From an optimization exercise on the open Yosys and OpenROAD flow, aimed at small area and a short achievable clock period; shortcuts taken in it are not production practice.
At most, simulation tests tie the RTL to the original design; equivalence was not proved.
The series may have gaps, and a smaller design here may also do less where the tests do not look.
The RTL of runs 9 and 16 to 18 was laid out without a check of its function.
Power and IR drop assume default switching activity.

--- flow/design.v: outline only ---
// module MULTI_32bit: 3470 lines
// module MULTI_32bit_fa: 6 lines
// module MULTI_32bit_ha: 6 lines
module MULTI_32bit(clk, rst, A, B, F);
  // ...
==> flow/flow/run.sh <==
#!/bin/bash
# The standard layout, but with port buffers of a plain buffer cell
# (buffer_ports otherwise picks a delay cell, clkdlybuf4s50_1).
set -euo pipefail
export BUFFER_PORTS_ARGS="-buffer_cell sky130_fd_sc_hd__buf_4"
bash standard.sh > make_finish.log 2>&1
==> flow/standard.sh <==
#!/bin/bash
# synth_recipe.tcl (not shown) runs the flow's synth.tcl, then flattens the netlist and writes it again
# the make line also repeats each setting of config.mk as NAME=value (left out here)
make -C /OpenROAD-flow-scripts/flow DESIGN_CONFIG=/design/flow/config.mk WORK_HOME=/design/flow/orfs CLKGATE_MAP_FILE= SYNTH_SCRIPT=/design/flow/synth_recipe.tcl "${@:-finish}"
==> flow/config.mk <==
export PLATFORM = sky130hd
export DESIGN_NAME = MULTI_32bit
export DESIGN_NICKNAME = MULTI_32bit
export VERILOG_FILES = /design/flow/design.v
export SDC_FILE = /design/flow/constraint.sdc
export NUM_CORES = 4
export LEC_CHECK = 0
export ABC_CLOCK_PERIOD_IN_PS = 2500
export CAP_MARGIN = 20
export CORE_MARGIN = 2
export CORE_UTILIZATION = 40
export SETUP_SLACK_MARGIN = 4.3
export SLEW_MARGIN = 20
export SYNTH_HIERARCHICAL = 1
export SYNTH_MINIMUM_KEEP_SIZE = 0
==> flow/constraint.sdc <==
create_clock -name core_clock -period 7.0 [get_ports {clk}]
set_input_delay 1.4000 -clock core_clock [delete_from_list [all_inputs] [get_ports {clk}]]
set_output_delay 1.4000 -clock core_clock [all_outputs]
set_load 0.01 [all_outputs]
### CTS result over the die, run 1

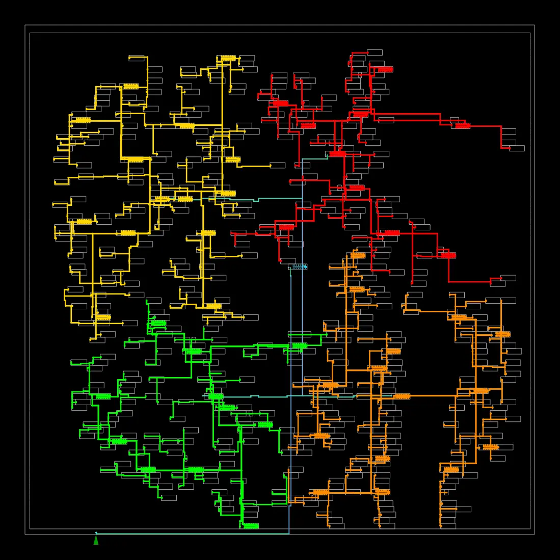
seq_cells: 456
H-tree levels: 2
Sink Count: 456

### Signal wires on met1, run 1

(3 px per micron)
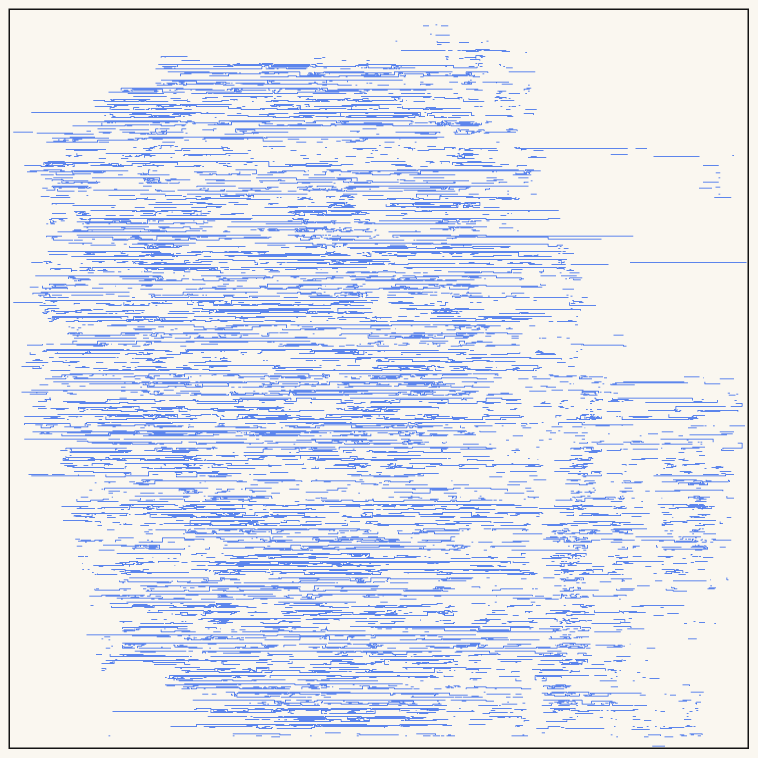
main direction: horizontal
nets with wire on the layer: 2190
wire length on this layer: 29.0 mm
longest straight run: 90.2 microns

### Ports around the boundary, run 1

(2 px per micron) Pins as bars across the die edge, other pins in gray.
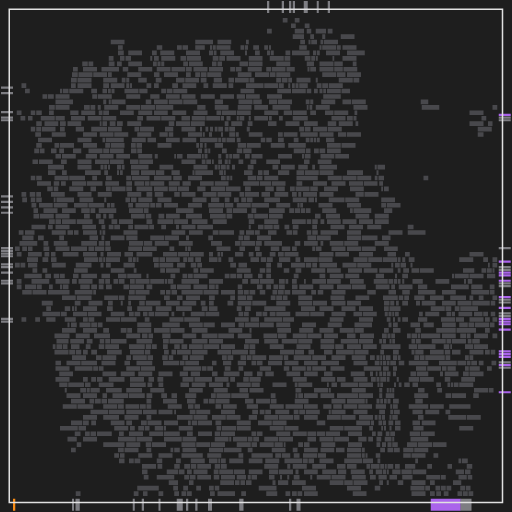
[`F`] purple | pins: 32 | direction: output | edge: 16 right, 16 bottom
[`rst`] orange | pins: 1 | direction: input | edge: bottom
all pins by edge: 41 bottom, 29 right, 20 left, 8 top

==> reports/metrics.cfg, run 1 <==
[synthesis]
synth_top_family_by_area = adder cells
synthFlopType = dfxtp_1
synth_simple_gate_area_share_pct = 4.967
async_flop_share_pct = 0
synthCells = 1953
yosysWarnings = 7

[cts]
cts_resized = 86
hold_buffers = 0
root_buffer = clkbuf_16
cts_buffer_depth = 3
cts_buffers = 51
clkTransAtPathRegs_ps = 60
cts_tree = built

[floorplanning]
die-area_sq_mm = 0.06045
row_count = 88
die_x_microns = 245.9
die-height_microns = 245.9
initial_core_util_pct = 40.48

[finish]
final_nets = 2451
fillCellCount = 5055
insertedDiodeCount = 0
fin_cells = 2822

[pwr]
p_sw_mw = 5.696
power_frac_clock_pct = 18.9
cell_internal_pwr_mw = 9.166
p_total_mw = 14.86
powerDensity_mw_per_mm2 = 526.4

[global_routing]
grt.met2_usage_pct = 37.90
use_met3_pct = 4.518
grt_pass1_wl_microns = 104600

[place]
dpl_cell_area_sq_mm = 0.02529

[sta]
worst_pin_slew_ps = 991.7
maxSlewHeadroom_pct = 33.88
finalSetupTns_ps = 0
fmax_ghz = 0.3588
finalClockSkew_ps = 22.07
timing.final.ws_setup_ps = 4213
period_share_pct = 39.81
whs_ps = 325.5
rsz0062_at_grt = true

[hold_path]
hold_path_class = reg2reg

[drt]
wl_per_cell_microns = 24.86
drt_pass1_iterations = 6

[critical_path]
path_cells = nand4_1, a211oi_4, o311ai_2, a21oi_2, or3_4, a21oi_2, nor4_4, buf_4, buf_12, buf_16, mux2_1
crit_slowest_cell = a211oi_4
max_stage_delay_ps = 380
worstPathArrival_ps = 3270
cp.depth = 11
reg2regPathDepth = 11
end_kind = flip-flop

[outcome]
status = timing/DRC/antenna clean

## run 1: area by class of cell
class	count	area share [%]
clock buffer	70	5.274
clock inverter	23	1.055
inverter	30	0.9883
multi-input combinational	1343	52.45
sequential	456	32.39
tap	765	3.391
timing repair buffer	131	4.330
timing repair inverter	4	0.1241
## run 1: synth_stat cells (4+ instances only)
cell type	count	area (sq um)
dfxtp_1	456	9129
xnor2_1	291	2549
fa_1	265	5305
a22oi_1	242	1817
clkbuf_1	111	416.7
ha_1	103	1289
nand2_1	57	214.0
a21oi_1	51	255.2
nand2b_1	47	294.0
o21ai_0	43	215.2
nand3_1	31	155.2
buf_1	25	93.84
xor2_1	22	192.7
inv_1	19	71.32
nand4_1	17	106.4
o21ai_1	17	85.08
a21o_1	15	112.6
nor2_1	15	56.30
mux2_1	14	157.7
inv_2	11	41.29
nand3b_1	9	67.56
o21a_1	7	52.55
a211oi_1	6	45.04
and3_1	6	37.54
nor3_1	6	30.03
and2_1	5	31.28
a31oi_1	4	25.02
buf_6	4	45.04
o211ai_1	4	30.03
==> run 1 -> run 2 <==
--- a/flow/config.mk
+++ b/flow/config.mk
@@ -9,7 +9,7 @@
 export CAP_MARGIN = 20
 export CORE_MARGIN = 2
 export CORE_UTILIZATION = 40
-export SETUP_SLACK_MARGIN = 4.3
+export SETUP_SLACK_MARGIN = 4.5
 export SLEW_MARGIN = 20
 export SYNTH_HIERARCHICAL = 1
 export SYNTH_MINIMUM_KEEP_SIZE = 0
### Signal wires on met1, run 2

(3 px per micron)
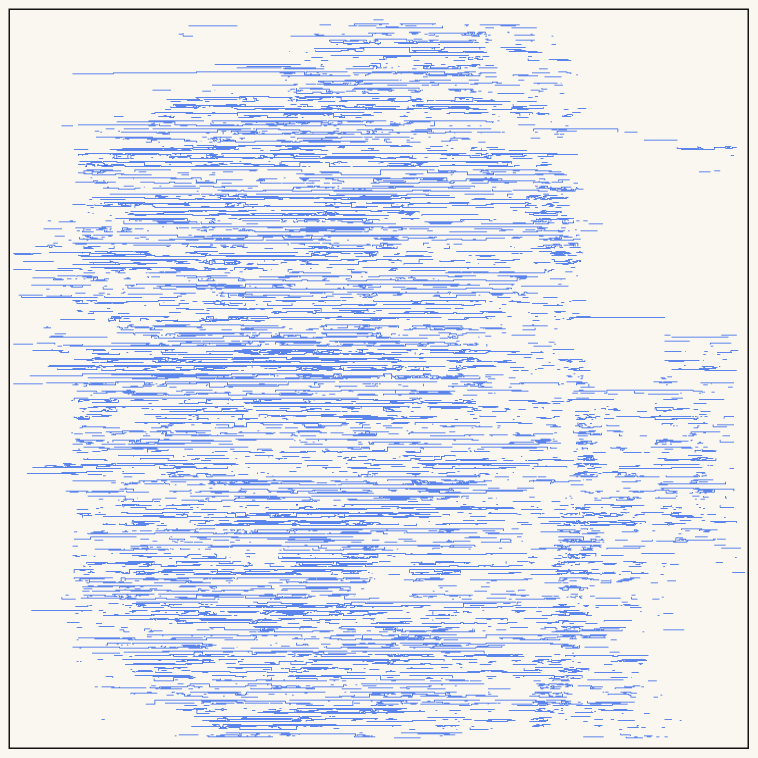
nets with wire on the layer: 2234
longest straight run: 79.6 microns
wire length on this layer: 29.9 mm
met1 Usage GRT: 30.29%
Total Routed Length: 71590 microns
DR vias: 15730

==> reports/metrics.cfg, run 2 <==
[synthesis]
synth_simple_gate_area_share_pct = 4.967
synth_top_area_cell = dfxtp_1
synth_common_cells = dfxtp_1 (456), xnor2_1 (291), fa_1 (265), a22oi_1 (242), clkbuf_1 (111)
yosysWarnings = 7
synthCells = 1953
yosysMostFrequentCell = dfxtp_1
yosysTopAreaCellShare_pct = 39.01
synthFlopType = dfxtp_1
async_flop_share_pct = 0

[finish]
final_nets = 2478
insertedDiodeCount = 0

[sta]
worst_pin_slew_ps = 843.4
maxSlewHeadroom_pct = 43.69
finalSetupTns_ps = 0
period_share_pct = 39.35
timing.final.ws_setup_ps = 4246
finalClockSkew_ps = 22.24

[global_routing]
grt.met2_usage_pct = 37.51
grt_pass1_wl_microns = 102500
use_met3_pct = 3.885

[critical_path]
crit_slowest_cell = fa_2
worstPathArrival_ps = 3240
end_kind = flip-flop
reg2regPathDepth = 5
path_cells = fa_1, fa_2, fa_1, fa_2, ha_2
max_stage_delay_ps = 610

[cts]
clkTransAtPathRegs_ps = 60
root_buffer = clkbuf_16
cts_buffers = 50
htree_levels = 2
cts.sink_count = 456
cts_tree = built

[floorplanning]
die-area_sq_mm = 0.06045
initial_core_util_pct = 40.48

[drt]
drt_pass1_iterations = 5
wl_per_cell_microns = 25.14

[outcome]
status = timing/DRC/antenna clean

[place]
dpl_cell_area_sq_mm = 0.02581

[pwr]
powerDensity_mw_per_mm2 = 529.4
p_total_mw = 15.52

### Logic cells by family, run 2

(2 px per micron)
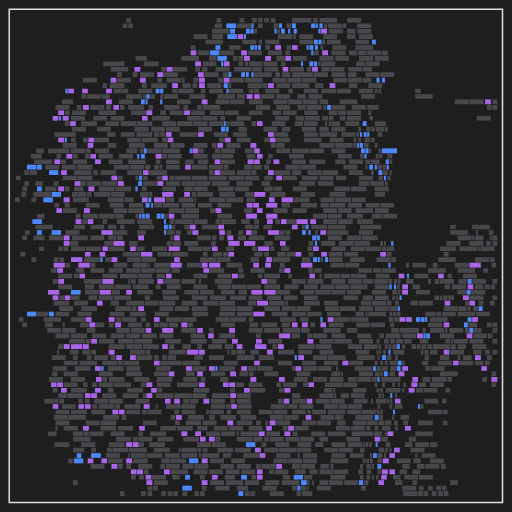
[NAND gates] blue | cells: 162 | most used: nand2_1 | where: widely spread
[XOR/XNOR gates] purple | cells: 314 | most used: xnor2_1 | where: widely spread
most common cell after layout, fill and taps aside: dfxtp_1
Cell Count, Final, Fillers Out: 2848
fraction of area in multi-input gates: 52.35%

==> run 2: cell counts after synthesis <==
No cell type changed its count.
==> run 2: critical path, delay by kind of cell, from the launching register on <==
kind       cells  cell delay, ps
flops          1             320
fa+ha+maj      5            2320
==> run 2: cell type report <==
type	instances	area (sq um)
Multi-Input combinational cell	1336	15350
Fill cell	4841	28480
Inverter	30	300.3
Timing Repair inverter	9	78.83
Clock buffer	73	1489
Clock inverter	18	272.8
Timing Repair Buffer	161	1678
Tap cell	765	957.2
Sequential cell	456	9198
==> run 2: cell families (layout without fill, tap and decap cells) <==
family | count (synthesis) | count (layout)
DFF | 456 | 456
AOI/OAI and AO/OA | 410 | 411
adders and majority gates | 368 | 368
xor gates and xnor gates | 314 | 314
and+or+nand+nor | 214 | 214
buffers and inverters | 172 | 291
muxes | 18 | 18
other | 1 | 11
==> run 2: what timing repair did <==
item                       CTS  global route
hold buffers                 0             0
gates cloned                13            12
setup endpoints to repair  198           116
resized for setup          161           102
pin swaps                   58            59
setup buffers               16            24
==> run 2: where the power goes <==
group	total (mW)	switching, mW	leakage [nW]	internal, mW
sequential	4.10	0.537	3.84	3.56
clock	2.79	1.09	0.868	1.70
combinational	8.63	4.46	6.32	4.17
### Ports around the boundary, run 2

(2 px per micron) Pins as bars across the die edge, other pins in gray.
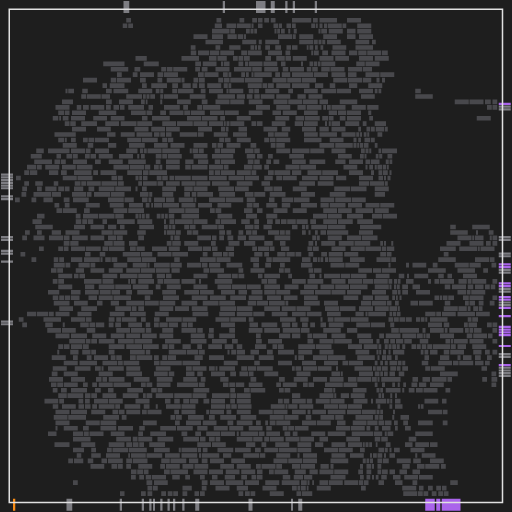

--- run 3: outline of the changes from run 2 ---
flow/design.v: 3482 -> 3366 lines; modules unchanged: 2
  MULTI_32bit: edited, 3470 -> 3354 lines
### Ports around the boundary, run 3

(2 px per micron) Pins as bars across the die edge, other pins in gray.
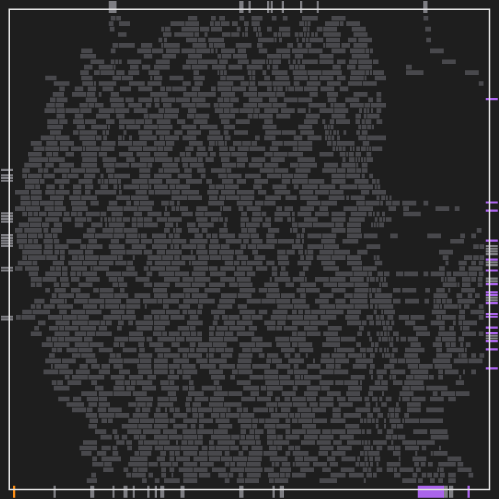
[`F`] purple | pins: 32 | direction: output | edge: 17 right, 15 bottom
[`rst`] orange | pins: 1 | direction: input | edge: bottom
all pins by edge: 38 bottom, 29 right, 17 left, 14 top
Port Buffers: 96
Die H: 239.4 microns
die width: 239.4 microns

### Signal wires on met1, run 3

(3 px per micron)
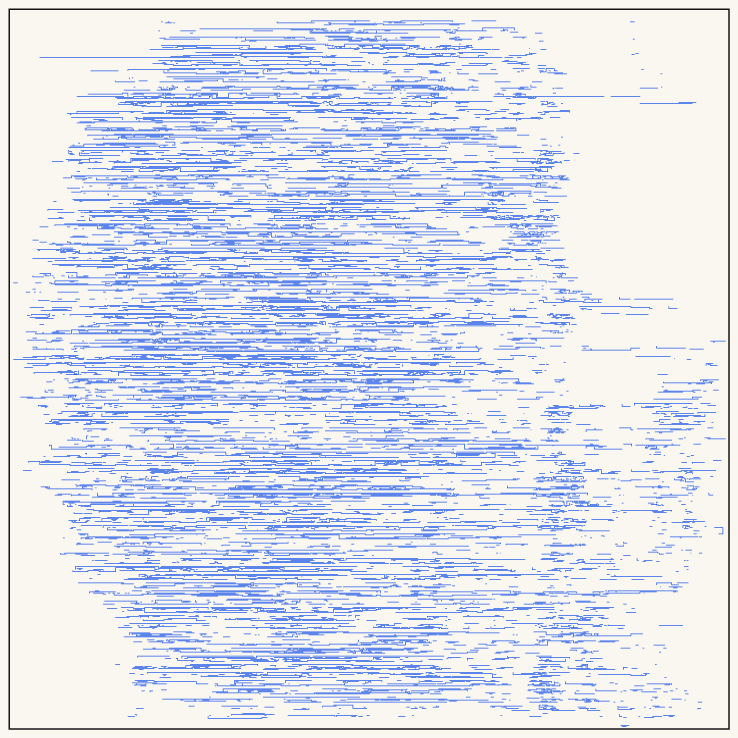
Total Routed Length: 77700 microns
DR vias: 16240
met1 Usage GRT: 32.85%

==> reports/metrics.cfg, run 3 <==
[outcome]
status = timing/DRC/antenna clean

[critical_path]
start_kind = flip-flop
cp_top_family = adder cells
cp.depth = 5
end_kind = flip-flop
worstPathArrival_ps = 3160
max_stage_delay_ps = 630
worstPathMaxFanout = 1
path_buf_inv = 0
rrSetupSlack_ps = 4320
reg2regPathDepth = 5
worstPathRequired_ps = 7480
worst-setup-path-type = reg2reg
cpMostUsedCell = fa_2
crit_slowest_cell = fa_2
path_cells = fa_2, fa_2, fa_1, fa_2, ha_4

[cts]
root_buffer = clkbuf_16
cts_buffer_depth = 3
cts_resized = 177
htree_levels = 2
hold_buffers = 0
clkTransAtPathRegs_ps = 50
clock_latency_ps = 600
cts.sink_count = 397
cts_buffers = 45
cts_tree = built
cts_setup_buffers = 72

[finish]
layout-drive-gt1-share_pct = 45.84
final_core_util_pct = 55.63
insertedDiodeCount = 0
syn_to_final_growth_pct = 38.02
largest_reg_flops = 32
layout_common_cells = dfxtp_1 (356), a22oi_2 (170), xnor2_1 (160), fa_2 (152), buf_4 (151)
final_common_cell = dfxtp_1
final_nets = 2515

[synthesis]
yosys_register_bits = 397
synthTopCellsByArea = dfxtp_1 (36%), fa_1 (24%), xnor2_1 (11%), a22oi_1 (8.2%), ha_1 (5.7%)
yosysMostFrequentCell = dfxtp_1
synth_edf_count = 0
synth_top_area_cell = dfxtp_1
async_flop_share_pct = 0
yosysWarnings = 7
synthFlopType = dfxtp_1
synth_mux_area_share_pct = 1.044
synthCells = 1899
synth_fa_ha_area_share_pct = 29.73
synth_cell_types = 60
synth_top_family_by_area = adder cells
synth_xor_area_share_pct = 12.29
synth-seq-area-share_pct = 35.86
synth_compound_area_share_pct = 12.65
synth_simple_gate_area_share_pct = 5.329
synth_common_cells = dfxtp_1 (397), xnor2_1 (284), fa_1 (266), a22oi_1 (242), clkbuf_1 (110)
synth_area_sq_mm = 0.02216
avgSynthCellArea_sq_um = 11.67
yosysTopAreaCellShare_pct = 35.86

[place]
gp_congestion = 0.8046
detailed_place_hpwl_microns = 42830
place_ws_ps = 3156

[sta]
min_period_ps = 2678
timing.final.ws_setup_ps = 4322
rsz0062_at_grt = true
whs_ps = 325.7
period_share_pct = 38.26
hold_viol_final = 0
worst_pin_slew_ps = 608.8
fmax_ghz = 0.3734
maxSlewHeadroom_pct = 59.41
finalClockSkew_ps = 28.17
finalSetupViolations = 0
finalSetupTns_ps = 0
slew_violations = 0

[global_routing]
grt-ovfl-total = 0
grt_pass1_wl_microns = 109400
grt_max_degree = 55
grt_pass1_vias = 17140
grt_usage_pct = 26.36
antenna_found_initial = 2

[floorplanning]
ios = 98
initial_core_util_pct = 40.31
die-area_sq_mm = 0.05731
core_sq_mm = 0.05499
row_count = 86

[drt]
drc = 0
ant_nets = 0
wl_per_cell_microns = 27.13
drt_iter0_drc = 1304
viasPerCell = 5.669
drt_pass1_iterations = 5

[pwr]
combPwrFrac_pct = 59.0
swShare_pct = 40.68
p_sw_mw = 6.250
seqPwrFrac_pct = 25.2
vdd_drop_max_v = 0.0004866
leakagePower_nw = 11.75
cell_internal_pwr_mw = 9.114
p_total_mw = 15.36
power_frac_clock_pct = 15.8
powerDensity_mw_per_mm2 = 502.3

[hold_path]
hold_path_class = reg2reg
hold_depth = 0

[flow_run]
cap_violations = 0

## run 3: cell type report
class,instances,area [sq um]
Fill cell,4425,24400
Multi-Input combinational cell,1343,16680
Sequential cell,397,8001
Timing Repair Buffer,253,3083
Clock buffer,66,1295
Tap cell,748,935.9
Inverter,32,275.3
Clock inverter,15,214.0
Timing Repair inverter,10,105.1
## run 3: per-layer routing
| metal | part of all wire (%) | wire, microns | global-route usage, % | vias up |
|---|---|---|---|---|
| met5 | 0 | 0 | 0 | - |
| met4 | 4.4 | 3400 | 12.06 | 0 |
| met3 | 9.6 | 7492 | 7.214 | 199 |
| met2 | 46 | 35720 | 42.66 | 874 |
| met1 | 40 | 31080 | 32.85 | 8251 |
| li1 | - | - | - | 6911 |
## run 3: through the flow
step / instances / instance area, sq um
floorplan: 1909 / 24970
global placement: 2617 / 25280
detailed placement: 2620 / 25360
CTS: 2791 / 28770
global route: 2864 / 30590
finish: 2864 / 30590
## run 3: power by group through the flow
stage	Combinational, mW	Clock, mW	Sequential, mW
after floorplan	4.76	0	3.73
after global routing	10.1	2.54	3.96
final	9.06	2.43	3.88
after global placement	7.31	0	3.85
after CTS	8.47	2.46	3.85
after detailed placement	7.47	0	3.87
==> run 3 -> run 4 <==
--- a/flow/config.mk
+++ b/flow/config.mk
@@ -9,6 +9,7 @@
 export CAP_MARGIN = 20
 export CORE_MARGIN = 2
 export CORE_UTILIZATION = 40
+export CTS_BUF_LIST = sky130_fd_sc_hd__clkbuf_8
 export SETUP_SLACK_MARGIN = 4.5
 export SLEW_MARGIN = 20
 export SYNTH_HIERARCHICAL = 1
### I/O nets highlighted, run 4

(2 px per micron)
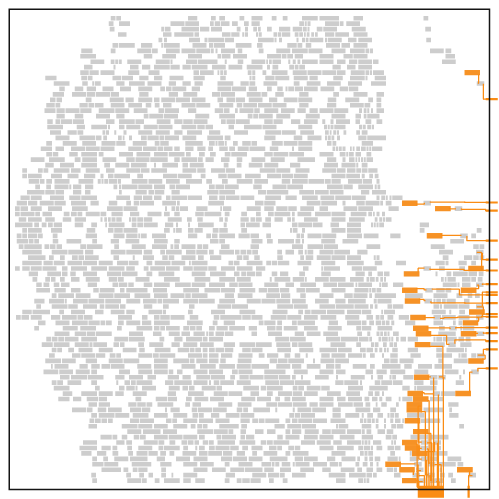
[`F`] orange | bits: 32 | direction: output | end cells: 32 | buffers: 32 | wire: 888 microns

==> reports/metrics.cfg, run 4 <==
[sta]
fmax_ghz = 0.3694
period_share_pct = 38.67
rsz0062_at_grt = true
hold_viol_final = 0
worst_pin_slew_ps = 619.0
min_period_ps = 2707
maxSlewHeadroom_pct = 58.74
whs_ps = 324.3
timing.final.ws_setup_ps = 4293
slew_violations = 0
finalSetupTns_ps = 0

[floorplanning]
die_x_microns = 239.4
die-area_sq_mm = 0.05731
die-height_microns = 239.4
core_sq_mm = 0.05499
ios = 98
initial_core_util_pct = 40.31
tapCellCount = 748

[critical_path]
worstPathMaxFanout = 1
reg2regPathDepth = 5
start_kind = flip-flop
end_kind = flip-flop
worstPathArrival_ps = 3240
worst-setup-path-type = reg2reg

[pwr]
p_sw_mw = 6.333
seqPwrFrac_pct = 25.4
powerDensity_mw_per_mm2 = 520.0
p_total_mw = 15.41
leakagePower_nw = 11.35
swShare_pct = 41.09
vdd_drop_max_v = 0.0004877
cell_internal_pwr_mw = 9.080
combPwrFrac_pct = 59.8
power_frac_clock_pct = 14.8

[global_routing]
grt_busiest_layer = met2
use_met1_pct = 32.45
antenna_found_initial = 0
grt_pass1_vias = 17220
grt.met2_usage_pct = 41.66
grt_pass1_wl_microns = 109000

[cts]
clock_latency_ps = 650
cts_tree = built
cts_buffer_depth = 3
clkTransAtPathRegs_ps = 60

[drt]
met3_length_microns = 7695
wl_met1_microns = 30480
vias = 15990
top_layer_used = met4
dr_wl_met2_microns = 34880
ant_nets = 0
wl_per_cell_microns = 26.87
drt_iter0_drc = 1408

[finish]
syn_to_final_growth_pct = 33.74
dominant_cells = multi-input gates
buf_share_pct = 8.628
buffers = 201
final_core_util_pct = 53.90
insertedDiodeCount = 1
layout-drive-gt1-share_pct = 43.03
seqCellArea_sq_mm = 0.008061
fin_area_sq_mm = 0.02964
multiInputGateArea_sq_mm = 0.01623
multi_input_area_share_pct = 54.76
layout_common_cells = dfxtp_1 (318), xnor2_1 (210), fa_2 (153), a22oi_2 (138), fa_1 (113)
largest_reg_flops = 32
final_common_cell = dfxtp_1
nClkBuffers = 85
fin_cells = 2859
fillCellCount = 4547
inv_count = 42
sh_seq_area_pct = 27.20
final_nets = 2488

[place]
dp_cells = 2620
detailed_place_hpwl_microns = 42830
dpl_cell_area_sq_mm = 0.02536
gp_congestion = 0.8046
port_buffers = 96

[hold_path]
hold_depth = 0
hold_path_class = reg2reg

[synthesis]
synth_edf_count = 0
synth_area_sq_mm = 0.02216
yosysTopAreaCellShare_pct = 35.86
async_flop_share_pct = 0
avgSynthCellArea_sq_um = 11.67
yosysMostFrequentCell = dfxtp_1
synthTopCellsByArea = dfxtp_1 (36%), fa_1 (24%), xnor2_1 (11%), a22oi_1 (8.2%), ha_1 (5.7%)
synth-seq-area-share_pct = 35.86
yosysWarnings = 7
synthCells = 1899
synth_top_area_cell = dfxtp_1

[outcome]
status = timing/DRC/antenna clean

[flow_run]
cap_violations = 0

### CTS result over the die, run 4

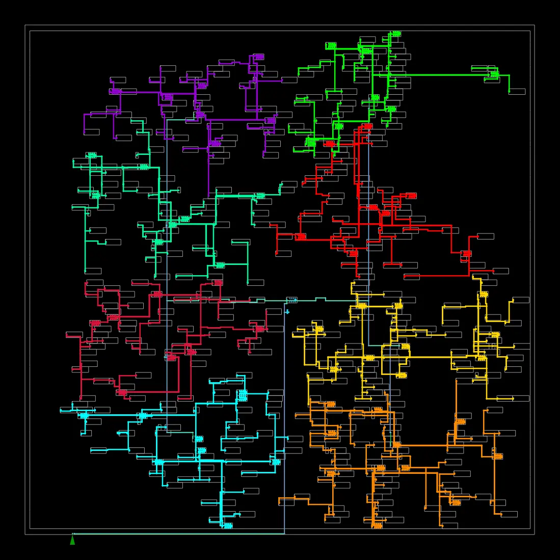
Sink Count: 397
CTS root buffer: clkbuf_8
CTS Buf Count: 70
H-tree levels: 3
seq_cells: 397

==> run 4: cell counts after synthesis <==
Identical to the previous run, type by type.
==> run 4: timing repair <==
item / 4_1_cts / 5_1_grt
pin swaps: 64 / 76
endpoints found under the setup margin: 290 / 148
buffers inserted: 60 / 26
gates cloned: 17 / 8
resized for setup: 208 / 129
hold buffers: 0 / 0
==> run 4: logic make-up after synthesis <==
family / count (synthesis) / share of synthesized area (%)
flip-flops: 397 / 35.86
other: 1 / 0.01692
buffers and inverters: 173 / 3.082
multiplexers: 21 / 1.044
AND/OR/NAND/NOR: 225 / 5.329
adder cells (fa/ha/maj): 367 / 29.73
XOR/XNOR: 311 / 12.29
AO/OA/AOI/OAI: 404 / 12.65
==> run 4: power groups by stage <==
stage          Sequential [mW]  Clock (mW)  Combinational, mW
2_1_floorplan             3.73           0               4.76
3_3_place_gp              3.85           0               7.31
3_5_place_dp              3.87           0               7.47
4_1_cts                   3.88        2.32               8.44
5_1_grt                   4.00        2.42               10.2
6_report                  3.92        2.28               9.21
==> run 4: worst max-delay path: stages, from the launching register on <==
cell,delay [ps]
dfxtp_1,320
fa_2,420
fa_1,510
fa_1,440
fa_2,670
ha_4,220
==> run 4 -> run 5 <==
--- a/flow/config.mk
+++ b/flow/config.mk
@@ -8,7 +8,7 @@
 export ABC_CLOCK_PERIOD_IN_PS = 2500
 export CAP_MARGIN = 20
 export CORE_MARGIN = 2
-export CORE_UTILIZATION = 40
+export CORE_UTILIZATION = 60
 export CTS_BUF_LIST = sky130_fd_sc_hd__clkbuf_8
 export SETUP_SLACK_MARGIN = 4.5
 export SLEW_MARGIN = 20
==> reports/metrics.cfg, run 5 <==
[floorplanning]
die_x_microns = 196.2
initial_core_util_pct = 60.68
row_count = 70
ios = 98

[place]
dpl_cell_area_sq_mm = 0.02495
gp_congestion = 0.8895
port_buffers = 96

[sta]
min_period_ps = 2796
slew_violations = 0
rsz0062_at_grt = true
worst_pin_slew_ps = 605.6
fmax_ghz = 0.3577
finalSetupViolations = 0
finalClockSkew_ps = 41.53
maxSlewHeadroom_pct = 59.63
whs_ps = 323.1

[synthesis]
synth_edf_count = 0
synth_common_cells = dfxtp_1 (397), xnor2_1 (284), fa_1 (266), a22oi_1 (242), clkbuf_1 (110)
yosysTopAreaCellShare_pct = 35.86
avgSynthCellArea_sq_um = 11.67
synth_fa_ha_area_share_pct = 29.73
synth-seq-area-share_pct = 35.86
synth_top_area_cell = dfxtp_1
synthFlopType = dfxtp_1
synth_top_family_by_area = adder cells
synth_mux_area_share_pct = 1.044
synth_compound_area_share_pct = 12.65
synth_cell_types = 60
synthCells = 1899
synth_simple_gate_area_share_pct = 5.329

[critical_path]
reg2regPathDepth = 5
worstPathMaxFanout = 1
rrSetupSlack_ps = 4200
end_kind = flip-flop
start_kind = flip-flop
worst-setup-path-type = reg2reg
worstPathArrival_ps = 3310

[finish]
multiInputGateArea_sq_mm = 0.01630
layout-drive-gt1-share_pct = 42.83
largest_reg_flops = 32
insertedDiodeCount = 0
layout_common_cells = dfxtp_1 (353), xnor2_1 (199), fa_2 (157), a22oi_2 (144), buf_4 (140)
seqCellArea_sq_mm = 0.008013
syn_to_final_growth_pct = 31.64

[pwr]
powerDensity_mw_per_mm2 = 522.8
p_total_mw = 15.25
cell_internal_pwr_mw = 8.936
swShare_pct = 41.41
powerClk_mw = 2.14
seqPwrFrac_pct = 25.4
power_frac_clock_pct = 14.0
combPwrFrac_pct = 60.6
p_seq_mw = 3.87
p_sw_mw = 6.316

[drt]
drt_pass1_iterations = 8
drt_iter0_drc = 1594
ant_nets = 0

[global_routing]
grt_max_degree = 55
grt-ovfl-total = 0
antenna_found_initial = 1
grt_usage_pct = 38.96
grt_pass1_vias = 17450

[cts]
clock_latency_ps = 650
root_buffer = clkbuf_8
cts_tree = built
cts.sink_count = 397
clkTransAtPathRegs_ps = 60
cts_buffer_depth = 3

[outcome]
status = timing/DRC/antenna clean

[hold_path]
hold_path_class = reg2reg

run 5: through the flow:
stage	setup WS (ps)	utilization [%]	std cells
2_1_floorplan	4154	-	1909
3_3_place_gp	3134	68.25	2337
3_5_place_dp	3125	68.32	2338
4_1_cts	4333	76.97	2549
5_1_grt	4210	79.88	2588
6_report	4204	79.88	2588
run 5: routing by layer:
layer  track usage (%)  up-vias  part of all wire, %
li1                  -     6886                    -
met1             48.86     8405                   37
met4             21.32        0                  5.8
met3             13.15      342                   12
met2             59.72     1244                   45
met5                 0        -                    0
run 5: final cells by class:
class	count	share of cell area (%)
well taps	468	2.007
repair buffers	222	8.633
clock inverters	29	0.6304
clock buffers	86	4.057
repair inverters	10	0.3345
multi-input cells	1344	55.88
flip-flops and latches	397	27.46
inverters	32	0.9949
run 5: repair_timing:
action,CTS,global route
gates resized for setup,147,148
pin swaps,50,82
gates cloned,15,9
setup buffers,81,30
setup endpoints to repair,265,140
hold buffers,0,0
run 5: critical path, stage by stage (launching register included):
cell	delay [ps]
dfxtp_2	330
fa_2	400
fa_1	580
fa_1	480
fa_2	650
ha_4	220
### Signal wires on met1, run 5

(4 px per micron)
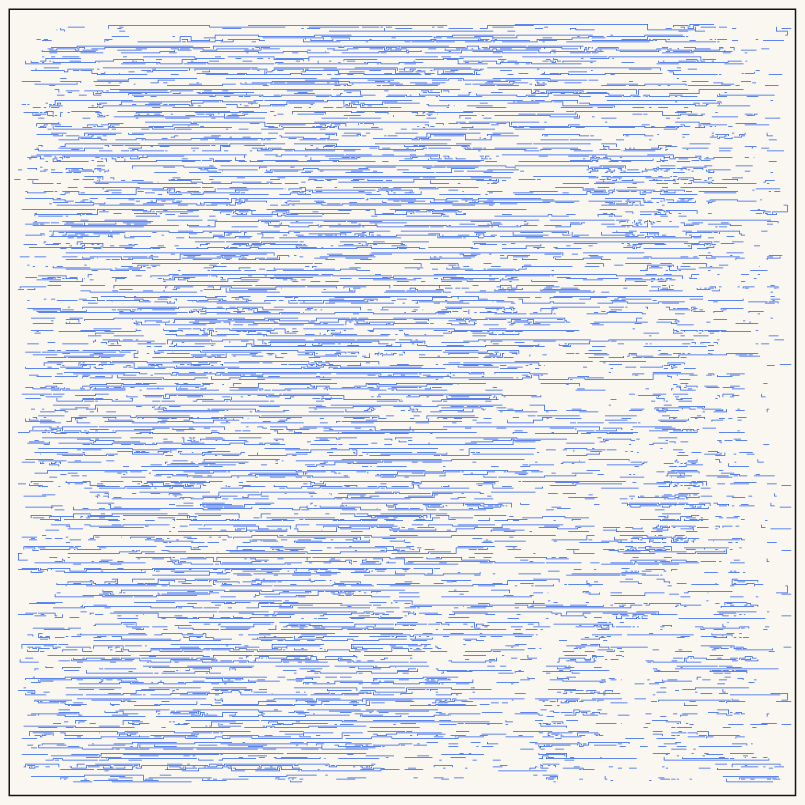
wire length on this layer: 28.4 mm
share of all routed wire: 37%
nets with wire on the layer: 2305
longest straight run: 70.4 microns
main direction: horizontal
DR vias: 16880
met1 Usage GRT: 48.86%
Total Routed Length: 76350 microns

### CTS result over the die, run 5

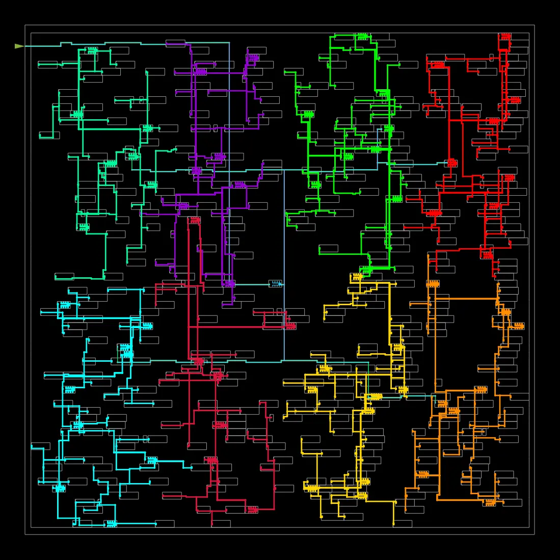
CTS Buf Count: 67

==> run 5 -> run 6 <==
--- a/flow/config.mk
+++ b/flow/config.mk
@@ -8,9 +8,9 @@
 export ABC_CLOCK_PERIOD_IN_PS = 2500
 export CAP_MARGIN = 20
 export CORE_MARGIN = 2
-export CORE_UTILIZATION = 60
+export CORE_UTILIZATION = 40
 export CTS_BUF_LIST = sky130_fd_sc_hd__clkbuf_8
-export SETUP_SLACK_MARGIN = 4.5
+export SETUP_SLACK_MARGIN = 4.1
 export SLEW_MARGIN = 20
 export SYNTH_HIERARCHICAL = 1
 export SYNTH_MINIMUM_KEEP_SIZE = 0
### CTS result over the die, run 6

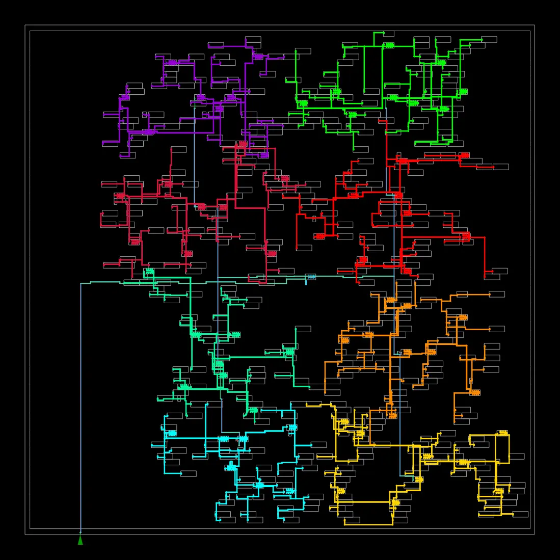
CTS Buf Count: 69

### I/O nets highlighted, run 6

(2 px per micron)
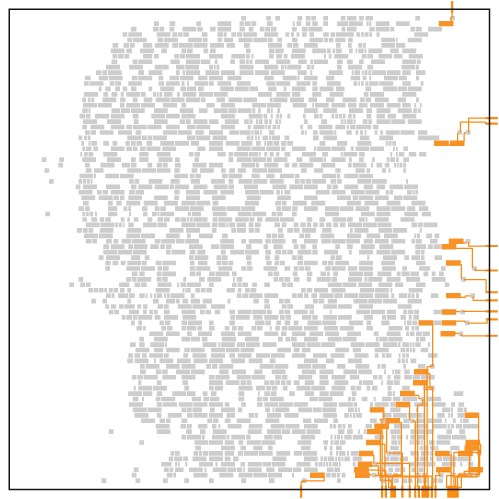
Ports: 98

==> reports/metrics.cfg, run 6 <==
[sta]
fmax_ghz = 0.3436
rsz0062_at_grt = true
finalClockSkew_ps = 25.91
min_period_ps = 2911
timing.final.ws_setup_ps = 4089
worst_pin_slew_ps = 847.7
slew_violations = 0
period_share_pct = 41.58

[pwr]
power_frac_clock_pct = 17.1
p_comb_mw = 6.74
cell_internal_pwr_mw = 7.639
power_leader = combinational cells
leakagePower_nw = 9.863
p_total_mw = 12.74

[cts]
cts_tree = built
clkTransAtPathRegs_ps = 60
htree_levels = 3
cts_setup_buffers = 1

[floorplanning]
die-area_sq_mm = 0.05731
die-height_microns = 239.4
core_sq_mm = 0.05499
die_x_microns = 239.4

[global_routing]
grt_pass1_vias = 16410
antenna_found_initial = 1
grt-ovfl-total = 0

[hold_path]
hold_path_class = reg2reg
hold_depth = 0

[outcome]
status = timing/DRC/antenna clean

[synthesis]
avgSynthCellArea_sq_um = 11.67
synth_edf_count = 0
synth_area_sq_mm = 0.02216
synth_top_area_cell = dfxtp_1
async_flop_share_pct = 0
synthTopCellsByArea = dfxtp_1 (36%), fa_1 (24%), xnor2_1 (11%), a22oi_1 (8.2%), ha_1 (5.7%)
synth-seq-area-share_pct = 35.86
yosysTopAreaCellShare_pct = 35.86

[finish]
largest_reg_flops = 32
fin_area_sq_mm = 0.02522
final_core_util_pct = 45.86
syn_to_final_growth_pct = 13.78
final_common_cell = dfxtp_1
layout-drive-gt1-share_pct = 14.91
final_nets = 2396
layout_common_cells = dfxtp_1 (394), xnor2_1 (284), fa_1 (265), a22oi_1 (242), buf_4 (113)

[drt]
drc = 0
ant_nets = 0
wl_per_cell_microns = 24.45
viasPerCell = 5.551
drt_iter0_drc = 1450

[critical_path]
end_kind = flip-flop
reg2regPathDepth = 9
worstPathArrival_ps = 3420
path_buf_inv = 1
path_cells = buf_4, ha_2, nand2_1, xor2_1, fa_1

[place]
dpl_cell_area_sq_mm = 0.02346
dp_cells = 2625
place_ws_ps = 2917

run 6: cell counts after synthesis:
Identical to the previous run, type by type.
run 6: final cells by class:
type,instances,area (sq um),share of cell area (%)
Tap cell,748,935.9,3.711
Antenna cell,1,2.502,0.009924
Inverter,32,147.6,0.5855
Clock inverter,28,152.6,0.6053
Clock buffer,92,1266,5.021
Timing Repair Buffer,121,994.7,3.945
Sequential cell,397,7951,31.53
Multi-Input combinational cell,1342,13770,54.59
run 6: cell families (layout without fill, tap and decap cells):
| family | Yosys count | count (layout) | share of synthesized area (%) |
|---|---|---|---|
| compound gates | 404 | 407 | 12.65 |
| xor+xnor | 311 | 311 | 12.29 |
| fa+ha+maj | 367 | 367 | 29.73 |
| buf+inv | 173 | 273 | 3.082 |
| flops | 397 | 397 | 35.86 |
| mux | 21 | 21 | 1.044 |
| other cells | 1 | 12 | 0.01692 |
| simple gates | 225 | 225 | 5.329 |
run 6: layer usage:
metal / vias up / GRT usage, % / share of wire, %
met5: - / 0 / 0
met4: 0 / 10.66 / 3.9
met3: 187 / 5.013 / 8.7
met2: 766 / 37.98 / 47
met1: 7734 / 29.26 / 41
li1: 6639 / - / -
==> run 6 -> run 7 <==
--- a/flow/config.mk
+++ b/flow/config.mk
@@ -10,7 +10,7 @@
 export CORE_MARGIN = 2
 export CORE_UTILIZATION = 40
 export CTS_BUF_LIST = sky130_fd_sc_hd__clkbuf_8
-export SETUP_SLACK_MARGIN = 4.1
+export SETUP_SLACK_MARGIN = 4.2
 export SLEW_MARGIN = 20
 export SYNTH_HIERARCHICAL = 1
 export SYNTH_MINIMUM_KEEP_SIZE = 0
==> reports/metrics.cfg, run 7 <==
[hold_path]
hold_path_class = reg2reg

[critical_path]
end_kind = flip-flop
rrSetupSlack_ps = 4290
worstPathRequired_ps = 7530
start_kind = input port

[drt]
drc = 0
dr_wl_met2_microns = 30670
ant_nets = 0
wirelength_microns = 66830
viasPerCell = 5.566
wl_met1_microns = 27450

[finish]
layout_common_cells = dfxtp_1 (395), xnor2_1 (284), fa_1 (265), a22oi_1 (242), buf_4 (112)
layout-drive-gt1-share_pct = 16.00
final_core_util_pct = 46.45
final_common_cell = dfxtp_1
largest_reg_flops = 32
syn_to_final_growth_pct = 15.24
final_nets = 2397
fin_area_sq_mm = 0.02554

[place]
detailed_place_hpwl_microns = 41330
place_ws_ps = 3310
dp_cells = 2620
gp_congestion = 0.8400
port_buffers = 96

[cts]
cts_tree = built
htree_levels = 3
hold_buffers = 0
cts_buffer_depth = 3
clock_latency_ps = 660
cts_setup_buffers = 11

[floorplanning]
initial_core_util_pct = 40.31
row_count = 86
die-height_microns = 239.4
core_sq_mm = 0.05499

[sta]
hold_viol_final = 0
rsz0062_at_grt = false
slew_violations = 0
finalClockSkew_ps = 34.70
timing.final.ws_setup_ps = 4178

[global_routing]
grt_pass1_vias = 16490
grt_max_degree = 55
use_met1_pct = 30.91
grt.met2_usage_pct = 37.46
grt-ovfl-total = 0

[pwr]
leakagePower_nw = 9.909
powerDensity_mw_per_mm2 = 505.2
vdd_drop_max_v = 0.0002427

[synthesis]
synth_simple_gate_area_share_pct = 5.329
synth_area_sq_mm = 0.02216
avgSynthCellArea_sq_um = 11.67
synth_common_cells = dfxtp_1 (397), xnor2_1 (284), fa_1 (266), a22oi_1 (242), clkbuf_1 (110)
synth_top_family_by_area = adder cells
yosysMostFrequentCell = dfxtp_1
synth_compound_area_share_pct = 12.65

[outcome]
status = timing/DRC/antenna clean

==> run 7: cell count changes in the layout (fill, tap and decap cells not counted), moves of 3 or more <==
cell,previous run,this run
a21oi_1,55,51
a21oi_2,4,8
bufinv_16,1,4
clkbuf_8,92,89
clkinv_2,11,8
clkinvlp_4,2,5
ha_1,92,87
ha_2,7,0
ha_4,2,14
inv_4,9,5
inv_6,1,6
==> run 7: cell families (layout without fill, tap and decap cells) <==
logic type,Yosys count,after routing
buffers and inverters,173,274
DFF,397,397
and+or+nand+nor,225,225
muxes,21,21
other,1,12
adders and majority gates,367,367
xor gates and xnor gates,311,311
AOI/OAI and AO/OA,404,407
==> run 7: cell type report <==
type                       count  area [sq um]
fill                        4980         29450
sequential                   397          7950
inverter                      32         157.7
clock buffer                  89          1225
timing repair buffer         121          1011
clock inverter                32         274.0
multi-input combinational   1342         13980
tap                          748         935.9
antenna                        1         2.502
==> run 7: where the power goes <==
part	switching, mW	total (mW)	internal [mW]
Sequential	0.533	3.82	3.29
Combinational	3.61	6.78	3.17
Clock	1.01	2.30	1.30
==> run 7: critical path: stages <==
cell	delay, ps
buf_4	180
nand3b_1	430
o21ai_4	180
buf_12	200
a22oi_1	100
xnor2_1	340
fa_1	500
### CTS result over the die, run 7

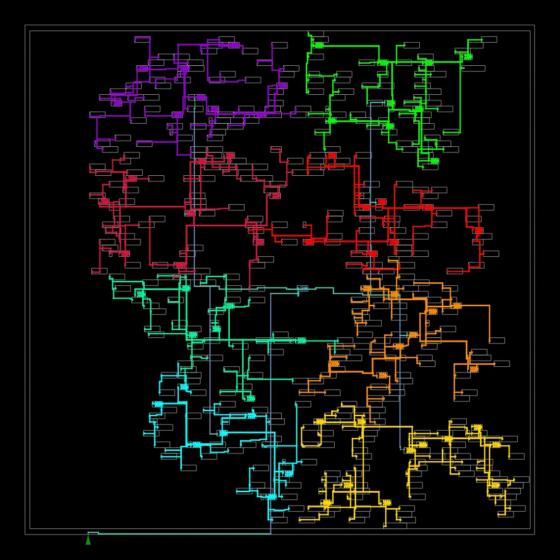
CTS Buf Count: 70

### I/O nets highlighted, run 7

(2 px per micron)
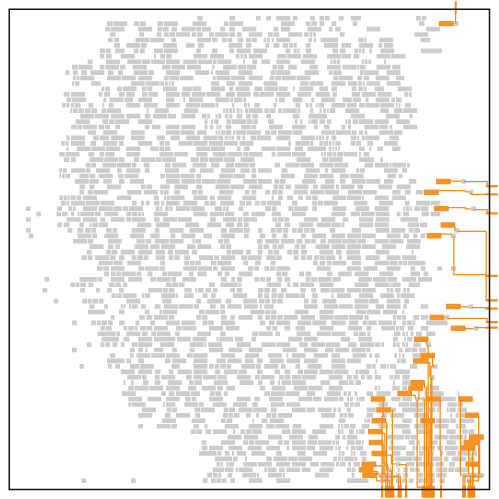

### Signal wires on met1, run 7

(3 px per micron)
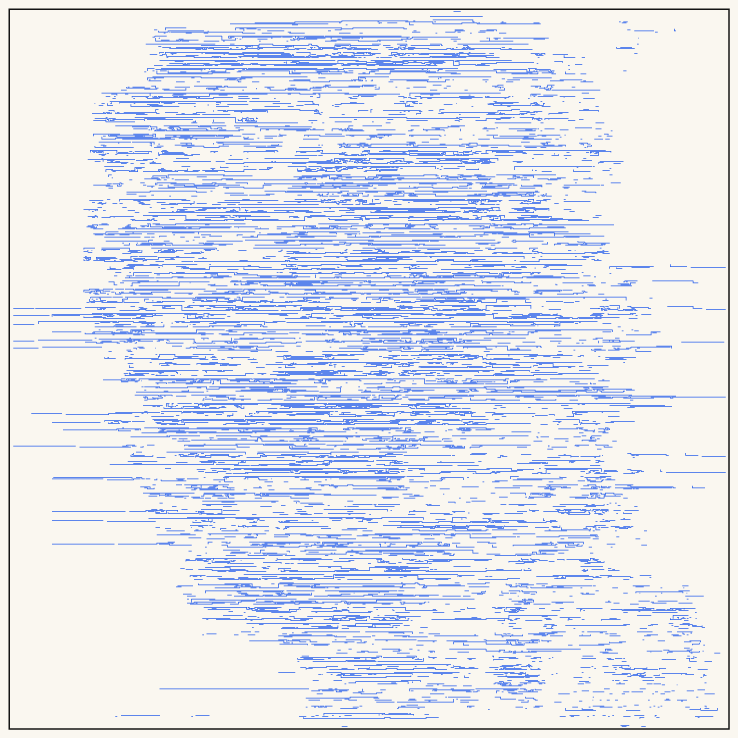

==> run 7 -> run 8 <==
--- a/flow/config.mk
+++ b/flow/config.mk
@@ -10,7 +10,7 @@
 export CORE_MARGIN = 2
 export CORE_UTILIZATION = 40
 export CTS_BUF_LIST = sky130_fd_sc_hd__clkbuf_8
-export SETUP_SLACK_MARGIN = 4.2
+export SETUP_SLACK_MARGIN = 4.3
 export SLEW_MARGIN = 20
 export SYNTH_HIERARCHICAL = 1
 export SYNTH_MINIMUM_KEEP_SIZE = 0
### Signal wires on met1, run 8

(3 px per micron)
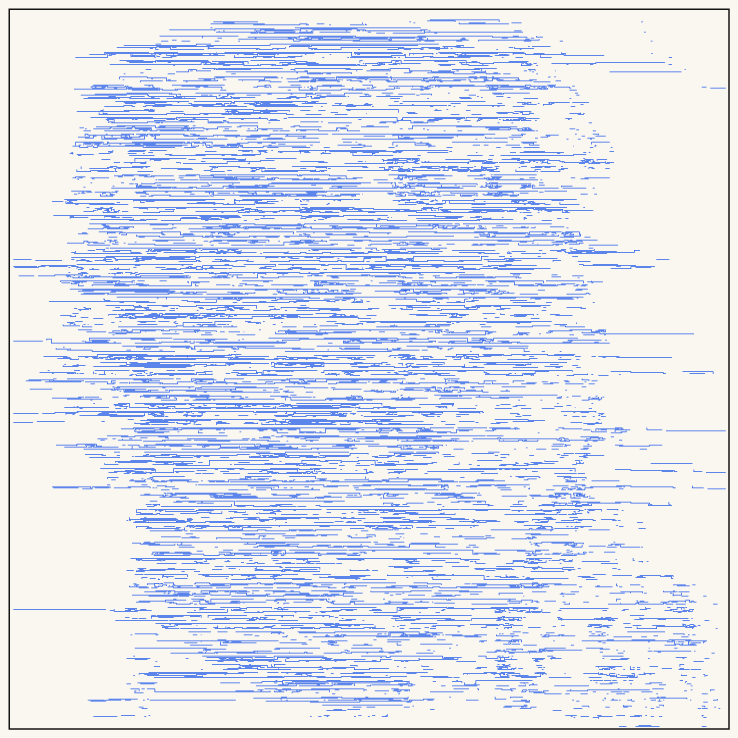
longest straight run: 83.7 microns
nets with wire on the layer: 2212
main direction: horizontal
share of all routed wire: 42%
met1 Usage GRT: 33.49%
Total Routed Length: 72180 microns
DR vias: 15600

### I/O nets highlighted, run 8

(2 px per micron)
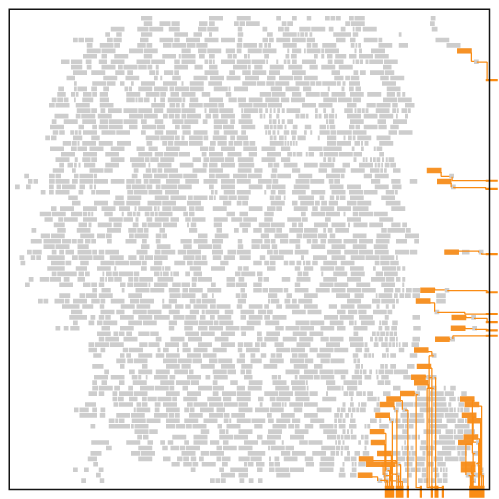
[`F`] orange | bits: 32 | direction: output | end cells: 32 | buffers: 32 | wire: 997 microns

==> reports/metrics.cfg, run 8 <==
[global_routing]
antenna_found_initial = 1
grt_pass1_vias = 16990
grt_max_degree = 56
grt.met2_usage_pct = 41.45
grt-ovfl-total = 0
grt_usage_pct = 25.74

[drt]
dr_wl_met2_microns = 33640
met3_length_microns = 5871
wl_met1_microns = 30090
viasPerCell = 5.602

[synthesis]
synthFlopType = dfxtp_1
synth_top_area_cell = dfxtp_1
yosysWarnings = 7
synth-seq-area-share_pct = 35.86
synth_area_sq_mm = 0.02216
synthTopCellsByArea = dfxtp_1 (36%), fa_1 (24%), xnor2_1 (11%), a22oi_1 (8.2%), ha_1 (5.7%)
synth_cell_types = 60
synth_common_cells = dfxtp_1 (397), xnor2_1 (284), fa_1 (266), a22oi_1 (242), clkbuf_1 (110)

[place]
dpl_cell_area_sq_mm = 0.02472
gp_congestion = 0.8374
port_buffers = 96
detailed_place_hpwl_microns = 42270

[sta]
finalSetupViolations = 0
worst_pin_slew_ps = 854.6
maxSlewHeadroom_pct = 42.94
fmax_ghz = 0.3693
min_period_ps = 2708
finalSetupTns_ps = 0
timing.final.ws_setup_ps = 4292
hold_viol_final = 0
slew_violations = 0
finalClockSkew_ps = 37.26
whs_ps = 316.6

[pwr]
leakagePower_nw = 10.46
p_total_mw = 13.13
p_sw_mw = 5.371
powerDensity_mw_per_mm2 = 487.6

[floorplanning]
row_count = 86
ios = 98
core_sq_mm = 0.05499
initial_core_util_pct = 40.31

[critical_path]
worstPathRequired_ps = 7520

[cts]
clkTransAtPathRegs_ps = 60

[outcome]
status = timing/DRC/antenna clean

[finish]
layout-drive-gt1-share_pct = 25.83
final_common_cell = dfxtp_1
largest_reg_flops = 32

[hold_path]
hold_path_class = reg2reg

-- run 8: cell counts after synthesis --
Identical to the previous run, type by type.
-- run 8: worst max-delay path: stages --
cell	delay [ps]
buf_4	170
ha_4	590
nand2_1	120
xor2_1	420
fa_1	500
-- run 8: final cells by class --
class	instances	area (sq um)
antenna	1	2.502
clock buffer	80	1101
clock inverter	31	173.9
fill	4842	28050
inverter	32	241.5
multi-input combinational	1348	15150
sequential	397	7953
tap	748	935.9
timing repair buffer	147	1365
timing repair inverter	1	8.758
-- run 8: power by group through the flow --
| stage | logic (mW) | clock network [mW] | registers (mW) |
|---|---|---|---|
| after floorplan | 4.68 | 0 | 3.73 |
| after global placement | 6.79 | 0 | 3.86 |
| after detailed placement | 6.99 | 0 | 3.87 |
| after CTS | 7.15 | 2.08 | 3.82 |
| after global routing | 8.11 | 2.18 | 3.93 |
| final | 7.27 | 2.03 | 3.84 |
-- run 8: kinds of logic after synthesis --
group / count (synthesis) / synth area share [%]
muxes: 21 / 1.044
xor gates and xnor gates: 311 / 12.29
other: 1 / 0.01692
buffers and inverters: 173 / 3.082
and+or+nand+nor: 225 / 5.329
adders and majority gates: 367 / 29.73
AOI/OAI and AO/OA: 404 / 12.65
DFF: 397 / 35.86
==> run 8 -> run 9 <==
--- a/flow/design.v
+++ b/flow/design.v
@@ -2527,6 +2527,28 @@
   assign pp346 = (one320 | (two321 & A[22])) ^ neg322;
   assign pp347 = (two321) ^ neg322;
   assign nn348 = ~neg322;
+  assign s477 = ~(A[4] ^ pp86);
+  assign c478 = A[4] | pp86;
+  assign s491 = ~(A[6] ^ pp115);
+  assign c492 = A[6] | pp115;
+  assign s503 = ~(A[8] ^ pp144);
+  assign c504 = A[8] | pp144;
+  assign s515 = ~(A[10] ^ pp173);
+  assign c516 = A[10] | pp173;
+  assign s525 = ~(A[12] ^ pp202);
+  assign c526 = A[12] | pp202;
+  assign s533 = ~(A[14] ^ pp231);
+  assign c534 = A[14] | pp231;
+  assign s541 = ~(A[16] ^ pp260);
+  assign c542 = A[16] | pp260;
+  assign s547 = ~(A[18] ^ pp289);
+  assign c548 = A[18] | pp289;
+  assign s551 = ~(A[20] ^ pp318);
+  assign c552 = A[20] | pp318;
+  assign s555 = ~(A[22] ^ pp347);
+  assign c556 = A[22] | pp347;
+  assign s939 = ~(r1_c47_0 ^ r1_c47_2);
+  assign c940 = r1_c47_0 | r1_c47_2;
   assign h941 = r1_c0_0 ^ r1_c0_1;
   assign h942 = r1_c1_0 ^ 1'b0;
   assign h943 = r1_c2_0 ^ 1'b0;
@@ -3115,46 +3137,36 @@
   MULTI_32bit_fa u_s471 (.a(pp85), .b(pp112), .c(pp139), .s(s471), .co(c472));
   MULTI_32bit_fa u_s473 (.a(pp166), .b(pp193), .c(pp220), .s(s473), .co(c474));
   MULTI_32bit_fa u_s475 (.a(pp247), .b(pp274), .c(pp301), .s(s475), .co(c476));
-  MULTI_32bit_fa u_s477 (.a(1'b1), .b(A[4]), .c(pp86), .s(s477), .co(c478));
   MULTI_32bit_fa u_s479 (.a(pp113), .b(pp140), .c(pp167), .s(s479), .co(c480));
   MULTI_32bit_fa u_s481 (.a(pp194), .b(pp221), .c(pp248), .s(s481), .co(c482));
   MULTI_32bit_fa u_s483 (.a(pp275), .b(pp302), .c(pp329), .s(s483), .co(c484));
   MULTI_32bit_fa u_s485 (.a(A[5]), .b(nn87), .c(pp114), .s(s485), .co(c486));
   MULTI_32bit_fa u_s487 (.a(pp141), .b(pp168), .c(pp195), .s(s487), .co(c488));
   MULTI_32bit_fa u_s489 (.a(pp222), .b(pp249), .c(pp276), .s(s489), .co(c490));
-  MULTI_32bit_fa u_s491 (.a(1'b1), .b(A[6]), .c(pp115), .s(s491), .co(c492));
   MULTI_32bit_fa u_s493 (.a(pp142), .b(pp169), .c(pp196), .s(s493), .co(c494));
   MULTI_32bit_fa u_s495 (.a(pp223), .b(pp250), .c(pp277), .s(s495), .co(c496));
   MULTI_32bit_fa u_s497 (.a(A[7]), .b(nn116), .c(pp143), .s(s497), .co(c498));
   MULTI_32bit_fa u_s499 (.a(pp170), .b(pp197), .c(pp224), .s(s499), .co(c500));
   MULTI_32bit_fa u_s501 (.a(pp251), .b(pp278), .c(pp305), .s(s501), .co(c502));
-  MULTI_32bit_fa u_s503 (.a(1'b1), .b(A[8]), .c(pp144), .s(s503), .co(c504));
   MULTI_32bit_fa u_s505 (.a(pp171), .b(pp198), .c(pp225), .s(s505), .co(c506));
   MULTI_32bit_fa u_s507 (.a(pp252), .b(pp279), .c(pp306), .s(s507), .co(c508));
   MULTI_32bit_fa u_s509 (.a(A[9]), .b(nn145), .c(pp172), .s(s509), .co(c510));
   MULTI_32bit_fa u_s511 (.a(pp199), .b(pp226), .c(pp253), .s(s511), .co(c512));
   MULTI_32bit_fa u_s513 (.a(pp280), .b(pp307), .c(pp334), .s(s513), .co(c514));
-  MULTI_32bit_fa u_s515 (.a(1'b1), .b(A[10]), .c(pp173), .s(s515), .co(c516));
   MULTI_32bit_fa u_s517 (.a(pp200), .b(pp227), .c(pp254), .s(s517), .co(c518));
   MULTI_32bit_fa u_s519 (.a(pp281), .b(pp308), .c(pp335), .s(s519), .co(c520));
   MULTI_32bit_fa u_s521 (.a(A[11]), .b(nn174), .c(pp201), .s(s521), .co(c522));
   MULTI_32bit_fa u_s523 (.a(pp228), .b(pp255), .c(pp282), .s(s523), .co(c524));
-  MULTI_32bit_fa u_s525 (.a(1'b1), .b(A[12]), .c(pp202), .s(s525), .co(c526));
   MULTI_32bit_fa u_s527 (.a(pp229), .b(pp256), .c(pp283), .s(s527), .co(c528));
   MULTI_32bit_fa u_s529 (.a(A[13]), .b(nn203), .c(pp230), .s(s529), .co(c530));
   MULTI_32bit_fa u_s531 (.a(pp257), .b(pp284), .c(pp311), .s(s531), .co(c532));
-  MULTI_32bit_fa u_s533 (.a(1'b1), .b(A[14]), .c(pp231), .s(s533), .co(c534));
   MULTI_32bit_fa u_s535 (.a(pp258), .b(pp285), .c(pp312), .s(s535), .co(c536));
   MULTI_32bit_fa u_s537 (.a(A[15]), .b(nn232), .c(pp259), .s(s537), .co(c538));
   MULTI_32bit_fa u_s539 (.a(pp286), .b(pp313), .c(pp340), .s(s539), .co(c540));
-  MULTI_32bit_fa u_s541 (.a(1'b1), .b(A[16]), .c(pp260), .s(s541), .co(c542));
   MULTI_32bit_fa u_s543 (.a(pp287), .b(pp314), .c(pp341), .s(s543), .co(c544));
   MULTI_32bit_fa u_s545 (.a(A[17]), .b(nn261), .c(pp288), .s(s545), .co(c546));
-  MULTI_32bit_fa u_s547 (.a(1'b1), .b(A[18]), .c(pp289), .s(s547), .co(c548));
   MULTI_32bit_fa u_s549 (.a(A[19]), .b(nn290), .c(pp317), .s(s549), .co(c550));
-  MULTI_32bit_fa u_s551 (.a(1'b1), .b(A[20]), .c(pp318), .s(s551), .co(c552));
   MULTI_32bit_fa u_s553 (.a(A[21]), .b(nn319), .c(pp346), .s(s553), .co(c554));
-  MULTI_32bit_fa u_s555 (.a(1'b1), .b(A[22]), .c(pp347), .s(s555), .co(c556));
   MULTI_32bit_ha u_s557 (.a(r1_c15_0), .b(r1_c15_1), .s(s557), .co(c558));
   MULTI_32bit_ha u_s559 (.a(r1_c16_0), .b(r1_c16_1), .s(s559), .co(c560));
   MULTI_32bit_ha u_s561 (.a(r1_c17_0), .b(r1_c17_1), .s(s561), .co(c562));
@@ -3346,7 +3358,6 @@
   MULTI_32bit_fa u_s933 (.a(r1_c44_2), .b(s849), .c(c848), .s(s933), .co(c934));
   MULTI_32bit_fa u_s935 (.a(r1_c45_0), .b(r1_c45_1), .c(c850), .s(s935), .co(c936));
   MULTI_32bit_ha u_s937 (.a(r1_c46_0), .b(r1_c46_1), .s(s937), .co(c938));
-  MULTI_32bit_fa u_s939 (.a(1'b1), .b(r1_c47_0), .c(r1_c47_2), .s(s939), .co(c940));
   wire [47:0] p = {q1464, q1463, q1462, q1461, q1460, q1459, q1458, q1457, q1456, q1455, q1454, q1453, q1452, q1451, q1450, q1449, q1448, q1447, q1446, q1445, q1444, q1443, q1442, q1441, q1440, 1'b0, 1'b0, 1'b0, 1'b0, 1'b0, 1'b0, 1'b0, 1'b0, 1'b0, 1'b0, 1'b0, 1'b0, 1'b0, 1'b0, 1'b0, 1'b0, 1'b0, 1'b0, 1'b0, 1'b0, 1'b0, 1'b0, 1'b0};
   wire [7:0] e1 = r2_e + 8'd1;
   always @(posedge clk)
@@ -3358,6 +3369,35 @@
   assign s = a ^ b ^ c;
   assign co = (a & b) | (a & c) | (b & c);
 endmodule
+module MULTI_32bit_enc(y2, y1, y0, one, two, neg);
+  input y2, y1, y0;
+  output one, two, neg;
+  assign one = y1 ^ y0;
+  assign two = (y2 & ~y1 & ~y0) | (~y2 & y1 & y0);
+  assign neg = y2 & ~(y1 & y0);
+endmodule
+module MULTI_32bit_c42(x1, x2, x3, x4, cin, s, carry, cout);
+  input x1, x2, x3, x4, cin;
+  output s, carry, cout;
+  wire t = x1 ^ x2;
+  wire v = t ^ x3 ^ x4;
+  assign cout = t ? x3 : x1;
+  assign s = v ^ cin;
+  assign carry = v ? cin : x4;
+endmodule
+module MULTI_32bit_c42n(x1, x2, x3, x4, s, carry, cout);
+  input x1, x2, x3, x4;
+  output s, carry, cout;
+  wire t = x1 ^ x2;
+  assign s = t ^ x3 ^ x4;
+  assign cout = t ? x3 : x1;
+  assign carry = ~s & x4;
+endmodule
+module MULTI_32bit_pp(one, two, t0, t1, pp);
+  input one, two, t0, t1;
+  output pp;
+  assign pp = (one & t0) | (two & t1);
+endmodule
 module MULTI_32bit_ha(a, b, s, co);
   input a, b;
   output s, co;
==> reports/metrics.cfg, run 9 <==
[outcome]
status = timing/DRC/antenna clean

[floorplanning]
tapCellCount = 748
die-area_sq_mm = 0.05753
core_sq_mm = 0.05509

[critical_path]
worstPathMaxFanout = 5
crit_slowest_cell = a221oi_4
end_kind = flip-flop
reg2regPathDepth = 11
max_stage_delay_ps = 470
start_kind = flip-flop
cpMostUsedCell = buf_12

[synthesis]
synthCells = 1923
synth_mux_area_share_pct = 0.9785
synthTopCellsByArea = dfxtp_1 (36%), fa_1 (23%), xnor2_1 (11%), a22oi_1 (8.2%), ha_1 (6.3%)
synth_common_cells = dfxtp_1 (397), xnor2_1 (292), fa_1 (255), a22oi_1 (244), ha_1 (112)
synth-seq-area-share_pct = 35.72
avgSynthCellArea_sq_um = 11.57
synth_area_sq_mm = 0.02225
synth_edf_count = 0
synth_cell_types = 61
synth_top_area_cell = dfxtp_1
synth_simple_gate_area_share_pct = 4.595
yosysTopAreaCellShare_pct = 35.72

[finish]
final_nets = 2450
seqCellArea_sq_mm = 0.007966
dominant_cells = multi-input gates
syn_to_final_growth_pct = 21.80
final_common_cell = dfxtp_1
multi_input_cells = 1340
seq_cells = 397
layout-drive-gt1-share_pct = 24.87
sh_seq_area_pct = 29.40
largest_reg_flops = 32
clock_area_share_pct = 5.734
inv_count = 65

[drt]
drc = 0
drt_iter0_drc = 1250
wl_per_cell_microns = 25.24
wirelength_microns = 71190
ant_nets = 0

[cts]
hold_buffers = 0
root_buffer = clkbuf_8
cts.sink_count = 397
clkTransAtPathRegs_ps = 60
cts_tree = built
clock_latency_ps = 670
cts_buffers = 70

[global_routing]
grt_max_degree = 56
antenna_found_initial = 3
grt-ovfl-total = 0

[place]
port_buffers = 96
place_ws_ps = 3195

[sta]
period_share_pct = 41.57
worst_pin_slew_ps = 837.0
min_period_ps = 2910
fmax_ghz = 0.3436
finalClockSkew_ps = 43.87
slew_violations = 0
rsz0062_at_grt = true

[pwr]
vdd_drop_max_v = 0.0002984
powerDensity_mw_per_mm2 = 538.0
leakagePower_nw = 10.50

[flow_run]
cap_violations = 0

[hold_path]
hold_path_class = reg2reg

-- run 9: metrics by stage --
stage	hold slack (ps)	std cells	cell area [sq um]	power (mW)
6_report	323.1	2821	27100	14.58
5_1_grt	329.8	2819	27090	15.75
4_1_cts	324.3	2790	26500	14.15
3_5_place_dp	312.1	2637	24390	11.23
3_3_place_gp	313.3	2637	24390	11.05
2_1_floorplan	309.6	1923	23850	8.384
-- run 9: timing repair --
action / in CTS / in global routing
gates resized for setup: 58 / 57
buffers inserted: 13 / 26
endpoints found under the setup margin: 203 / 114
endpoints found under the hold margin: 0 / 0
pin swaps: 17 / 28
cloned: 14 / 3
-- run 9: worst max-delay path: cells and delay by family (launching register included) --
family	cells	cell delay, ps
AOI/OAI and AO/OA	5	1230
buffers and inverters	3	390
and+or+nand+nor	1	310
xor gates and xnor gates	1	190
muxes	1	320
DFF	1	370
-- run 9: where the power goes --
part	internal, mW	switching (mW)
Combinational	3.93	4.41
Sequential	3.29	0.560
Clock	1.36	1.03
-- run 9: per-layer routing --
metal	vias up	GRT usage, %	wire, microns
met1	7981	32.10	29370
met2	720	40.52	33280
li1	6821	-	-
met4	0	10.77	2586
met5	-	0	0
met3	159	6.223	5961
### Ports around the boundary, run 9

(2 px per micron) Pins as bars across the die edge, other pins in gray.
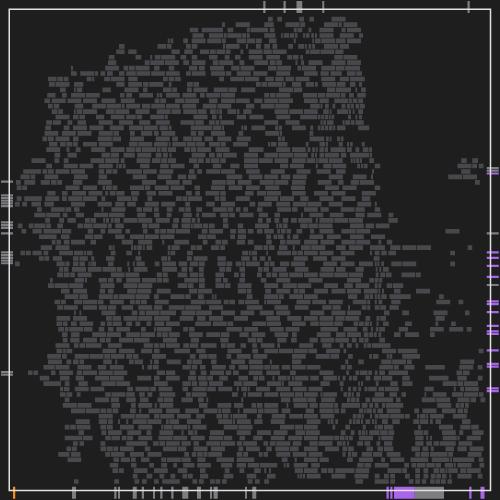
die width: 239.8 microns
Die H: 239.8 microns

### Logic cells by family, run 9

(2 px per micron)
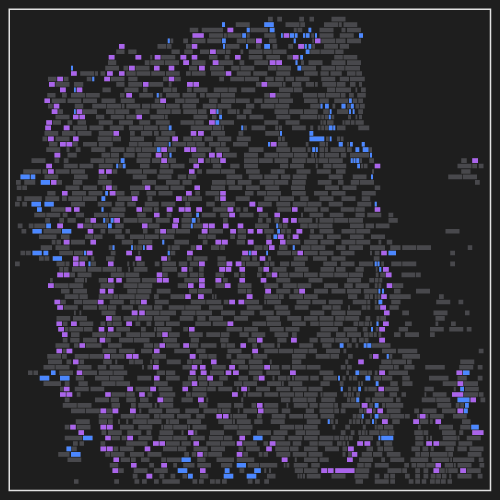
[NAND gates] blue | cells: 153 | most used: nand2_1 | where: widely spread
[XOR/XNOR gates] purple | cells: 318 | most used: xnor2_1 | where: widely spread
fraction of area in multi-input gates: 55.10%
Cell Count, Final, Fillers Out: 2821

--- run 10: outline of the changes from run 9 ---
flow/design.v: 3406 -> 4068 lines; modules unchanged: 6
  MULTI_32bit: edited, 3365 -> 4027 lines
--- a/flow/config.mk
+++ b/flow/config.mk
@@ -11,5 +11,5 @@
 export CORE_UTILIZATION = 40
 export CTS_BUF_LIST = sky130_fd_sc_hd__clkbuf_8
-export SETUP_SLACK_MARGIN = 4.3
+export SETUP_SLACK_MARGIN = 4.2
 export SLEW_MARGIN = 20
 export SYNTH_HIERARCHICAL = 1
### Ports around the boundary, run 10

(2 px per micron) Pins as bars across the die edge, other pins in gray.
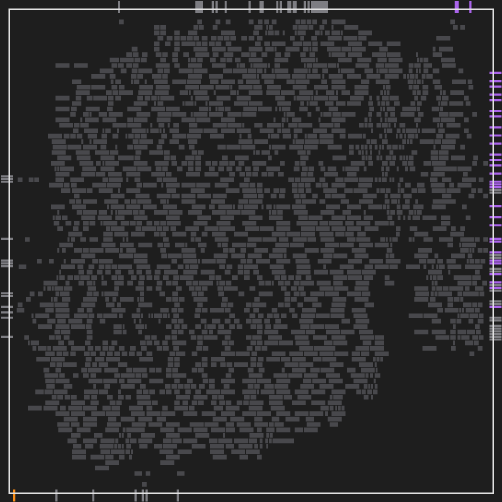
Die H: 241.3 microns
die width: 241.3 microns

==> reports/metrics.cfg, run 10 <==
[finish]
seqCellArea_sq_mm = 0.007948
buffers = 108
insertedDiodeCount = 1
largest_reg_flops = 32
final_common_cell = dfxtp_1
inv_count = 92
layout-drive-gt1-share_pct = 13.86
final_nets = 2427
multi_input_cells = 1314
layout_common_cells = dfxtp_1 (397), a22o_1 (297), xor2_1 (268), fa_1 (252), ha_1 (121)
multiInputGateArea_sq_mm = 0.01424
sh_seq_area_pct = 30.73
seq_cells = 397
final_core_util_pct = 46.67
buf_share_pct = 3.498
syn_to_final_growth_pct = 14.86
clock_area_share_pct = 5.748

[flow_run]
cap_violations = 0

[pwr]
leakagePower_nw = 11.41
swShare_pct = 39.28
seqPwrFrac_pct = 30.4
cell_internal_pwr_mw = 7.228
power_frac_clock_pct = 19.0
p_total_mw = 11.90

[floorplanning]
row_count = 86
die-area_sq_mm = 0.05820
initial_core_util_pct = 40.63
tapCellCount = 748

[sta]
slew_violations = 0
worst_pin_slew_ps = 802.8
period_share_pct = 40.16
hold_viol_final = 0
finalSetupTns_ps = 0
rsz0062_at_grt = true
fmax_ghz = 0.3557

[global_routing]
grt_pass1_vias = 15130
grt-ovfl-total = 0
grt_usage_pct = 20.74
antenna_found_initial = 1

[cts]
cts_buffer_depth = 3
clock_latency_ps = 650
cts_buffers = 70
cts.sink_count = 397
htree_levels = 3
cts_tree = built

[critical_path]
cp.depth = 4
path_cells = buf_4, ha_1, a22o_1, fa_1
worstPathMaxFanout = 37
crit_slowest_cell = ha_1
end_kind = flip-flop
reg2regPathDepth = 11
worst-setup-path-type = in2reg
cp_top_family = adder cells
start_kind = input port
worstPathRequired_ps = 7490

[hold_path]
hold_path_class = reg2reg
hold_depth = 0

[drt]
top_layer_used = met4
ant_nets = 0
vias = 14830
wl_met1_microns = 27430
met3_length_microns = 3822
viasPerCell = 5.329
wirelength_microns = 59990
drt_iter0_drc = 1275
dr_wl_met2_microns = 27530
drt_pass1_iterations = 5

[synthesis]
yosysWarnings = 7
synth_area_sq_mm = 0.02252
synthCells = 1860

[outcome]
status = timing/DRC/antenna clean

[place]
port_buffers = 96
gp_congestion = 0.8574

### Logic cells by family, run 10

(2 px per micron)
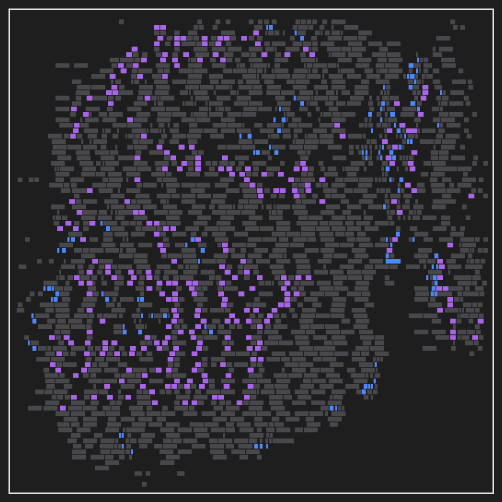
Cell Count, Final, Fillers Out: 2783
fraction of area in multi-input gates: 55.06%

## run 10: per-stage QoR
step | hold slack (ps) | area (sq um) | worst slack (ps) | cells
global route | 338.8 | 25860 | 4151 | 2783
floorplan | 309.6 | 22750 | 4135 | 1869
CTS | 328.0 | 25700 | 4172 | 2782
global placement | 312.3 | 24000 | 3476 | 2648
detailed placement | 312.1 | 24000 | 3422 | 2648
finish | 325.3 | 25860 | 4189 | 2783
## run 10: routing by layer
| metal | track usage, % | vias up |
|---|---|---|
| met2 | 32.97 | 540 |
| li1 | - | 6734 |
| met3 | 3.954 | 97 |
| met4 | 5.518 | 0 |
| met1 | 29.03 | 7459 |
| met5 | 0 | - |
## run 10: power groups by stage
stage,clock network (mW),registers [mW],logic [mW]
2_1_floorplan,0,3.53,3.68
3_3_place_gp,0,3.65,5.60
3_5_place_dp,0,3.67,5.77
4_1_cts,2.33,3.62,6.03
5_1_grt,2.42,3.70,6.80
6_report,2.26,3.62,6.02
## run 10: timing repair
item,in CTS,in global routing
setup buffers,9,0
pin swaps,10,3
resized for setup,12,27
hold buffers,0,0
endpoints found under the setup margin,31,60
cloned,2,0
==> run 10 -> run 11 <==
--- a/flow/config.mk
+++ b/flow/config.mk
@@ -10,7 +10,7 @@
 export CORE_MARGIN = 2
 export CORE_UTILIZATION = 40
 export CTS_BUF_LIST = sky130_fd_sc_hd__clkbuf_8
-export SETUP_SLACK_MARGIN = 4.2
+export SETUP_SLACK_MARGIN = 4.4
 export SLEW_MARGIN = 20
 export SYNTH_HIERARCHICAL = 1
 export SYNTH_MINIMUM_KEEP_SIZE = 0
### I/O nets highlighted, run 11

(2 px per micron)
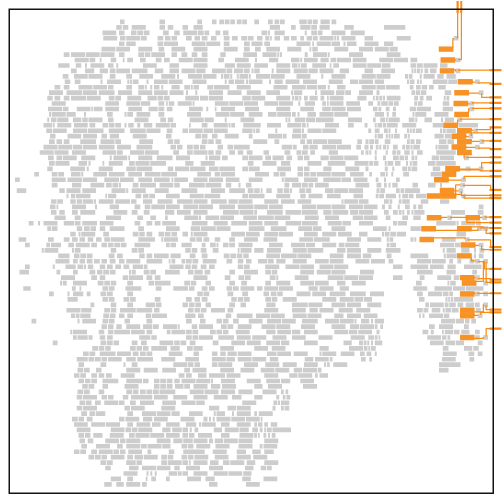
[`F`] orange | bits: 32 | direction: output | end cells: 32 | buffers: 32 | wire: 523 microns

### Ports around the boundary, run 11

(2 px per micron) Pins as bars across the die edge, other pins in gray.
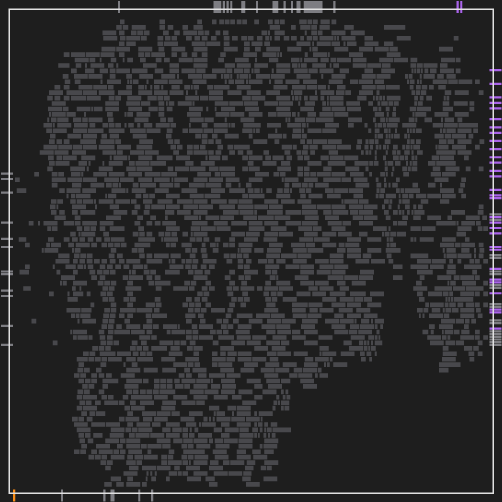
[`rst`] orange | pins: 1 | direction: input | edge: bottom
[`F`] purple | pins: 32 | direction: output | edge: 30 right, 2 top
all pins by edge: 48 right, 31 top, 12 left, 7 bottom

==> reports/metrics.cfg, run 11 <==
[outcome]
status = timing/DRC/antenna clean

[sta]
maxSlewHeadroom_pct = 54.53
finalSetupViolations = 0
slew_violations = 0
worst_pin_slew_ps = 680.7
hold_viol_final = 0
rsz0062_at_grt = true
finalSetupTns_ps = 0
fmax_ghz = 0.3673
finalClockSkew_ps = 32.29
min_period_ps = 2722
period_share_pct = 38.89

[global_routing]
use_met3_pct = 4.273
grt.met2_usage_pct = 31.46
grt_pass1_wl_microns = 90890
grt_pass1_vias = 15270
use_met1_pct = 29.44
grt_max_degree = 38
grt-ovfl-total = 0
antenna_found_initial = 4
grt_usage_pct = 21.01
grt_busiest_layer = met2

[pwr]
leakagePower_nw = 11.43
vdd_drop_max_v = 0.0003187
powerDensity_mw_per_mm2 = 469.1

[cts]
htree_levels = 3
clock_latency_ps = 640
root_buffer = clkbuf_8
cts_tree = built
cts_buffer_depth = 3
cts_buffers = 69
hold_buffers = 0
cts.sink_count = 397
clkTransAtPathRegs_ps = 60

[critical_path]
worstPathRequired_ps = 7520
max_stage_delay_ps = 600
worst-setup-path-type = reg2reg
path_cells = fa_2, fa_2, fa_1, fa_1, ha_2
cp_top_family = adder cells
reg2regPathDepth = 5
worstPathArrival_ps = 3250
worstPathMaxFanout = 1
cp.depth = 5
end_kind = flip-flop
crit_slowest_cell = fa_2
start_kind = flip-flop
rrSetupSlack_ps = 4280
path_buf_inv = 0

[hold_path]
hold_path_class = reg2reg
hold_depth = 0

[floorplanning]
die-area_sq_mm = 0.05820
initial_core_util_pct = 40.63
row_count = 86
core_sq_mm = 0.05542
ios = 98
die_x_microns = 241.3
die-height_microns = 241.3

[place]
detailed_place_hpwl_microns = 45450
dp_cells = 2648
gp_congestion = 0.8645
port_buffers = 96

[finish]
fillCellCount = 4926
largest_reg_flops = 32
syn_to_final_growth_pct = 18.38
fin_cells = 2790
final_nets = 2437
layout-drive-gt1-share_pct = 20.59
layout_common_cells = dfxtp_1 (378), a22o_1 (297), xor2_1 (256), fa_1 (186), inv_1 (107)
final_common_cell = dfxtp_1

[synthesis]
synthCells = 1860
yosysWarnings = 7
avgSynthCellArea_sq_um = 12.11
synth_area_sq_mm = 0.02252

[drt]
drt_iter0_drc = 1216
ant_nets = 0
met3_length_microns = 4153
viasPerCell = 5.320
vias = 14840
drc = 0
drt_pass1_iterations = 5
top_layer_used = met4
wl_met1_microns = 27910
wl_per_cell_microns = 21.54
dr_wl_met2_microns = 25770
wirelength_microns = 60100

[flow_run]
cap_violations = 0

==> run 11: report_power, final <==
group | internal [mW] | total, mW | switching (mW)
sequential | 3.14 | 3.64 | 0.498
clock | 1.30 | 2.25 | 0.955
combinational | 3.21 | 6.61 | 3.41
total | 7.64 | 12.5 | 4.86
==> run 11: through the flow <==
step / setup WS (ps) / power, mW / area (sq um) / hold slack, ps / util (%)
floorplan: 4135 / 7.253 / 23500 / 309.6 / -
global placement: 3532 / 9.287 / 24260 / 310.0 / 43.78
detailed placement: 3471 / 9.482 / 24260 / 312.1 / 43.78
CTS: 4201 / 12.28 / 26330 / 321.8 / 47.51
global route: 4163 / 13.60 / 26650 / 332.3 / 48.10
finish: 4278 / 12.50 / 26650 / 319.8 / 48.10
==> run 11: area by class of cell <==
class	instances	area [sq um]	area share (%)
timing repair buffer	118	1119	4.197
inverter	92	345.3	1.296
clock buffer	90	1239	4.647
multi-input combinational	1315	14800	55.53
clock inverter	28	234.0	0.8778
antenna	2	5.005	0.01878
sequential	397	7974	29.92
tap	748	935.9	3.511
==> run 11: what timing repair did <==
item / CTS / global route
resized for setup: 102 / 60
gates cloned: 5 / 1
setup buffers: 11 / 5
pin swaps: 45 / 41
setup endpoints to repair: 131 / 116
==> run 11 -> run 12 <==
--- a/flow/config.mk
+++ b/flow/config.mk
@@ -10,7 +10,7 @@
 export CORE_MARGIN = 2
 export CORE_UTILIZATION = 40
 export CTS_BUF_LIST = sky130_fd_sc_hd__clkbuf_8
-export SETUP_SLACK_MARGIN = 4.4
+export SETUP_SLACK_MARGIN = 4.3
 export SLEW_MARGIN = 20
 export SYNTH_HIERARCHICAL = 1
 export SYNTH_MINIMUM_KEEP_SIZE = 0
### Ports around the boundary, run 12

(2 px per micron) Pins as bars across the die edge, other pins in gray.
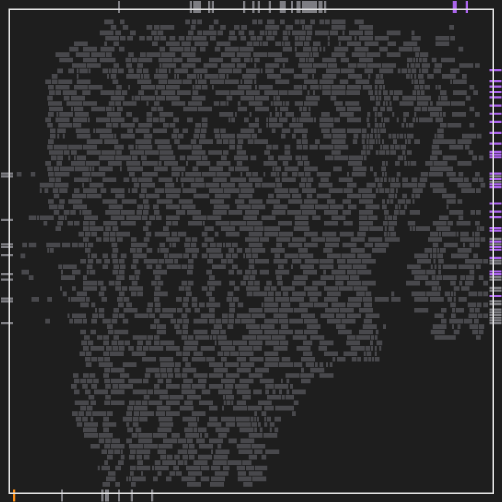
[`F`] purple | pins: 32 | direction: output | edge: 29 right, 3 top
[`rst`] orange | pins: 1 | direction: input | edge: bottom
all pins by edge: 47 right, 32 top, 11 left, 8 bottom

### I/O nets highlighted, run 12

(2 px per micron)
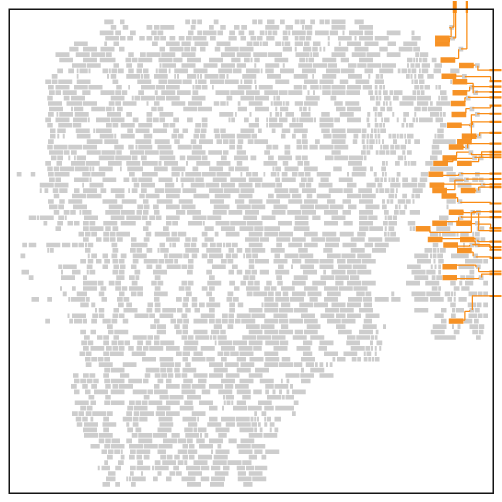
[`F`] orange | bits: 32 | direction: output | end cells: 32 | buffers: 32 | wire: 586 microns

==> reports/metrics.cfg, run 12 <==
[floorplanning]
initial_core_util_pct = 40.63
die-height_microns = 241.3
die-area_sq_mm = 0.05820
core_sq_mm = 0.05542
ios = 98
die_x_microns = 241.3
row_count = 86

[critical_path]
max_stage_delay_ps = 560
end_kind = flip-flop
worstPathMaxFanout = 1
cpMostUsedCell = fa_1
start_kind = flip-flop
cp.depth = 5
crit_slowest_cell = fa_2
path_cells = fa_1, fa_2, fa_1, fa_1, ha_1
worstPathArrival_ps = 3190
worst-setup-path-type = reg2reg
reg2regPathDepth = 5
cp_top_family = adder cells
path_buf_inv = 0
worstPathRequired_ps = 7490
rrSetupSlack_ps = 4300

[drt]
top_layer_used = met4
drt_iter0_drc = 1128
wl_per_cell_microns = 21.29
vias = 14720
dr_wl_met2_microns = 25990
wirelength_microns = 59130
viasPerCell = 5.298
drc = 0
wl_met1_microns = 28190
ant_nets = 0
drt_pass1_iterations = 5
met3_length_microns = 3655

[finish]
final_core_util_pct = 46.73
syn_to_final_growth_pct = 15.02
largest_reg_flops = 32
final_common_cell = dfxtp_1
final_nets = 2423
layout-drive-gt1-share_pct = 15.33
layout_common_cells = dfxtp_1 (385), a22o_1 (297), xor2_1 (268), fa_1 (231), ha_1 (119)

[global_routing]
use_met3_pct = 3.555
grt.met2_usage_pct = 31.90
antenna_found_initial = 0
use_met1_pct = 29.94
grt_busiest_layer = met2
grt_max_degree = 38
grt-ovfl-total = 0
grt_pass1_wl_microns = 90470
grt_pass1_vias = 15200
grt_usage_pct = 20.80

[synthesis]
avgSynthCellArea_sq_um = 12.11
synth_area_sq_mm = 0.02252
yosysWarnings = 7
synthCells = 1860

[sta]
finalSetupViolations = 0
period_share_pct = 38.64
worst_pin_slew_ps = 730.8
slew_violations = 0
finalClockSkew_ps = 37.00
maxSlewHeadroom_pct = 51.28
finalSetupTns_ps = 0
fmax_ghz = 0.3697
hold_viol_final = 0
rsz0062_at_grt = true
min_period_ps = 2705

[pwr]
vdd_drop_max_v = 0.0002459
leakagePower_nw = 11.37
p_total_mw = 11.89
powerDensity_mw_per_mm2 = 459.0

[place]
gp_congestion = 0.8508
detailed_place_hpwl_microns = 45020
port_buffers = 96

[outcome]
status = timing/DRC/antenna clean

[hold_path]
hold_depth = 0
hold_path_class = reg2reg

[cts]
root_buffer = clkbuf_8
cts_buffer_depth = 3
clock_latency_ps = 620
hold_buffers = 0
cts.sink_count = 397
clkTransAtPathRegs_ps = 60
htree_levels = 3
cts_tree = built
cts_buffers = 69

[flow_run]
cap_violations = 0

## run 12: per-stage QoR
| step | area, sq um | std cells | hold WS, ps | setup slack (ps) |
|---|---|---|---|---|
| after floorplan | 22930 | 1869 | 309.6 | 4135 |
| final | 25900 | 2778 | 326.2 | 4295 |
| after CTS | 25670 | 2775 | 328.8 | 4210 |
| after detailed placement | 24000 | 2648 | 312.1 | 3532 |
| after global placement | 24000 | 2648 | 311.8 | 3576 |
| after global routing | 25890 | 2777 | 331.7 | 4207 |
## run 12: power breakdown
group | switching [mW] | internal (mW) | total [mW]
logic | 3.25 | 2.90 | 6.15
clock network | 0.946 | 1.17 | 2.12
registers | 0.488 | 3.13 | 3.62
total | 4.68 | 7.21 | 11.9
## run 12: layout make-up
cell class              instances  area [sq um]
fillers                      5051         29520
multi-input cells            1314         14340
flip-flops and latches        397          7965
clock buffers                  88          1211
well taps                     748         935.9
repair buffers                105         907.1
inverters                      92         345.3
clock inverters                33         187.7
diodes                          1         2.502
## run 12: timing repair
item / 4_1_cts / 5_1_grt
endpoints found under the hold margin: 0 / 0
setup buffers: 4 / 2
setup endpoints to repair: 65 / 125
resized for setup: 42 / 53
pin swaps: 17 / 15
gates cloned: 2 / 0
==> run 12 -> run 13 <==
--- a/flow/design.v
+++ b/flow/design.v
@@ -4060,6 +4060,16 @@
   output pp;
   assign pp = (one & t0) | (two & t1);
 endmodule
+module MULTI_32bit_xor(a, b, y);
+  input a, b;
+  output y;
+  assign y = a ^ b;
+endmodule
+module MULTI_32bit_and(a, b, y);
+  input a, b;
+  output y;
+  assign y = a & b;
+endmodule
 module MULTI_32bit_ha(a, b, s, co);
   input a, b;
   output s, co;
--- a/flow/config.mk
+++ b/flow/config.mk
@@ -10,6 +10,8 @@
 export CORE_MARGIN = 2
 export CORE_UTILIZATION = 40
 export CTS_BUF_LIST = sky130_fd_sc_hd__clkbuf_8
+export CTS_CLUSTER_DIAMETER = 60
+export CTS_CLUSTER_SIZE = 20
 export SETUP_SLACK_MARGIN = 4.3
 export SLEW_MARGIN = 20
 export SYNTH_HIERARCHICAL = 1
==> reports/metrics.cfg, run 13 <==
[global_routing]
grt.met2_usage_pct = 31.62
grt_usage_pct = 20.31
grt_pass1_wl_microns = 88980
use_met1_pct = 30.23
grt_pass1_vias = 14730
grt-ovfl-total = 0
use_met3_pct = 2.484
antenna_found_initial = 2
grt_busiest_layer = met2
grt_max_degree = 38

[critical_path]
rrSetupSlack_ps = 4300
crit_slowest_cell = fa_1
worstPathRequired_ps = 7590
path_cells = fa_2, fa_1, fa_1, fa_1, ha_1
start_kind = flip-flop
worstPathArrival_ps = 3290
worst-setup-path-type = reg2reg
cpMostUsedCell = fa_1
worstPathMaxFanout = 1
end_kind = flip-flop
reg2regPathDepth = 5
max_stage_delay_ps = 520

[drt]
drt_pass1_iterations = 5
dr_wl_met2_microns = 25520
drc = 0
wirelength_microns = 58140
vias = 14400
viasPerCell = 5.307
wl_per_cell_microns = 21.43
drt_iter0_drc = 1148
met3_length_microns = 3298
ant_nets = 0
top_layer_used = met4
wl_met1_microns = 28190

[synthesis]
synthCells = 1860
synth_area_sq_mm = 0.02252
yosysWarnings = 7
avgSynthCellArea_sq_um = 12.11

[hold_path]
hold_path_class = reg2reg
hold_depth = 0

[cts]
hold_buffers = 0
clock_latency_ps = 700
cts_tree = built
clkTransAtPathRegs_ps = 110
cts.sink_count = 397
root_buffer = clkbuf_8
cts_buffer_depth = 3

[place]
detailed_place_hpwl_microns = 45020
port_buffers = 96
gp_congestion = 0.8508

[finish]
layout-drive-gt1-share_pct = 13.49
final_nets = 2386
layout_common_cells = dfxtp_1 (381), a22o_1 (297), xor2_1 (268), fa_1 (228), ha_1 (120)
final_common_cell = dfxtp_1
syn_to_final_growth_pct = 11.89
largest_reg_flops = 32

[sta]
hold_viol_final = 0
finalClockSkew_ps = 77.06
whs_ps = 337.2
fmax_ghz = 0.3697
finalSetupViolations = 0
min_period_ps = 2705
finalSetupTns_ps = 0
maxSlewHeadroom_pct = 49.94
slew_violations = 0
rsz0062_at_grt = true
period_share_pct = 38.64
worst_pin_slew_ps = 750.9

[floorplanning]
die-height_microns = 241.3
ios = 98
row_count = 86
initial_core_util_pct = 40.63
core_sq_mm = 0.05542
die_x_microns = 241.3
die-area_sq_mm = 0.05820

[pwr]
power_frac_clock_pct = 13.0
power_leader = combinational cells
powerDensity_mw_per_mm2 = 444.3
vdd_drop_max_v = 0.0002784
swShare_pct = 40.78
p_seq_mw = 3.61
seqPwrFrac_pct = 32.3
powerClk_mw = 1.45
p_comb_mw = 6.12
p_sw_mw = 4.564
leakagePower_nw = 10.93
cell_internal_pwr_mw = 6.627
combPwrFrac_pct = 54.7

[outcome]
status = timing/DRC/antenna clean

[flow_run]
cap_violations = 0

[run 13: cell type report]
class                      instances  area [sq um]
timing repair buffer             107         907.1
inverter                          92         345.3
tap                              748         935.9
sequential                       397          7970
clock buffer                      32         440.4
fill                            5103         30220
clock inverter                    22         297.8
multi-input combinational       1314         14290
antenna                            1         2.502
[run 13: repair_timing]
action / in CTS / in global routing
pin swaps: 17 / 18
gates resized for setup: 41 / 45
hold endpoints to repair: 0 / 0
setup buffers: 7 / 1
cloned: 2 / 0
setup endpoints to repair: 42 / 103
[run 13: metrics by stage]
| stage | total power, mW | util, % | cells | instance area, sq um | setup WS (ps) |
|---|---|---|---|---|---|
| global route | 12.21 | 45.46 | 2713 | 25190 | 4250 |
| floorplan | 7.215 | - | 1869 | 22930 | 4135 |
| detailed placement | 9.443 | 43.30 | 2648 | 24000 | 3532 |
| global placement | 9.267 | 43.30 | 2648 | 24000 | 3576 |
| finish | 11.19 | 45.46 | 2713 | 25190 | 4295 |
| CTS | 11.22 | 45.13 | 2711 | 25010 | 4288 |
[run 13: worst max-delay path, delay by kind of cell (launching register included)]
kind | cells | cell delay [ps]
DFF | 1 | 410
adders and majority gates | 5 | 2200
### I/O nets highlighted, run 13

(2 px per micron)
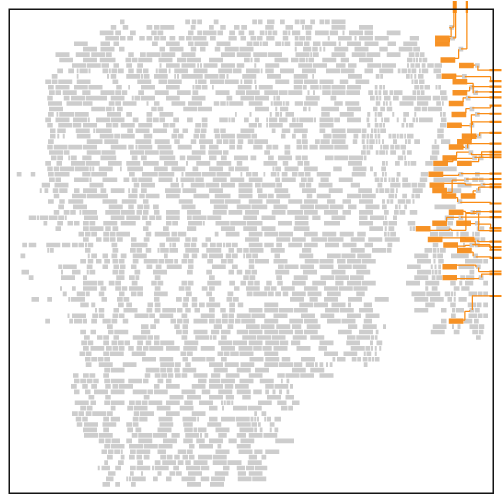
[`F`] orange | bits: 32 | direction: output | end cells: 32 | buffers: 32 | wire: 590 microns

### CTS result over the die, run 13

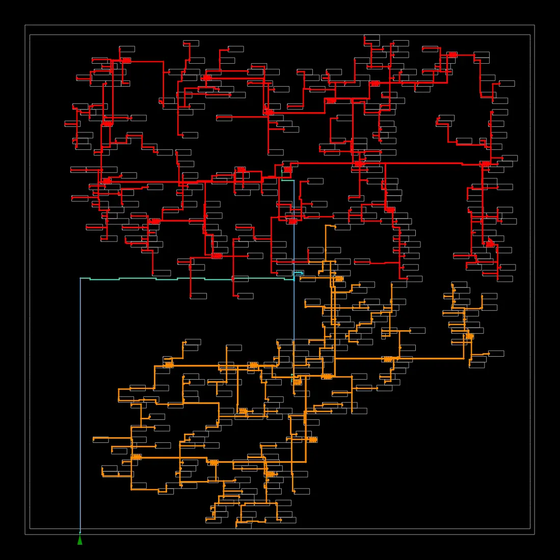
CTS Buf Count: 30
H-tree levels: 1

==> run 13 -> run 14 <==
==> flow/flow/run.sh (replaced) <==
#!/bin/bash
# The standard layout, but with port buffers of a plain buffer cell
# (buffer_ports otherwise picks a delay cell, clkdlybuf4s50_1).
set -euo pipefail
export BUFFER_PORTS_ARGS="-buffer_cell sky130_fd_sc_hd__buf_2"
bash standard.sh > make_finish.log 2>&1
--- a/flow/config.mk
+++ b/flow/config.mk
@@ -10,8 +10,6 @@
 export CORE_MARGIN = 2
 export CORE_UTILIZATION = 40
 export CTS_BUF_LIST = sky130_fd_sc_hd__clkbuf_8
-export CTS_CLUSTER_DIAMETER = 60
-export CTS_CLUSTER_SIZE = 20
 export SETUP_SLACK_MARGIN = 4.3
 export SLEW_MARGIN = 20
 export SYNTH_HIERARCHICAL = 1
### I/O nets highlighted, run 14

(2 px per micron)
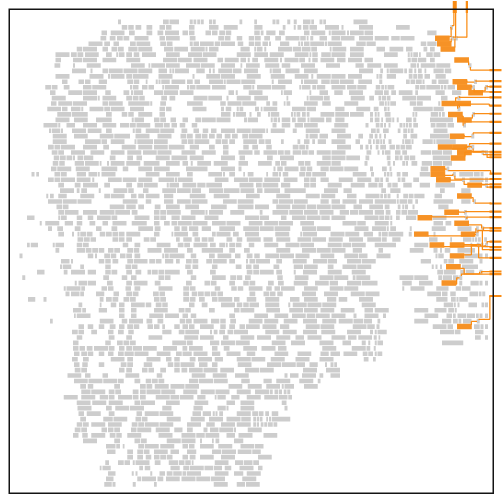

==> reports/metrics.cfg, run 14 <==
[outcome]
status = timing/DRC/antenna clean

[place]
dpl_cell_area_sq_mm = 0.02377
port_buffers = 96
gp_congestion = 0.8602
detailed_place_hpwl_microns = 45020

[sta]
fmax_ghz = 0.3608
slew_violations = 0
min_period_ps = 2772
hold_viol_final = 0
maxSlewHeadroom_pct = 52.87
finalClockSkew_ps = 35.00
period_share_pct = 39.60
finalSetupTns_ps = 0
finalSetupViolations = 0
worst_pin_slew_ps = 705.4
rsz0062_at_grt = true

[hold_path]
hold_depth = 0
hold_path_class = reg2reg

[pwr]
vdd_drop_max_v = 0.0002581
p_comb_mw = 6.47
powerDensity_mw_per_mm2 = 475.9
p_seq_mw = 3.63
power_leader = combinational cells
swShare_pct = 38.62
seqPwrFrac_pct = 29.1
cell_internal_pwr_mw = 7.640
leakagePower_nw = 11.49
combPwrFrac_pct = 52.0
p_sw_mw = 4.807
powerClk_mw = 2.35
power_frac_clock_pct = 18.9
p_total_mw = 12.45

[drt]
ant_nets = 0
vias = 14660
drt_iter0_drc = 971
viasPerCell = 5.251
drt_pass1_iterations = 5
wl_per_cell_microns = 21.46
drc = 0
wirelength_microns = 59910

[cts]
clkTransAtPathRegs_ps = 60
cts.sink_count = 397
htree_levels = 3
root_buffer = clkbuf_8
cts_buffers = 69
cts_buffer_depth = 3
hold_buffers = 0
clock_latency_ps = 630
cts_tree = built

[finish]
layout_common_cells = dfxtp_1 (384), a22o_1 (297), xor2_1 (268), fa_1 (225), ha_1 (119)
final_nets = 2440
final_common_cell = dfxtp_1
fin_area_sq_mm = 0.02616
fillCellCount = 4969
largest_reg_flops = 32
syn_to_final_growth_pct = 16.17
layout-drive-gt1-share_pct = 16.74

[critical_path]
reg2regPathDepth = 11
cp_top_family = compound AO/OA/AOI/OAI gates
worstPathArrival_ps = 3300
worst-setup-path-type = reg2reg
cp.depth = 11
start_kind = flip-flop
worstPathMaxFanout = 4
path_cells = a41o_1, a31o_1, o2111ai_4, nand4_4, and3_4, a211oi_4, xnor2_4, buf_6, bufbuf_16, a21o_1, a221oi_2
worstPathRequired_ps = 7530
path_buf_inv = 2
max_stage_delay_ps = 310
end_kind = flip-flop
crit_slowest_cell = o2111ai_4
rrSetupSlack_ps = 4230

[global_routing]
grt_pass1_vias = 15510
grt_usage_pct = 21.04
grt-ovfl-total = 0
antenna_found_initial = 2
grt_max_degree = 38
grt_pass1_wl_microns = 91380

[floorplanning]
ios = 98
die-height_microns = 241.3
initial_core_util_pct = 40.63
die-area_sq_mm = 0.05820
row_count = 86
die_x_microns = 241.3
core_sq_mm = 0.05542

[synthesis]
synth_area_sq_mm = 0.02252
avgSynthCellArea_sq_um = 12.11
synthCells = 1860
yosysWarnings = 7

[flow_run]
cap_violations = 0

### Ports around the boundary, run 14

(2 px per micron) Pins as bars across the die edge, other pins in gray.
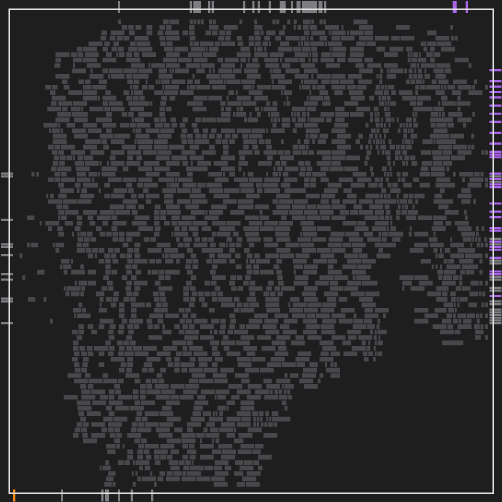

run 14: cell type report:
class	instances	area (sq um)	share of cell area [%]
Clock buffer	88	1211	4.630
Clock inverter	30	327.8	1.253
Timing Repair Buffer	122	938.4	3.588
Antenna cell	1	2.502	0.009567
Multi-Input combinational cell	1314	14430	55.17
Sequential cell	397	7964	30.45
Tap cell	748	935.9	3.578
Inverter	92	345.3	1.320
run 14: repair_timing:
item                       4_1_cts  5_1_grt
setup buffers                   13        3
resized for setup               60       77
setup endpoints to repair      235      118
gates cloned                     6        1
pin swaps                       19       34
run 14: per-layer routing:
| metal | track usage [%] | vias to the layer above | routed length (microns) |
|---|---|---|---|
| li1 | - | 6758 | - |
| met1 | 29.11 | 7308 | 27460 |
| met2 | 32.45 | 494 | 26580 |
| met3 | 4.797 | 100 | 4255 |
| met4 | 7.314 | 0 | 1617 |
| met5 | 0 | - | 0 |
run 14: through the flow:
step           cells  util, %  setup slack [ps]  hold WS [ps]
2_1_floorplan   1869        -              4135         309.6
3_3_place_gp    2650    42.90              3236         312.4
3_5_place_dp    2650    42.90              3237         312.1
4_1_cts         2787    46.63              4143         326.3
5_1_grt         2792    47.20              4119         329.3
6_report        2792    47.20              4228         324.8
==> run 14 -> run 15 <==
==> flow/flow/run.sh (replaced) <==
#!/bin/bash
# The standard layout, but with port buffers of a plain buffer cell
# (buffer_ports otherwise picks a delay cell, clkdlybuf4s50_1).
set -euo pipefail
export BUFFER_PORTS_ARGS="-buffer_cell sky130_fd_sc_hd__buf_4"
bash standard.sh > make_finish.log 2>&1
--- a/flow/config.mk
+++ b/flow/config.mk
@@ -9,7 +9,9 @@
 export CAP_MARGIN = 20
 export CORE_MARGIN = 2
 export CORE_UTILIZATION = 40
-export CTS_BUF_LIST = sky130_fd_sc_hd__clkbuf_8
+export CTS_BUF_LIST = sky130_fd_sc_hd__clkbuf_16
+export CTS_CLUSTER_DIAMETER = 80
+export CTS_CLUSTER_SIZE = 30
 export SETUP_SLACK_MARGIN = 4.3
 export SLEW_MARGIN = 20
 export SYNTH_HIERARCHICAL = 1
==> reports/metrics.cfg, run 15 <==
[outcome]
status = timing/DRC/antenna clean

[global_routing]
antenna_found_initial = 0
grt-ovfl-total = 0
grt_max_degree = 38
grt_pass1_vias = 14670
grt_usage_pct = 20.32
grt.met2_usage_pct = 31.77
use_met1_pct = 29.91
grt_pass1_wl_microns = 88970
use_met3_pct = 2.928
grt_busiest_layer = met2

[critical_path]
worst-setup-path-type = in2reg
worstPathMaxFanout = 37
worstPathArrival_ps = 3160
rrSetupSlack_ps = 4300
worstPathRequired_ps = 7460
end_kind = flip-flop
reg2regPathDepth = 5
start_kind = input port

[synthesis]
yosysWarnings = 7
synth_area_sq_mm = 0.02252
avgSynthCellArea_sq_um = 12.11
synthCells = 1860

[drt]
drt_pass1_iterations = 5
top_layer_used = met4
wirelength_microns = 58280
drc = 0
met3_length_microns = 3255
ant_nets = 0
vias = 14330
dr_wl_met2_microns = 25710
wl_met1_microns = 28290
wl_per_cell_microns = 21.61
drt_iter0_drc = 1039
viasPerCell = 5.313

[cts]
clock_latency_ps = 590
hold_buffers = 0
cts_buffers = 22
cts_tree = built
clkTransAtPathRegs_ps = 90
root_buffer = clkbuf_16
cts_buffer_depth = 3
cts.sink_count = 397
htree_levels = 1

[finish]
final_core_util_pct = 45.80
layout_common_cells = dfxtp_1 (376), a22o_1 (297), xor2_1 (268), fa_1 (226), ha_1 (111)
fin_cells = 2697
final_common_cell = dfxtp_1
multiInputGateArea_sq_mm = 0.01438
seqCellArea_sq_mm = 0.007976
insertedDiodeCount = 0
fin_area_sq_mm = 0.02538
fillCellCount = 5076
final_nets = 2378
layout-drive-gt1-share_pct = 13.70
syn_to_final_growth_pct = 12.73
largest_reg_flops = 32

[sta]
rsz0062_at_grt = true
fmax_ghz = 0.3710
finalSetupTns_ps = 0
slew_violations = 0
maxSlewHeadroom_pct = 49.72
finalSetupViolations = 0
hold_viol_final = 0
finalClockSkew_ps = 59.54
min_period_ps = 2695
period_share_pct = 38.51
worst_pin_slew_ps = 754.2
whs_ps = 332.0
timing.final.ws_setup_ps = 4305

[floorplanning]
die-area_sq_mm = 0.05820
die-height_microns = 241.3
row_count = 86
initial_core_util_pct = 40.63
core_sq_mm = 0.05542
ios = 98
die_x_microns = 241.3

[pwr]
leakagePower_nw = 10.95
combPwrFrac_pct = 53.9
seqPwrFrac_pct = 31.9
p_sw_mw = 4.577
cell_internal_pwr_mw = 6.759
powerDensity_mw_per_mm2 = 446.6
swShare_pct = 40.38
power_frac_clock_pct = 14.2
vdd_drop_max_v = 0.0002816
p_total_mw = 11.34

[place]
place_ws_ps = 3532
dp_cells = 2648
dpl_cell_area_sq_mm = 0.02400
detailed_place_hpwl_microns = 45020
port_buffers = 96
gp_congestion = 0.8508

[hold_path]
hold_depth = 0
hold_path_class = reg2reg

[flow_run]
cap_violations = 0

-- run 15: cell types whose count changed in the layout (fill, tap and decap cells not counted), moves of 10 or more --
cell	before	now
mux2_2	1	13
buf_4	10	92
clkbuf_16	1	24
inv_1	102	92
mux2_4	12	0
clkbuf_8	89	1
buf_2	86	0
-- run 15: area by class of cell --
class	count	share of cell area, %
Multi-Input combinational cell	1314	56.66
Sequential cell	397	31.43
Tap cell	748	3.687
Timing Repair Buffer	107	3.603
Clock buffer	23	2.268
Inverter	92	1.361
Clock inverter	16	0.9908
-- run 15: worst max-delay path, stage by stage --
cell    delay [ps]
buf_6          350
ha_2           460
a22o_1         280
fa_1           650
-- run 15: power groups by stage --
stage	Sequential (mW)	Combinational, mW	Clock [mW]
final	3.62	6.11	1.61
after global placement	3.65	5.62	0
after CTS	3.61	6.06	1.65
after detailed placement	3.66	5.78	0
after global routing	3.70	6.93	1.73
after floorplan	3.53	3.69	0
-- run 15: timing repair --
action / 4_1_cts / 5_1_grt
setup buffers: 5 / 3
pin swaps: 19 / 21
setup endpoints to repair: 111 / 70
cloned: 2 / 0
gates resized for setup: 55 / 58
### I/O nets highlighted, run 15

(2 px per micron)
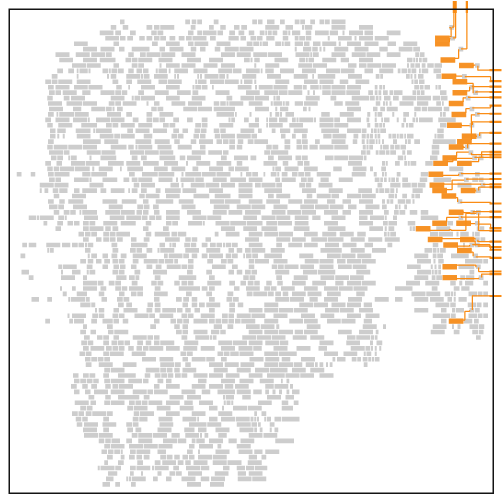

### Ports around the boundary, run 15

(2 px per micron) Pins as bars across the die edge, other pins in gray.
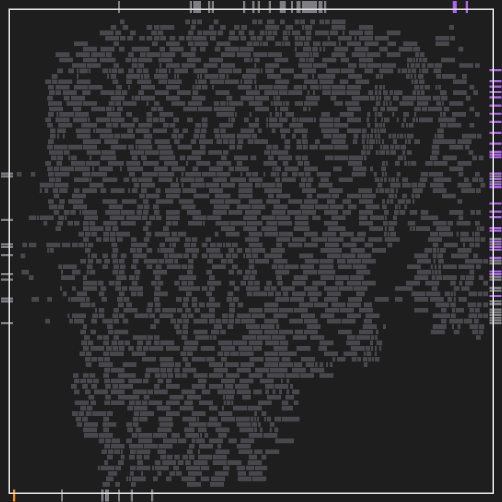
[`rst`] orange | pins: 1 | direction: input | edge: bottom
[`F`] purple | pins: 32 | direction: output | edge: 29 right, 3 top
all pins by edge: 47 right, 32 top, 11 left, 8 bottom

==> run 16: too many edits to list; what changed since run 15 <==
flow/design.v: 4078 -> 4078 lines; modules unchanged: 8
  MULTI_32bit: edited, 4027 -> 4027 lines
--- a/flow/config.mk
+++ b/flow/config.mk
@@ -10,7 +10,5 @@
 export CORE_MARGIN = 2
 export CORE_UTILIZATION = 40
-export CTS_BUF_LIST = sky130_fd_sc_hd__clkbuf_16
-export CTS_CLUSTER_DIAMETER = 80
-export CTS_CLUSTER_SIZE = 30
+export CTS_BUF_LIST = sky130_fd_sc_hd__clkbuf_8
 export SETUP_SLACK_MARGIN = 4.3
 export SLEW_MARGIN = 20
### Ports around the boundary, run 16

(2 px per micron) Pins as bars across the die edge, other pins in gray.
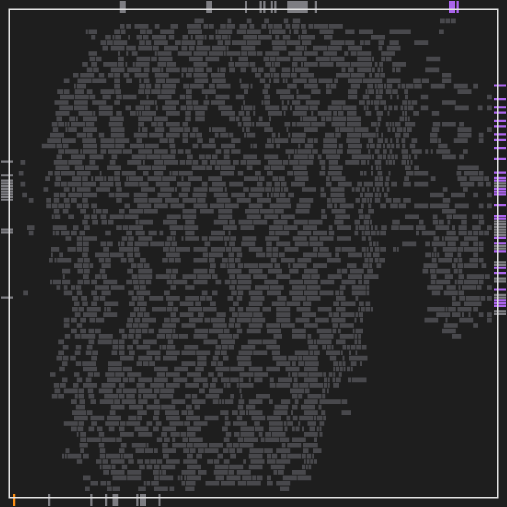
die width: 243.4 microns
Die H: 243.4 microns

==> reports/metrics.cfg, run 16 <==
[outcome]
status = timing/DRC/antenna clean

[sta]
rsz0062_at_grt = true
maxSlewHeadroom_pct = 43.49
slew_violations = 0
finalSetupViolations = 0
hold_viol_final = 0
period_share_pct = 37.89
worst_pin_slew_ps = 845.9

[drt]
viasPerCell = 5.347
drc = 0
ant_nets = 0
wirelength_microns = 61540
drt_pass1_iterations = 5
vias = 15390

[place]
port_buffers = 96

[critical_path]
start_kind = flip-flop
rrSetupSlack_ps = 4350
worstPathMaxFanout = 2
worstPathRequired_ps = 7510
cpMostUsedCell = fa_1
end_kind = flip-flop

[floorplanning]
core_sq_mm = 0.05650

[pwr]
seqPwrFrac_pct = 28.8
p_sw_mw = 5.052
swShare_pct = 39.56
combPwrFrac_pct = 52.8

[global_routing]
grt.met2_usage_pct = 31.29
use_met1_pct = 29.35
grt_pass1_vias = 15970

[cts]
cts_buffers = 71
cts_setup_buffers = 6
cts_tree = built
hold_buffers = 0
cts.sink_count = 397
clkTransAtPathRegs_ps = 60

[synthesis]
synthCells = 1948
avgSynthCellArea_sq_um = 11.77

[finish]
layout_common_cells = dfxtp_1 (391), xor2_1 (308), a22o_1 (297), fa_1 (254), inv_1 (107)
syn_to_final_growth_pct = 14.91
fin_cells = 2879
final_nets = 2470

[hold_path]
hold_path_class = reg2reg

### I/O nets highlighted, run 16

(2 px per micron)
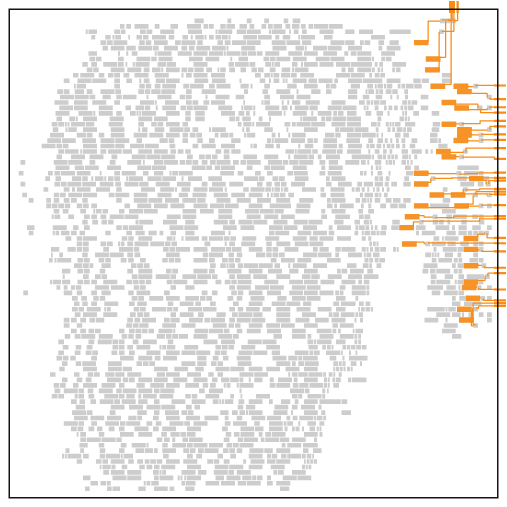
[`F`] orange | bits: 32 | direction: output | end cells: 32 | buffers: 32 | wire: 702 microns

==> run 16: metrics by stage <==
stage	utilization [%]	instance area, sq um	worst slack, ps
2_1_floorplan	-	23210	4116
3_3_place_gp	43.21	24410	3614
3_5_place_dp	43.21	24410	3589
4_1_cts	46.21	26110	4244
5_1_grt	46.64	26350	4222
6_report	46.65	26350	4348
==> run 16: critical path: cells and delay by family, from the launching register on <==
kind       cells  cell delay (ps)
xor+xnor       1              210
flops          1              310
fa+ha+maj      4             2000
==> run 16: power groups by stage <==
stage | sequential, mW | combinational, mW | clock, mW
finish | 3.68 | 6.74 | 2.35
global route | 3.76 | 7.53 | 2.51
CTS | 3.67 | 6.70 | 2.41
detailed placement | 3.71 | 6.58 | 0
global placement | 3.70 | 6.42 | 0
floorplan | 3.55 | 4.70 | 0
==> run 16: metal layers <==
layer | wire length (microns) | part of all wire [%]
met1 | 28690 | 47
met3 | 4105 | 6.7
met5 | 0 | 0
met4 | 2129 | 3.5
met2 | 26610 | 43
==> run 16: cell type report <==
class	instances	area, sq um
well taps	756	945.9
inverters	97	364.1
multi-input cells	1398	14690
clock inverters	32	285.3
clock buffers	92	1266
flip-flops and latches	397	7955
repair buffers	105	845.8
diodes	2	5.005
fillers	5164	30140
## Run 17: large edit since run 16, in outline
flow/design.v: 4078 -> 4112 lines; modules unchanged: 8
  MULTI_32bit: edited, 4027 -> 4055 lines
  MULTI_32bit_enc2: new, 6 lines
==> module MULTI_32bit_enc2 as of run 17 <==
module MULTI_32bit_enc2(y2, y1, y0, two, neg);
  input y2, y1, y0;
  output two, neg;
  assign two = (y2 & ~y1 & ~y0) | (~y2 & y1 & y0);
  assign neg = y2 & ~(y1 & y0);
endmodule
--- a/flow/config.mk
+++ b/flow/config.mk
@@ -10,5 +10,7 @@
 export CORE_MARGIN = 2
 export CORE_UTILIZATION = 40
-export CTS_BUF_LIST = sky130_fd_sc_hd__clkbuf_8
+export CTS_BUF_LIST = sky130_fd_sc_hd__clkbuf_16
+export CTS_CLUSTER_DIAMETER = 80
+export CTS_CLUSTER_SIZE = 30
 export SETUP_SLACK_MARGIN = 4.3
 export SLEW_MARGIN = 20
### Ports around the boundary, run 17

(2 px per micron) Pins as bars across the die edge, other pins in gray.
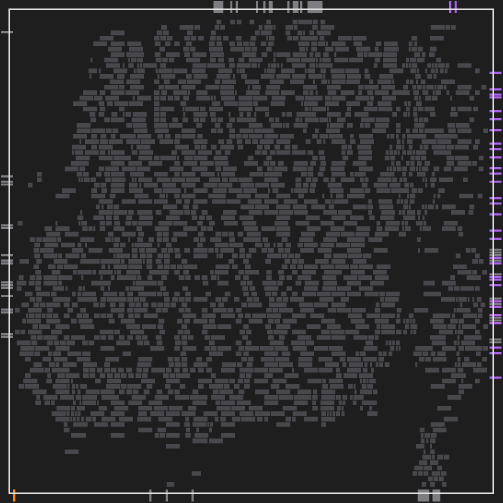
[`F`] purple | pins: 32 | direction: output | edge: 30 right, 2 top
[`rst`] orange | pins: 1 | direction: input | edge: bottom
die width: 241.3 microns
Die H: 241.3 microns

==> reports/metrics.cfg, run 17 <==
[outcome]
status = timing/DRC/antenna clean

[sta]
fmax_ghz = 0.3718
period_share_pct = 38.42
timing.final.ws_setup_ps = 4310
finalSetupTns_ps = 0
hold_viol_final = 0

[finish]
fillCellCount = 5050
multiInputGateArea_sq_mm = 0.01465
dominant_cells = multi-input gates
syn_to_final_growth_pct = 14.47
seq_cells = 397
buf_share_pct = 3.655
insertedDiodeCount = 1
layout_common_cells = dfxtp_1 (391), xor2_1 (311), a22o_1 (297), fa_1 (251), buf_4 (93)
clock_area_share_pct = 3.621

[critical_path]
worstPathRequired_ps = 7450
end_kind = flip-flop
worst-setup-path-type = reg2reg
rrSetupSlack_ps = 4310
worstPathMaxFanout = 2
start_kind = flip-flop

[place]
detailed_place_hpwl_microns = 44650
port_buffers = 96

[cts]
cts_buffer_depth = 3

[floorplanning]
row_count = 86
initial_core_util_pct = 40.63
die-area_sq_mm = 0.05821

[pwr]
powerDensity_mw_per_mm2 = 466.3
leakagePower_nw = 10.99
vdd_drop_max_v = 0.0002823
p_total_mw = 12.02

[global_routing]
antenna_found_initial = 0
grt_busiest_layer = met2
grt.met2_usage_pct = 31.98
grt_max_degree = 38
grt_usage_pct = 20.18
grt-ovfl-total = 0

[drt]
ant_nets = 0
drt_pass1_iterations = 6
viasPerCell = 5.343
drt_iter0_drc = 1138

[flow_run]
cap_violations = 0

[synthesis]
synth_area_sq_mm = 0.02252

### Signal wires on met1, run 17

(3 px per micron)
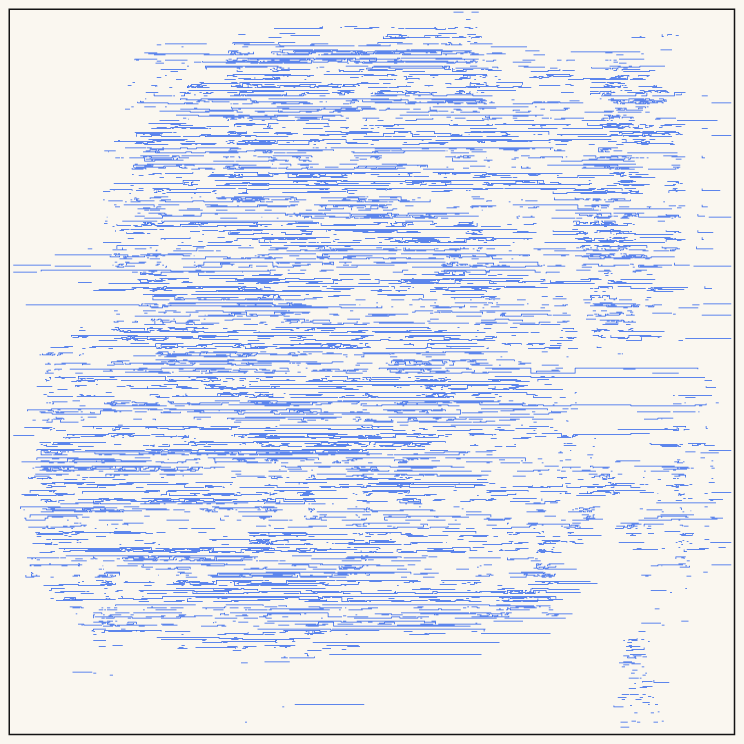
DR vias: 14630
met1 Usage GRT: 28.48%

[run 17: routing by layer]
metal  vias to the layer above  share of wire (%)
met5                         -                  0
met1                      7414                 46
li1                       6715                  -
met4                         0                2.1
met2                       439                 46
met3                        66                6.5
[run 17: through the flow]
step	hold slack [ps]	util, %	area, sq um	instances
finish	335.5	46.51	25770	2739
global route	342.8	46.51	25770	2738
CTS	336.7	45.92	25450	2730
detailed placement	313.5	43.46	24080	2682
global placement	310.1	43.45	24080	2681
floorplan	309.6	-	23010	1904
[run 17: timing repair]
item | 4_1_cts | 5_1_grt
setup buffers | 2 | 8
pin swaps | 11 | 13
endpoints found under the hold margin | 0 | 0
cloned | 1 | 0
resized for setup | 66 | 42
setup endpoints to repair | 151 | 83
[run 17: critical path, stage by stage, from the launching register on]
cell and delay (ps):
dfxtp_1 330, fa_1 480, fa_1 530, fa_1 450
fa_1 560, xor2_1 200
[run 17: power by group]
| group | internal, mW | switching [mW] | total [mW] |
|---|---|---|---|
| registers | 3.12 | 0.509 | 3.62 |
| clock network | 0.753 | 0.970 | 1.72 |
| logic | 3.22 | 3.45 | 6.67 |
| total | 7.09 | 4.93 | 12.0 |
==> run 17 -> run 18 <==
--- a/flow/config.mk
+++ b/flow/config.mk
@@ -12,6 +12,7 @@
 export CTS_BUF_LIST = sky130_fd_sc_hd__clkbuf_16
 export CTS_CLUSTER_DIAMETER = 80
 export CTS_CLUSTER_SIZE = 30
+export PLACE_DENSITY = 0.65
 export SETUP_SLACK_MARGIN = 4.3
 export SLEW_MARGIN = 20
 export SYNTH_HIERARCHICAL = 1
==> reports/metrics.cfg, run 18 <==
[sta]
rsz0062_at_grt = true
whs_ps = 332.8
finalSetupViolations = 0
finalSetupTns_ps = 0
slew_violations = 0
timing.final.ws_setup_ps = 4301
maxSlewHeadroom_pct = 55.05
worst_pin_slew_ps = 673.7
fmax_ghz = 0.3705
period_share_pct = 38.56
min_period_ps = 2699
finalClockSkew_ps = 20.26
hold_viol_final = 0

[outcome]
status = timing/DRC/antenna clean

[synthesis]
avgSynthCellArea_sq_um = 11.83
synthCells = 1904
synth_area_sq_mm = 0.02252
yosysWarnings = 7

[place]
gp_congestion = 0.8469
dpl_cell_area_sq_mm = 0.02408
dp_cells = 2681
port_buffers = 96
place_ws_ps = 3284
detailed_place_hpwl_microns = 43520

[finish]
layout_common_cells = dfxtp_1 (394), xor2_1 (312), a22o_1 (297), fa_1 (254), buf_4 (90)
fillCellCount = 5048
final_common_cell = dfxtp_1
syn_to_final_growth_pct = 13.90
fin_area_sq_mm = 0.02565
fin_cells = 2733
layout-drive-gt1-share_pct = 11.74
largest_reg_flops = 32
final_nets = 2347
final_core_util_pct = 46.28

[cts]
htree_levels = 1
hold_buffers = 0
cts_resized = 69
cts.sink_count = 397
cts_setup_buffers = 1
cts_tree = built
cts_buffer_depth = 3
clkTransAtPathRegs_ps = 100
clock_latency_ps = 560

[global_routing]
grt_max_degree = 38
use_met3_pct = 3.316
grt-ovfl-total = 0
grt_usage_pct = 19.66
grt_busiest_layer = met2
grt_pass1_wl_microns = 87860
grt_pass1_vias = 15380
use_met1_pct = 27.49
antenna_found_initial = 3
grt.met2_usage_pct = 31.49

[drt]
wl_per_cell_microns = 21.01
dr_wl_met2_microns = 25770
top_layer_used = met4
wl_met1_microns = 25920
drt_pass1_iterations = 5
met3_length_microns = 3990
drc = 0
wirelength_microns = 57410
drt_iter0_drc = 1305
vias = 14830
viasPerCell = 5.428
ant_nets = 0

[pwr]
p_total_mw = 11.80
leakagePower_nw = 10.93
powerDensity_mw_per_mm2 = 459.9
vdd_drop_max_v = 0.0002949

[critical_path]
rrSetupSlack_ps = 4310
end_kind = flip-flop
reg2regPathDepth = 9
worstPathRequired_ps = 7420
worstPathArrival_ps = 3120
worstPathMaxFanout = 37
start_kind = input port
worst-setup-path-type = in2reg

[floorplanning]
initial_core_util_pct = 40.63
row_count = 86
die-height_microns = 241.3
core_sq_mm = 0.05542
ios = 98
die_x_microns = 241.3
die-area_sq_mm = 0.05821

[hold_path]
hold_depth = 0
hold_path_class = reg2reg

[flow_run]
cap_violations = 0

run 18: changes by cell type in the layout (fill, tap and decap cells not counted), sizes merged:
| cell | change |
|---|---|
| bufinv | +1 |
| inv | -6 |
| clkinv | +2 |
| nor2 | +1 |
| buf | -1 |
| clkbuf | -3 |
run 18: power by group:
| group | total, mW | internal, mW | switching [mW] |
|---|---|---|---|
| registers | 3.62 | 3.12 | 0.500 |
| clock network | 1.60 | 0.713 | 0.890 |
| logic | 6.58 | 3.16 | 3.42 |
| total | 11.8 | 6.99 | 4.81 |
run 18: area by class of cell:
| type | instances | area (sq um) | area share [%] |
|---|---|---|---|
| Sequential cell | 397 | 7954 | 31.01 |
| Clock buffer | 23 | 575.6 | 2.244 |
| Clock inverter | 17 | 269.0 | 1.049 |
| Tap cell | 748 | 935.9 | 3.649 |
| Antenna cell | 1 | 2.502 | 0.009757 |
| Multi-Input combinational cell | 1348 | 14620 | 57.00 |
| Timing Repair Buffer | 107 | 937.1 | 3.654 |
| Inverter | 92 | 355.3 | 1.386 |
run 18: worst max-delay path, cell delays in order:
cell and delay [ps]:
clkbuf_8 360, nand2_1 190, o22ai_4 410, a22o_1 210, fa_1 460
### CTS result over the die, run 18

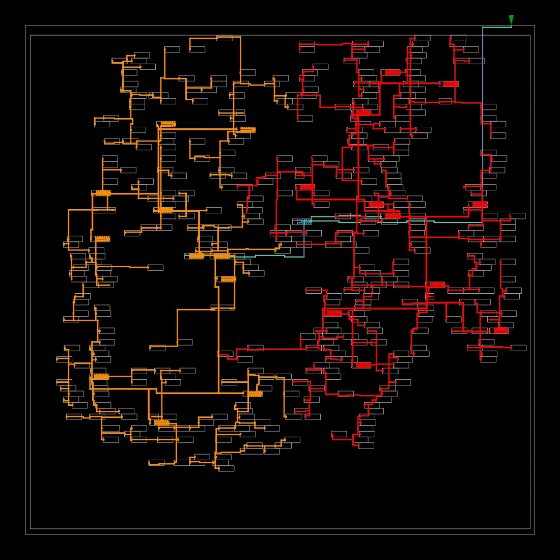
CTS Buf Count: 23
CTS root buffer: clkbuf_16

### Signal wires on met1, run 18

(3 px per micron)
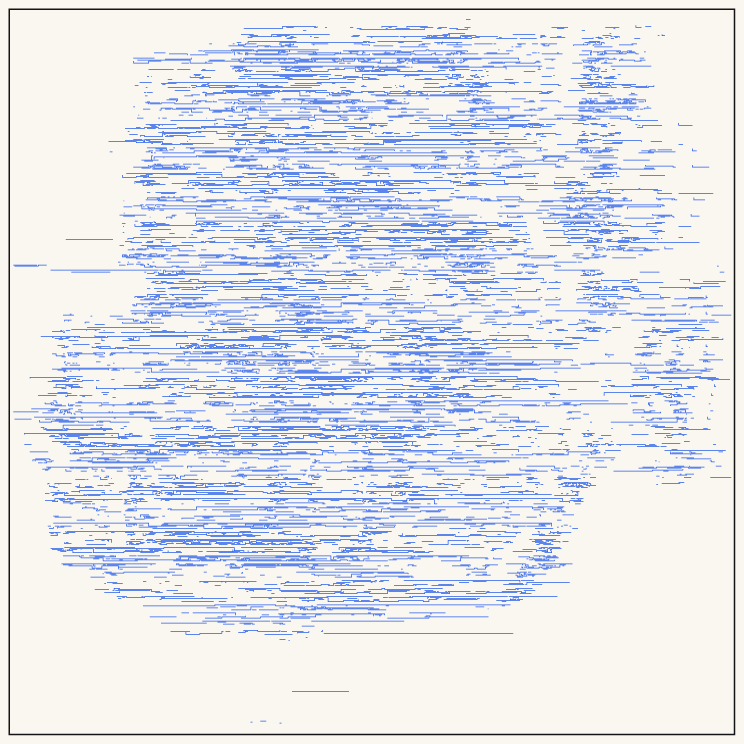
share of all routed wire: 45%
main direction: horizontal
wire length on this layer: 25.9 mm
longest straight run: 129 microns
nets with wire on the layer: 2176


==> screenshots <==
Ports around the boundary.
(2 px per micron) Pins as bars across the die edge, other pins in gray.
panel A
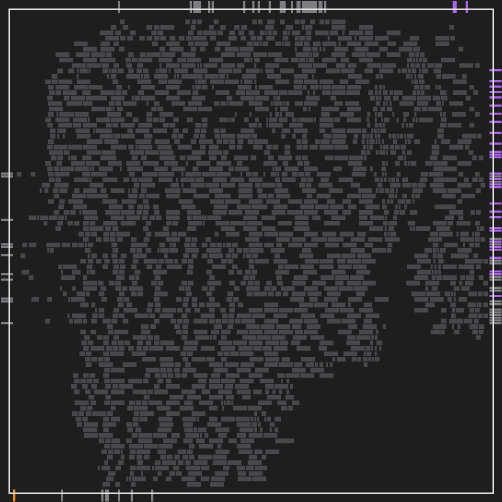
panel B
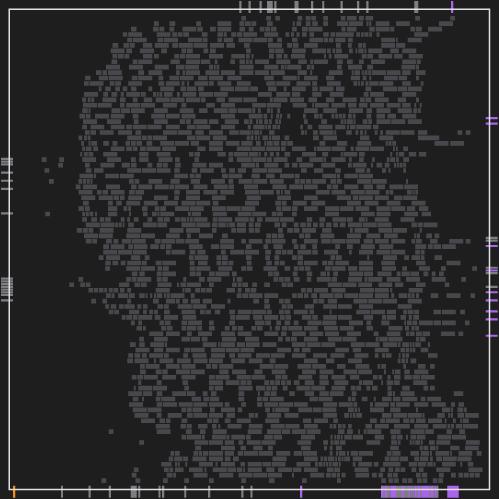
panel C
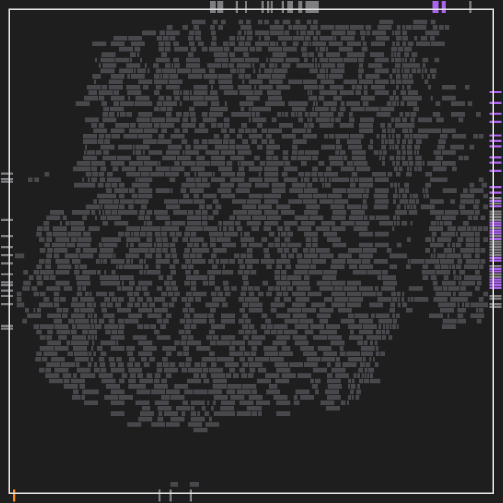
panel D
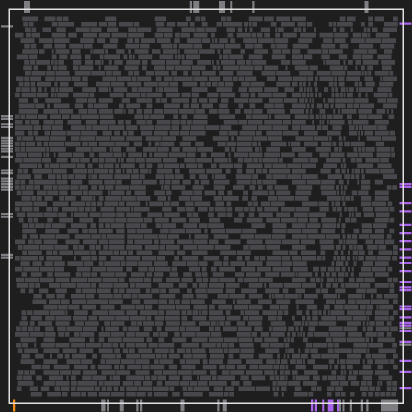
panel E
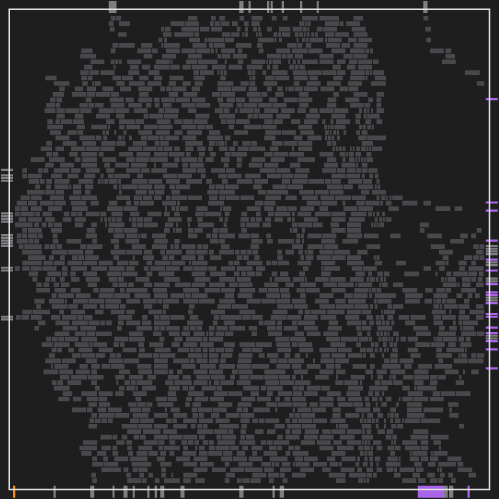
panel A: run 13
panel C: run 18
panel D: run 5
panel B: run 6
panel E: run 4
- smallest die: panel D

Key to panel B:
[`rst`] orange | pins: 1 | direction: input | edge: bottom
[`F`] purple | pins: 32 | direction: output | edge: 22 bottom, 9 right, 1 top
all pins by edge: 52 bottom, 17 top, 15 left, 14 right

## static timing again, ports no longer ideal
How much do the figures lean on ideal ports? The routed layouts below were timed once more, with nothing changed but the port constraints.
Step 1: set_driving_cell puts a clkbuf_16 on clk and a buf_2 on each other input, an assumption about the parent block.
Step 2 times the ports against the registers' clock, not the clock port: input delays grow and output delays shrink by t, the midpoint of the rising clock arrivals with the driver on.
a / b / c = ideal / step 1 / step 2; a / b = the first two.
| run | shift t [ns] | setup WS [ns] | cell pins on the clock port's net |
|---|---|---|---|
| run 1 | 0.657 | 4.213 / 4.213 / 3.691 | 1 |
| run 2 | 0.651 | 4.246 / 4.246 / 3.872 | 1 |
| run 3 | 0.639 | 4.322 / 4.322 / 3.776 | 1 |
| run 4 | 0.690 | 4.293 / 4.293 / 3.738 | 1 |
| run 5 | 0.684 | 4.204 / 4.204 / 3.789 | 1 |
| run 6 | 0.686 | 4.089 / 4.103 / 3.417 | 1 |
| run 7 | 0.700 | 4.178 / 4.202 / 3.502 | 1 |
| run 8 | 0.693 | 4.292 / 4.297 / 3.623 | 1 |
| run 9 | 0.697 | 4.090 / 4.090 / 3.622 | 1 |
| run 10 | 0.687 | 4.189 / 4.209 / 3.522 | 1 |
| run 11 | 0.669 | 4.278 / 4.278 / 3.742 | 1 |
| run 12 | 0.655 | 4.295 / 4.295 / 3.682 | 1 |
| run 13 | 0.713 | 4.295 / 4.295 / 3.636 | 1 |
| run 14 | 0.670 | 4.228 / 4.228 / 3.663 | 1 |
| run 15 | 0.615 | 4.305 / 4.305 / 3.707 | 1 |
| run 16 | 0.672 | 4.348 / 4.293 / 3.621 | 1 |
| run 17 | 0.633 | 4.310 / 4.310 / 3.708 | 1 |
| run 18 | 0.605 | 4.301 / 4.306 / 3.718 | 1 |
After both steps setup and hold are still met in every run listed. For run 16, which loses most, drivers alone change the setup slack by -0.055 ns; drivers and shift together by -0.727 ns.
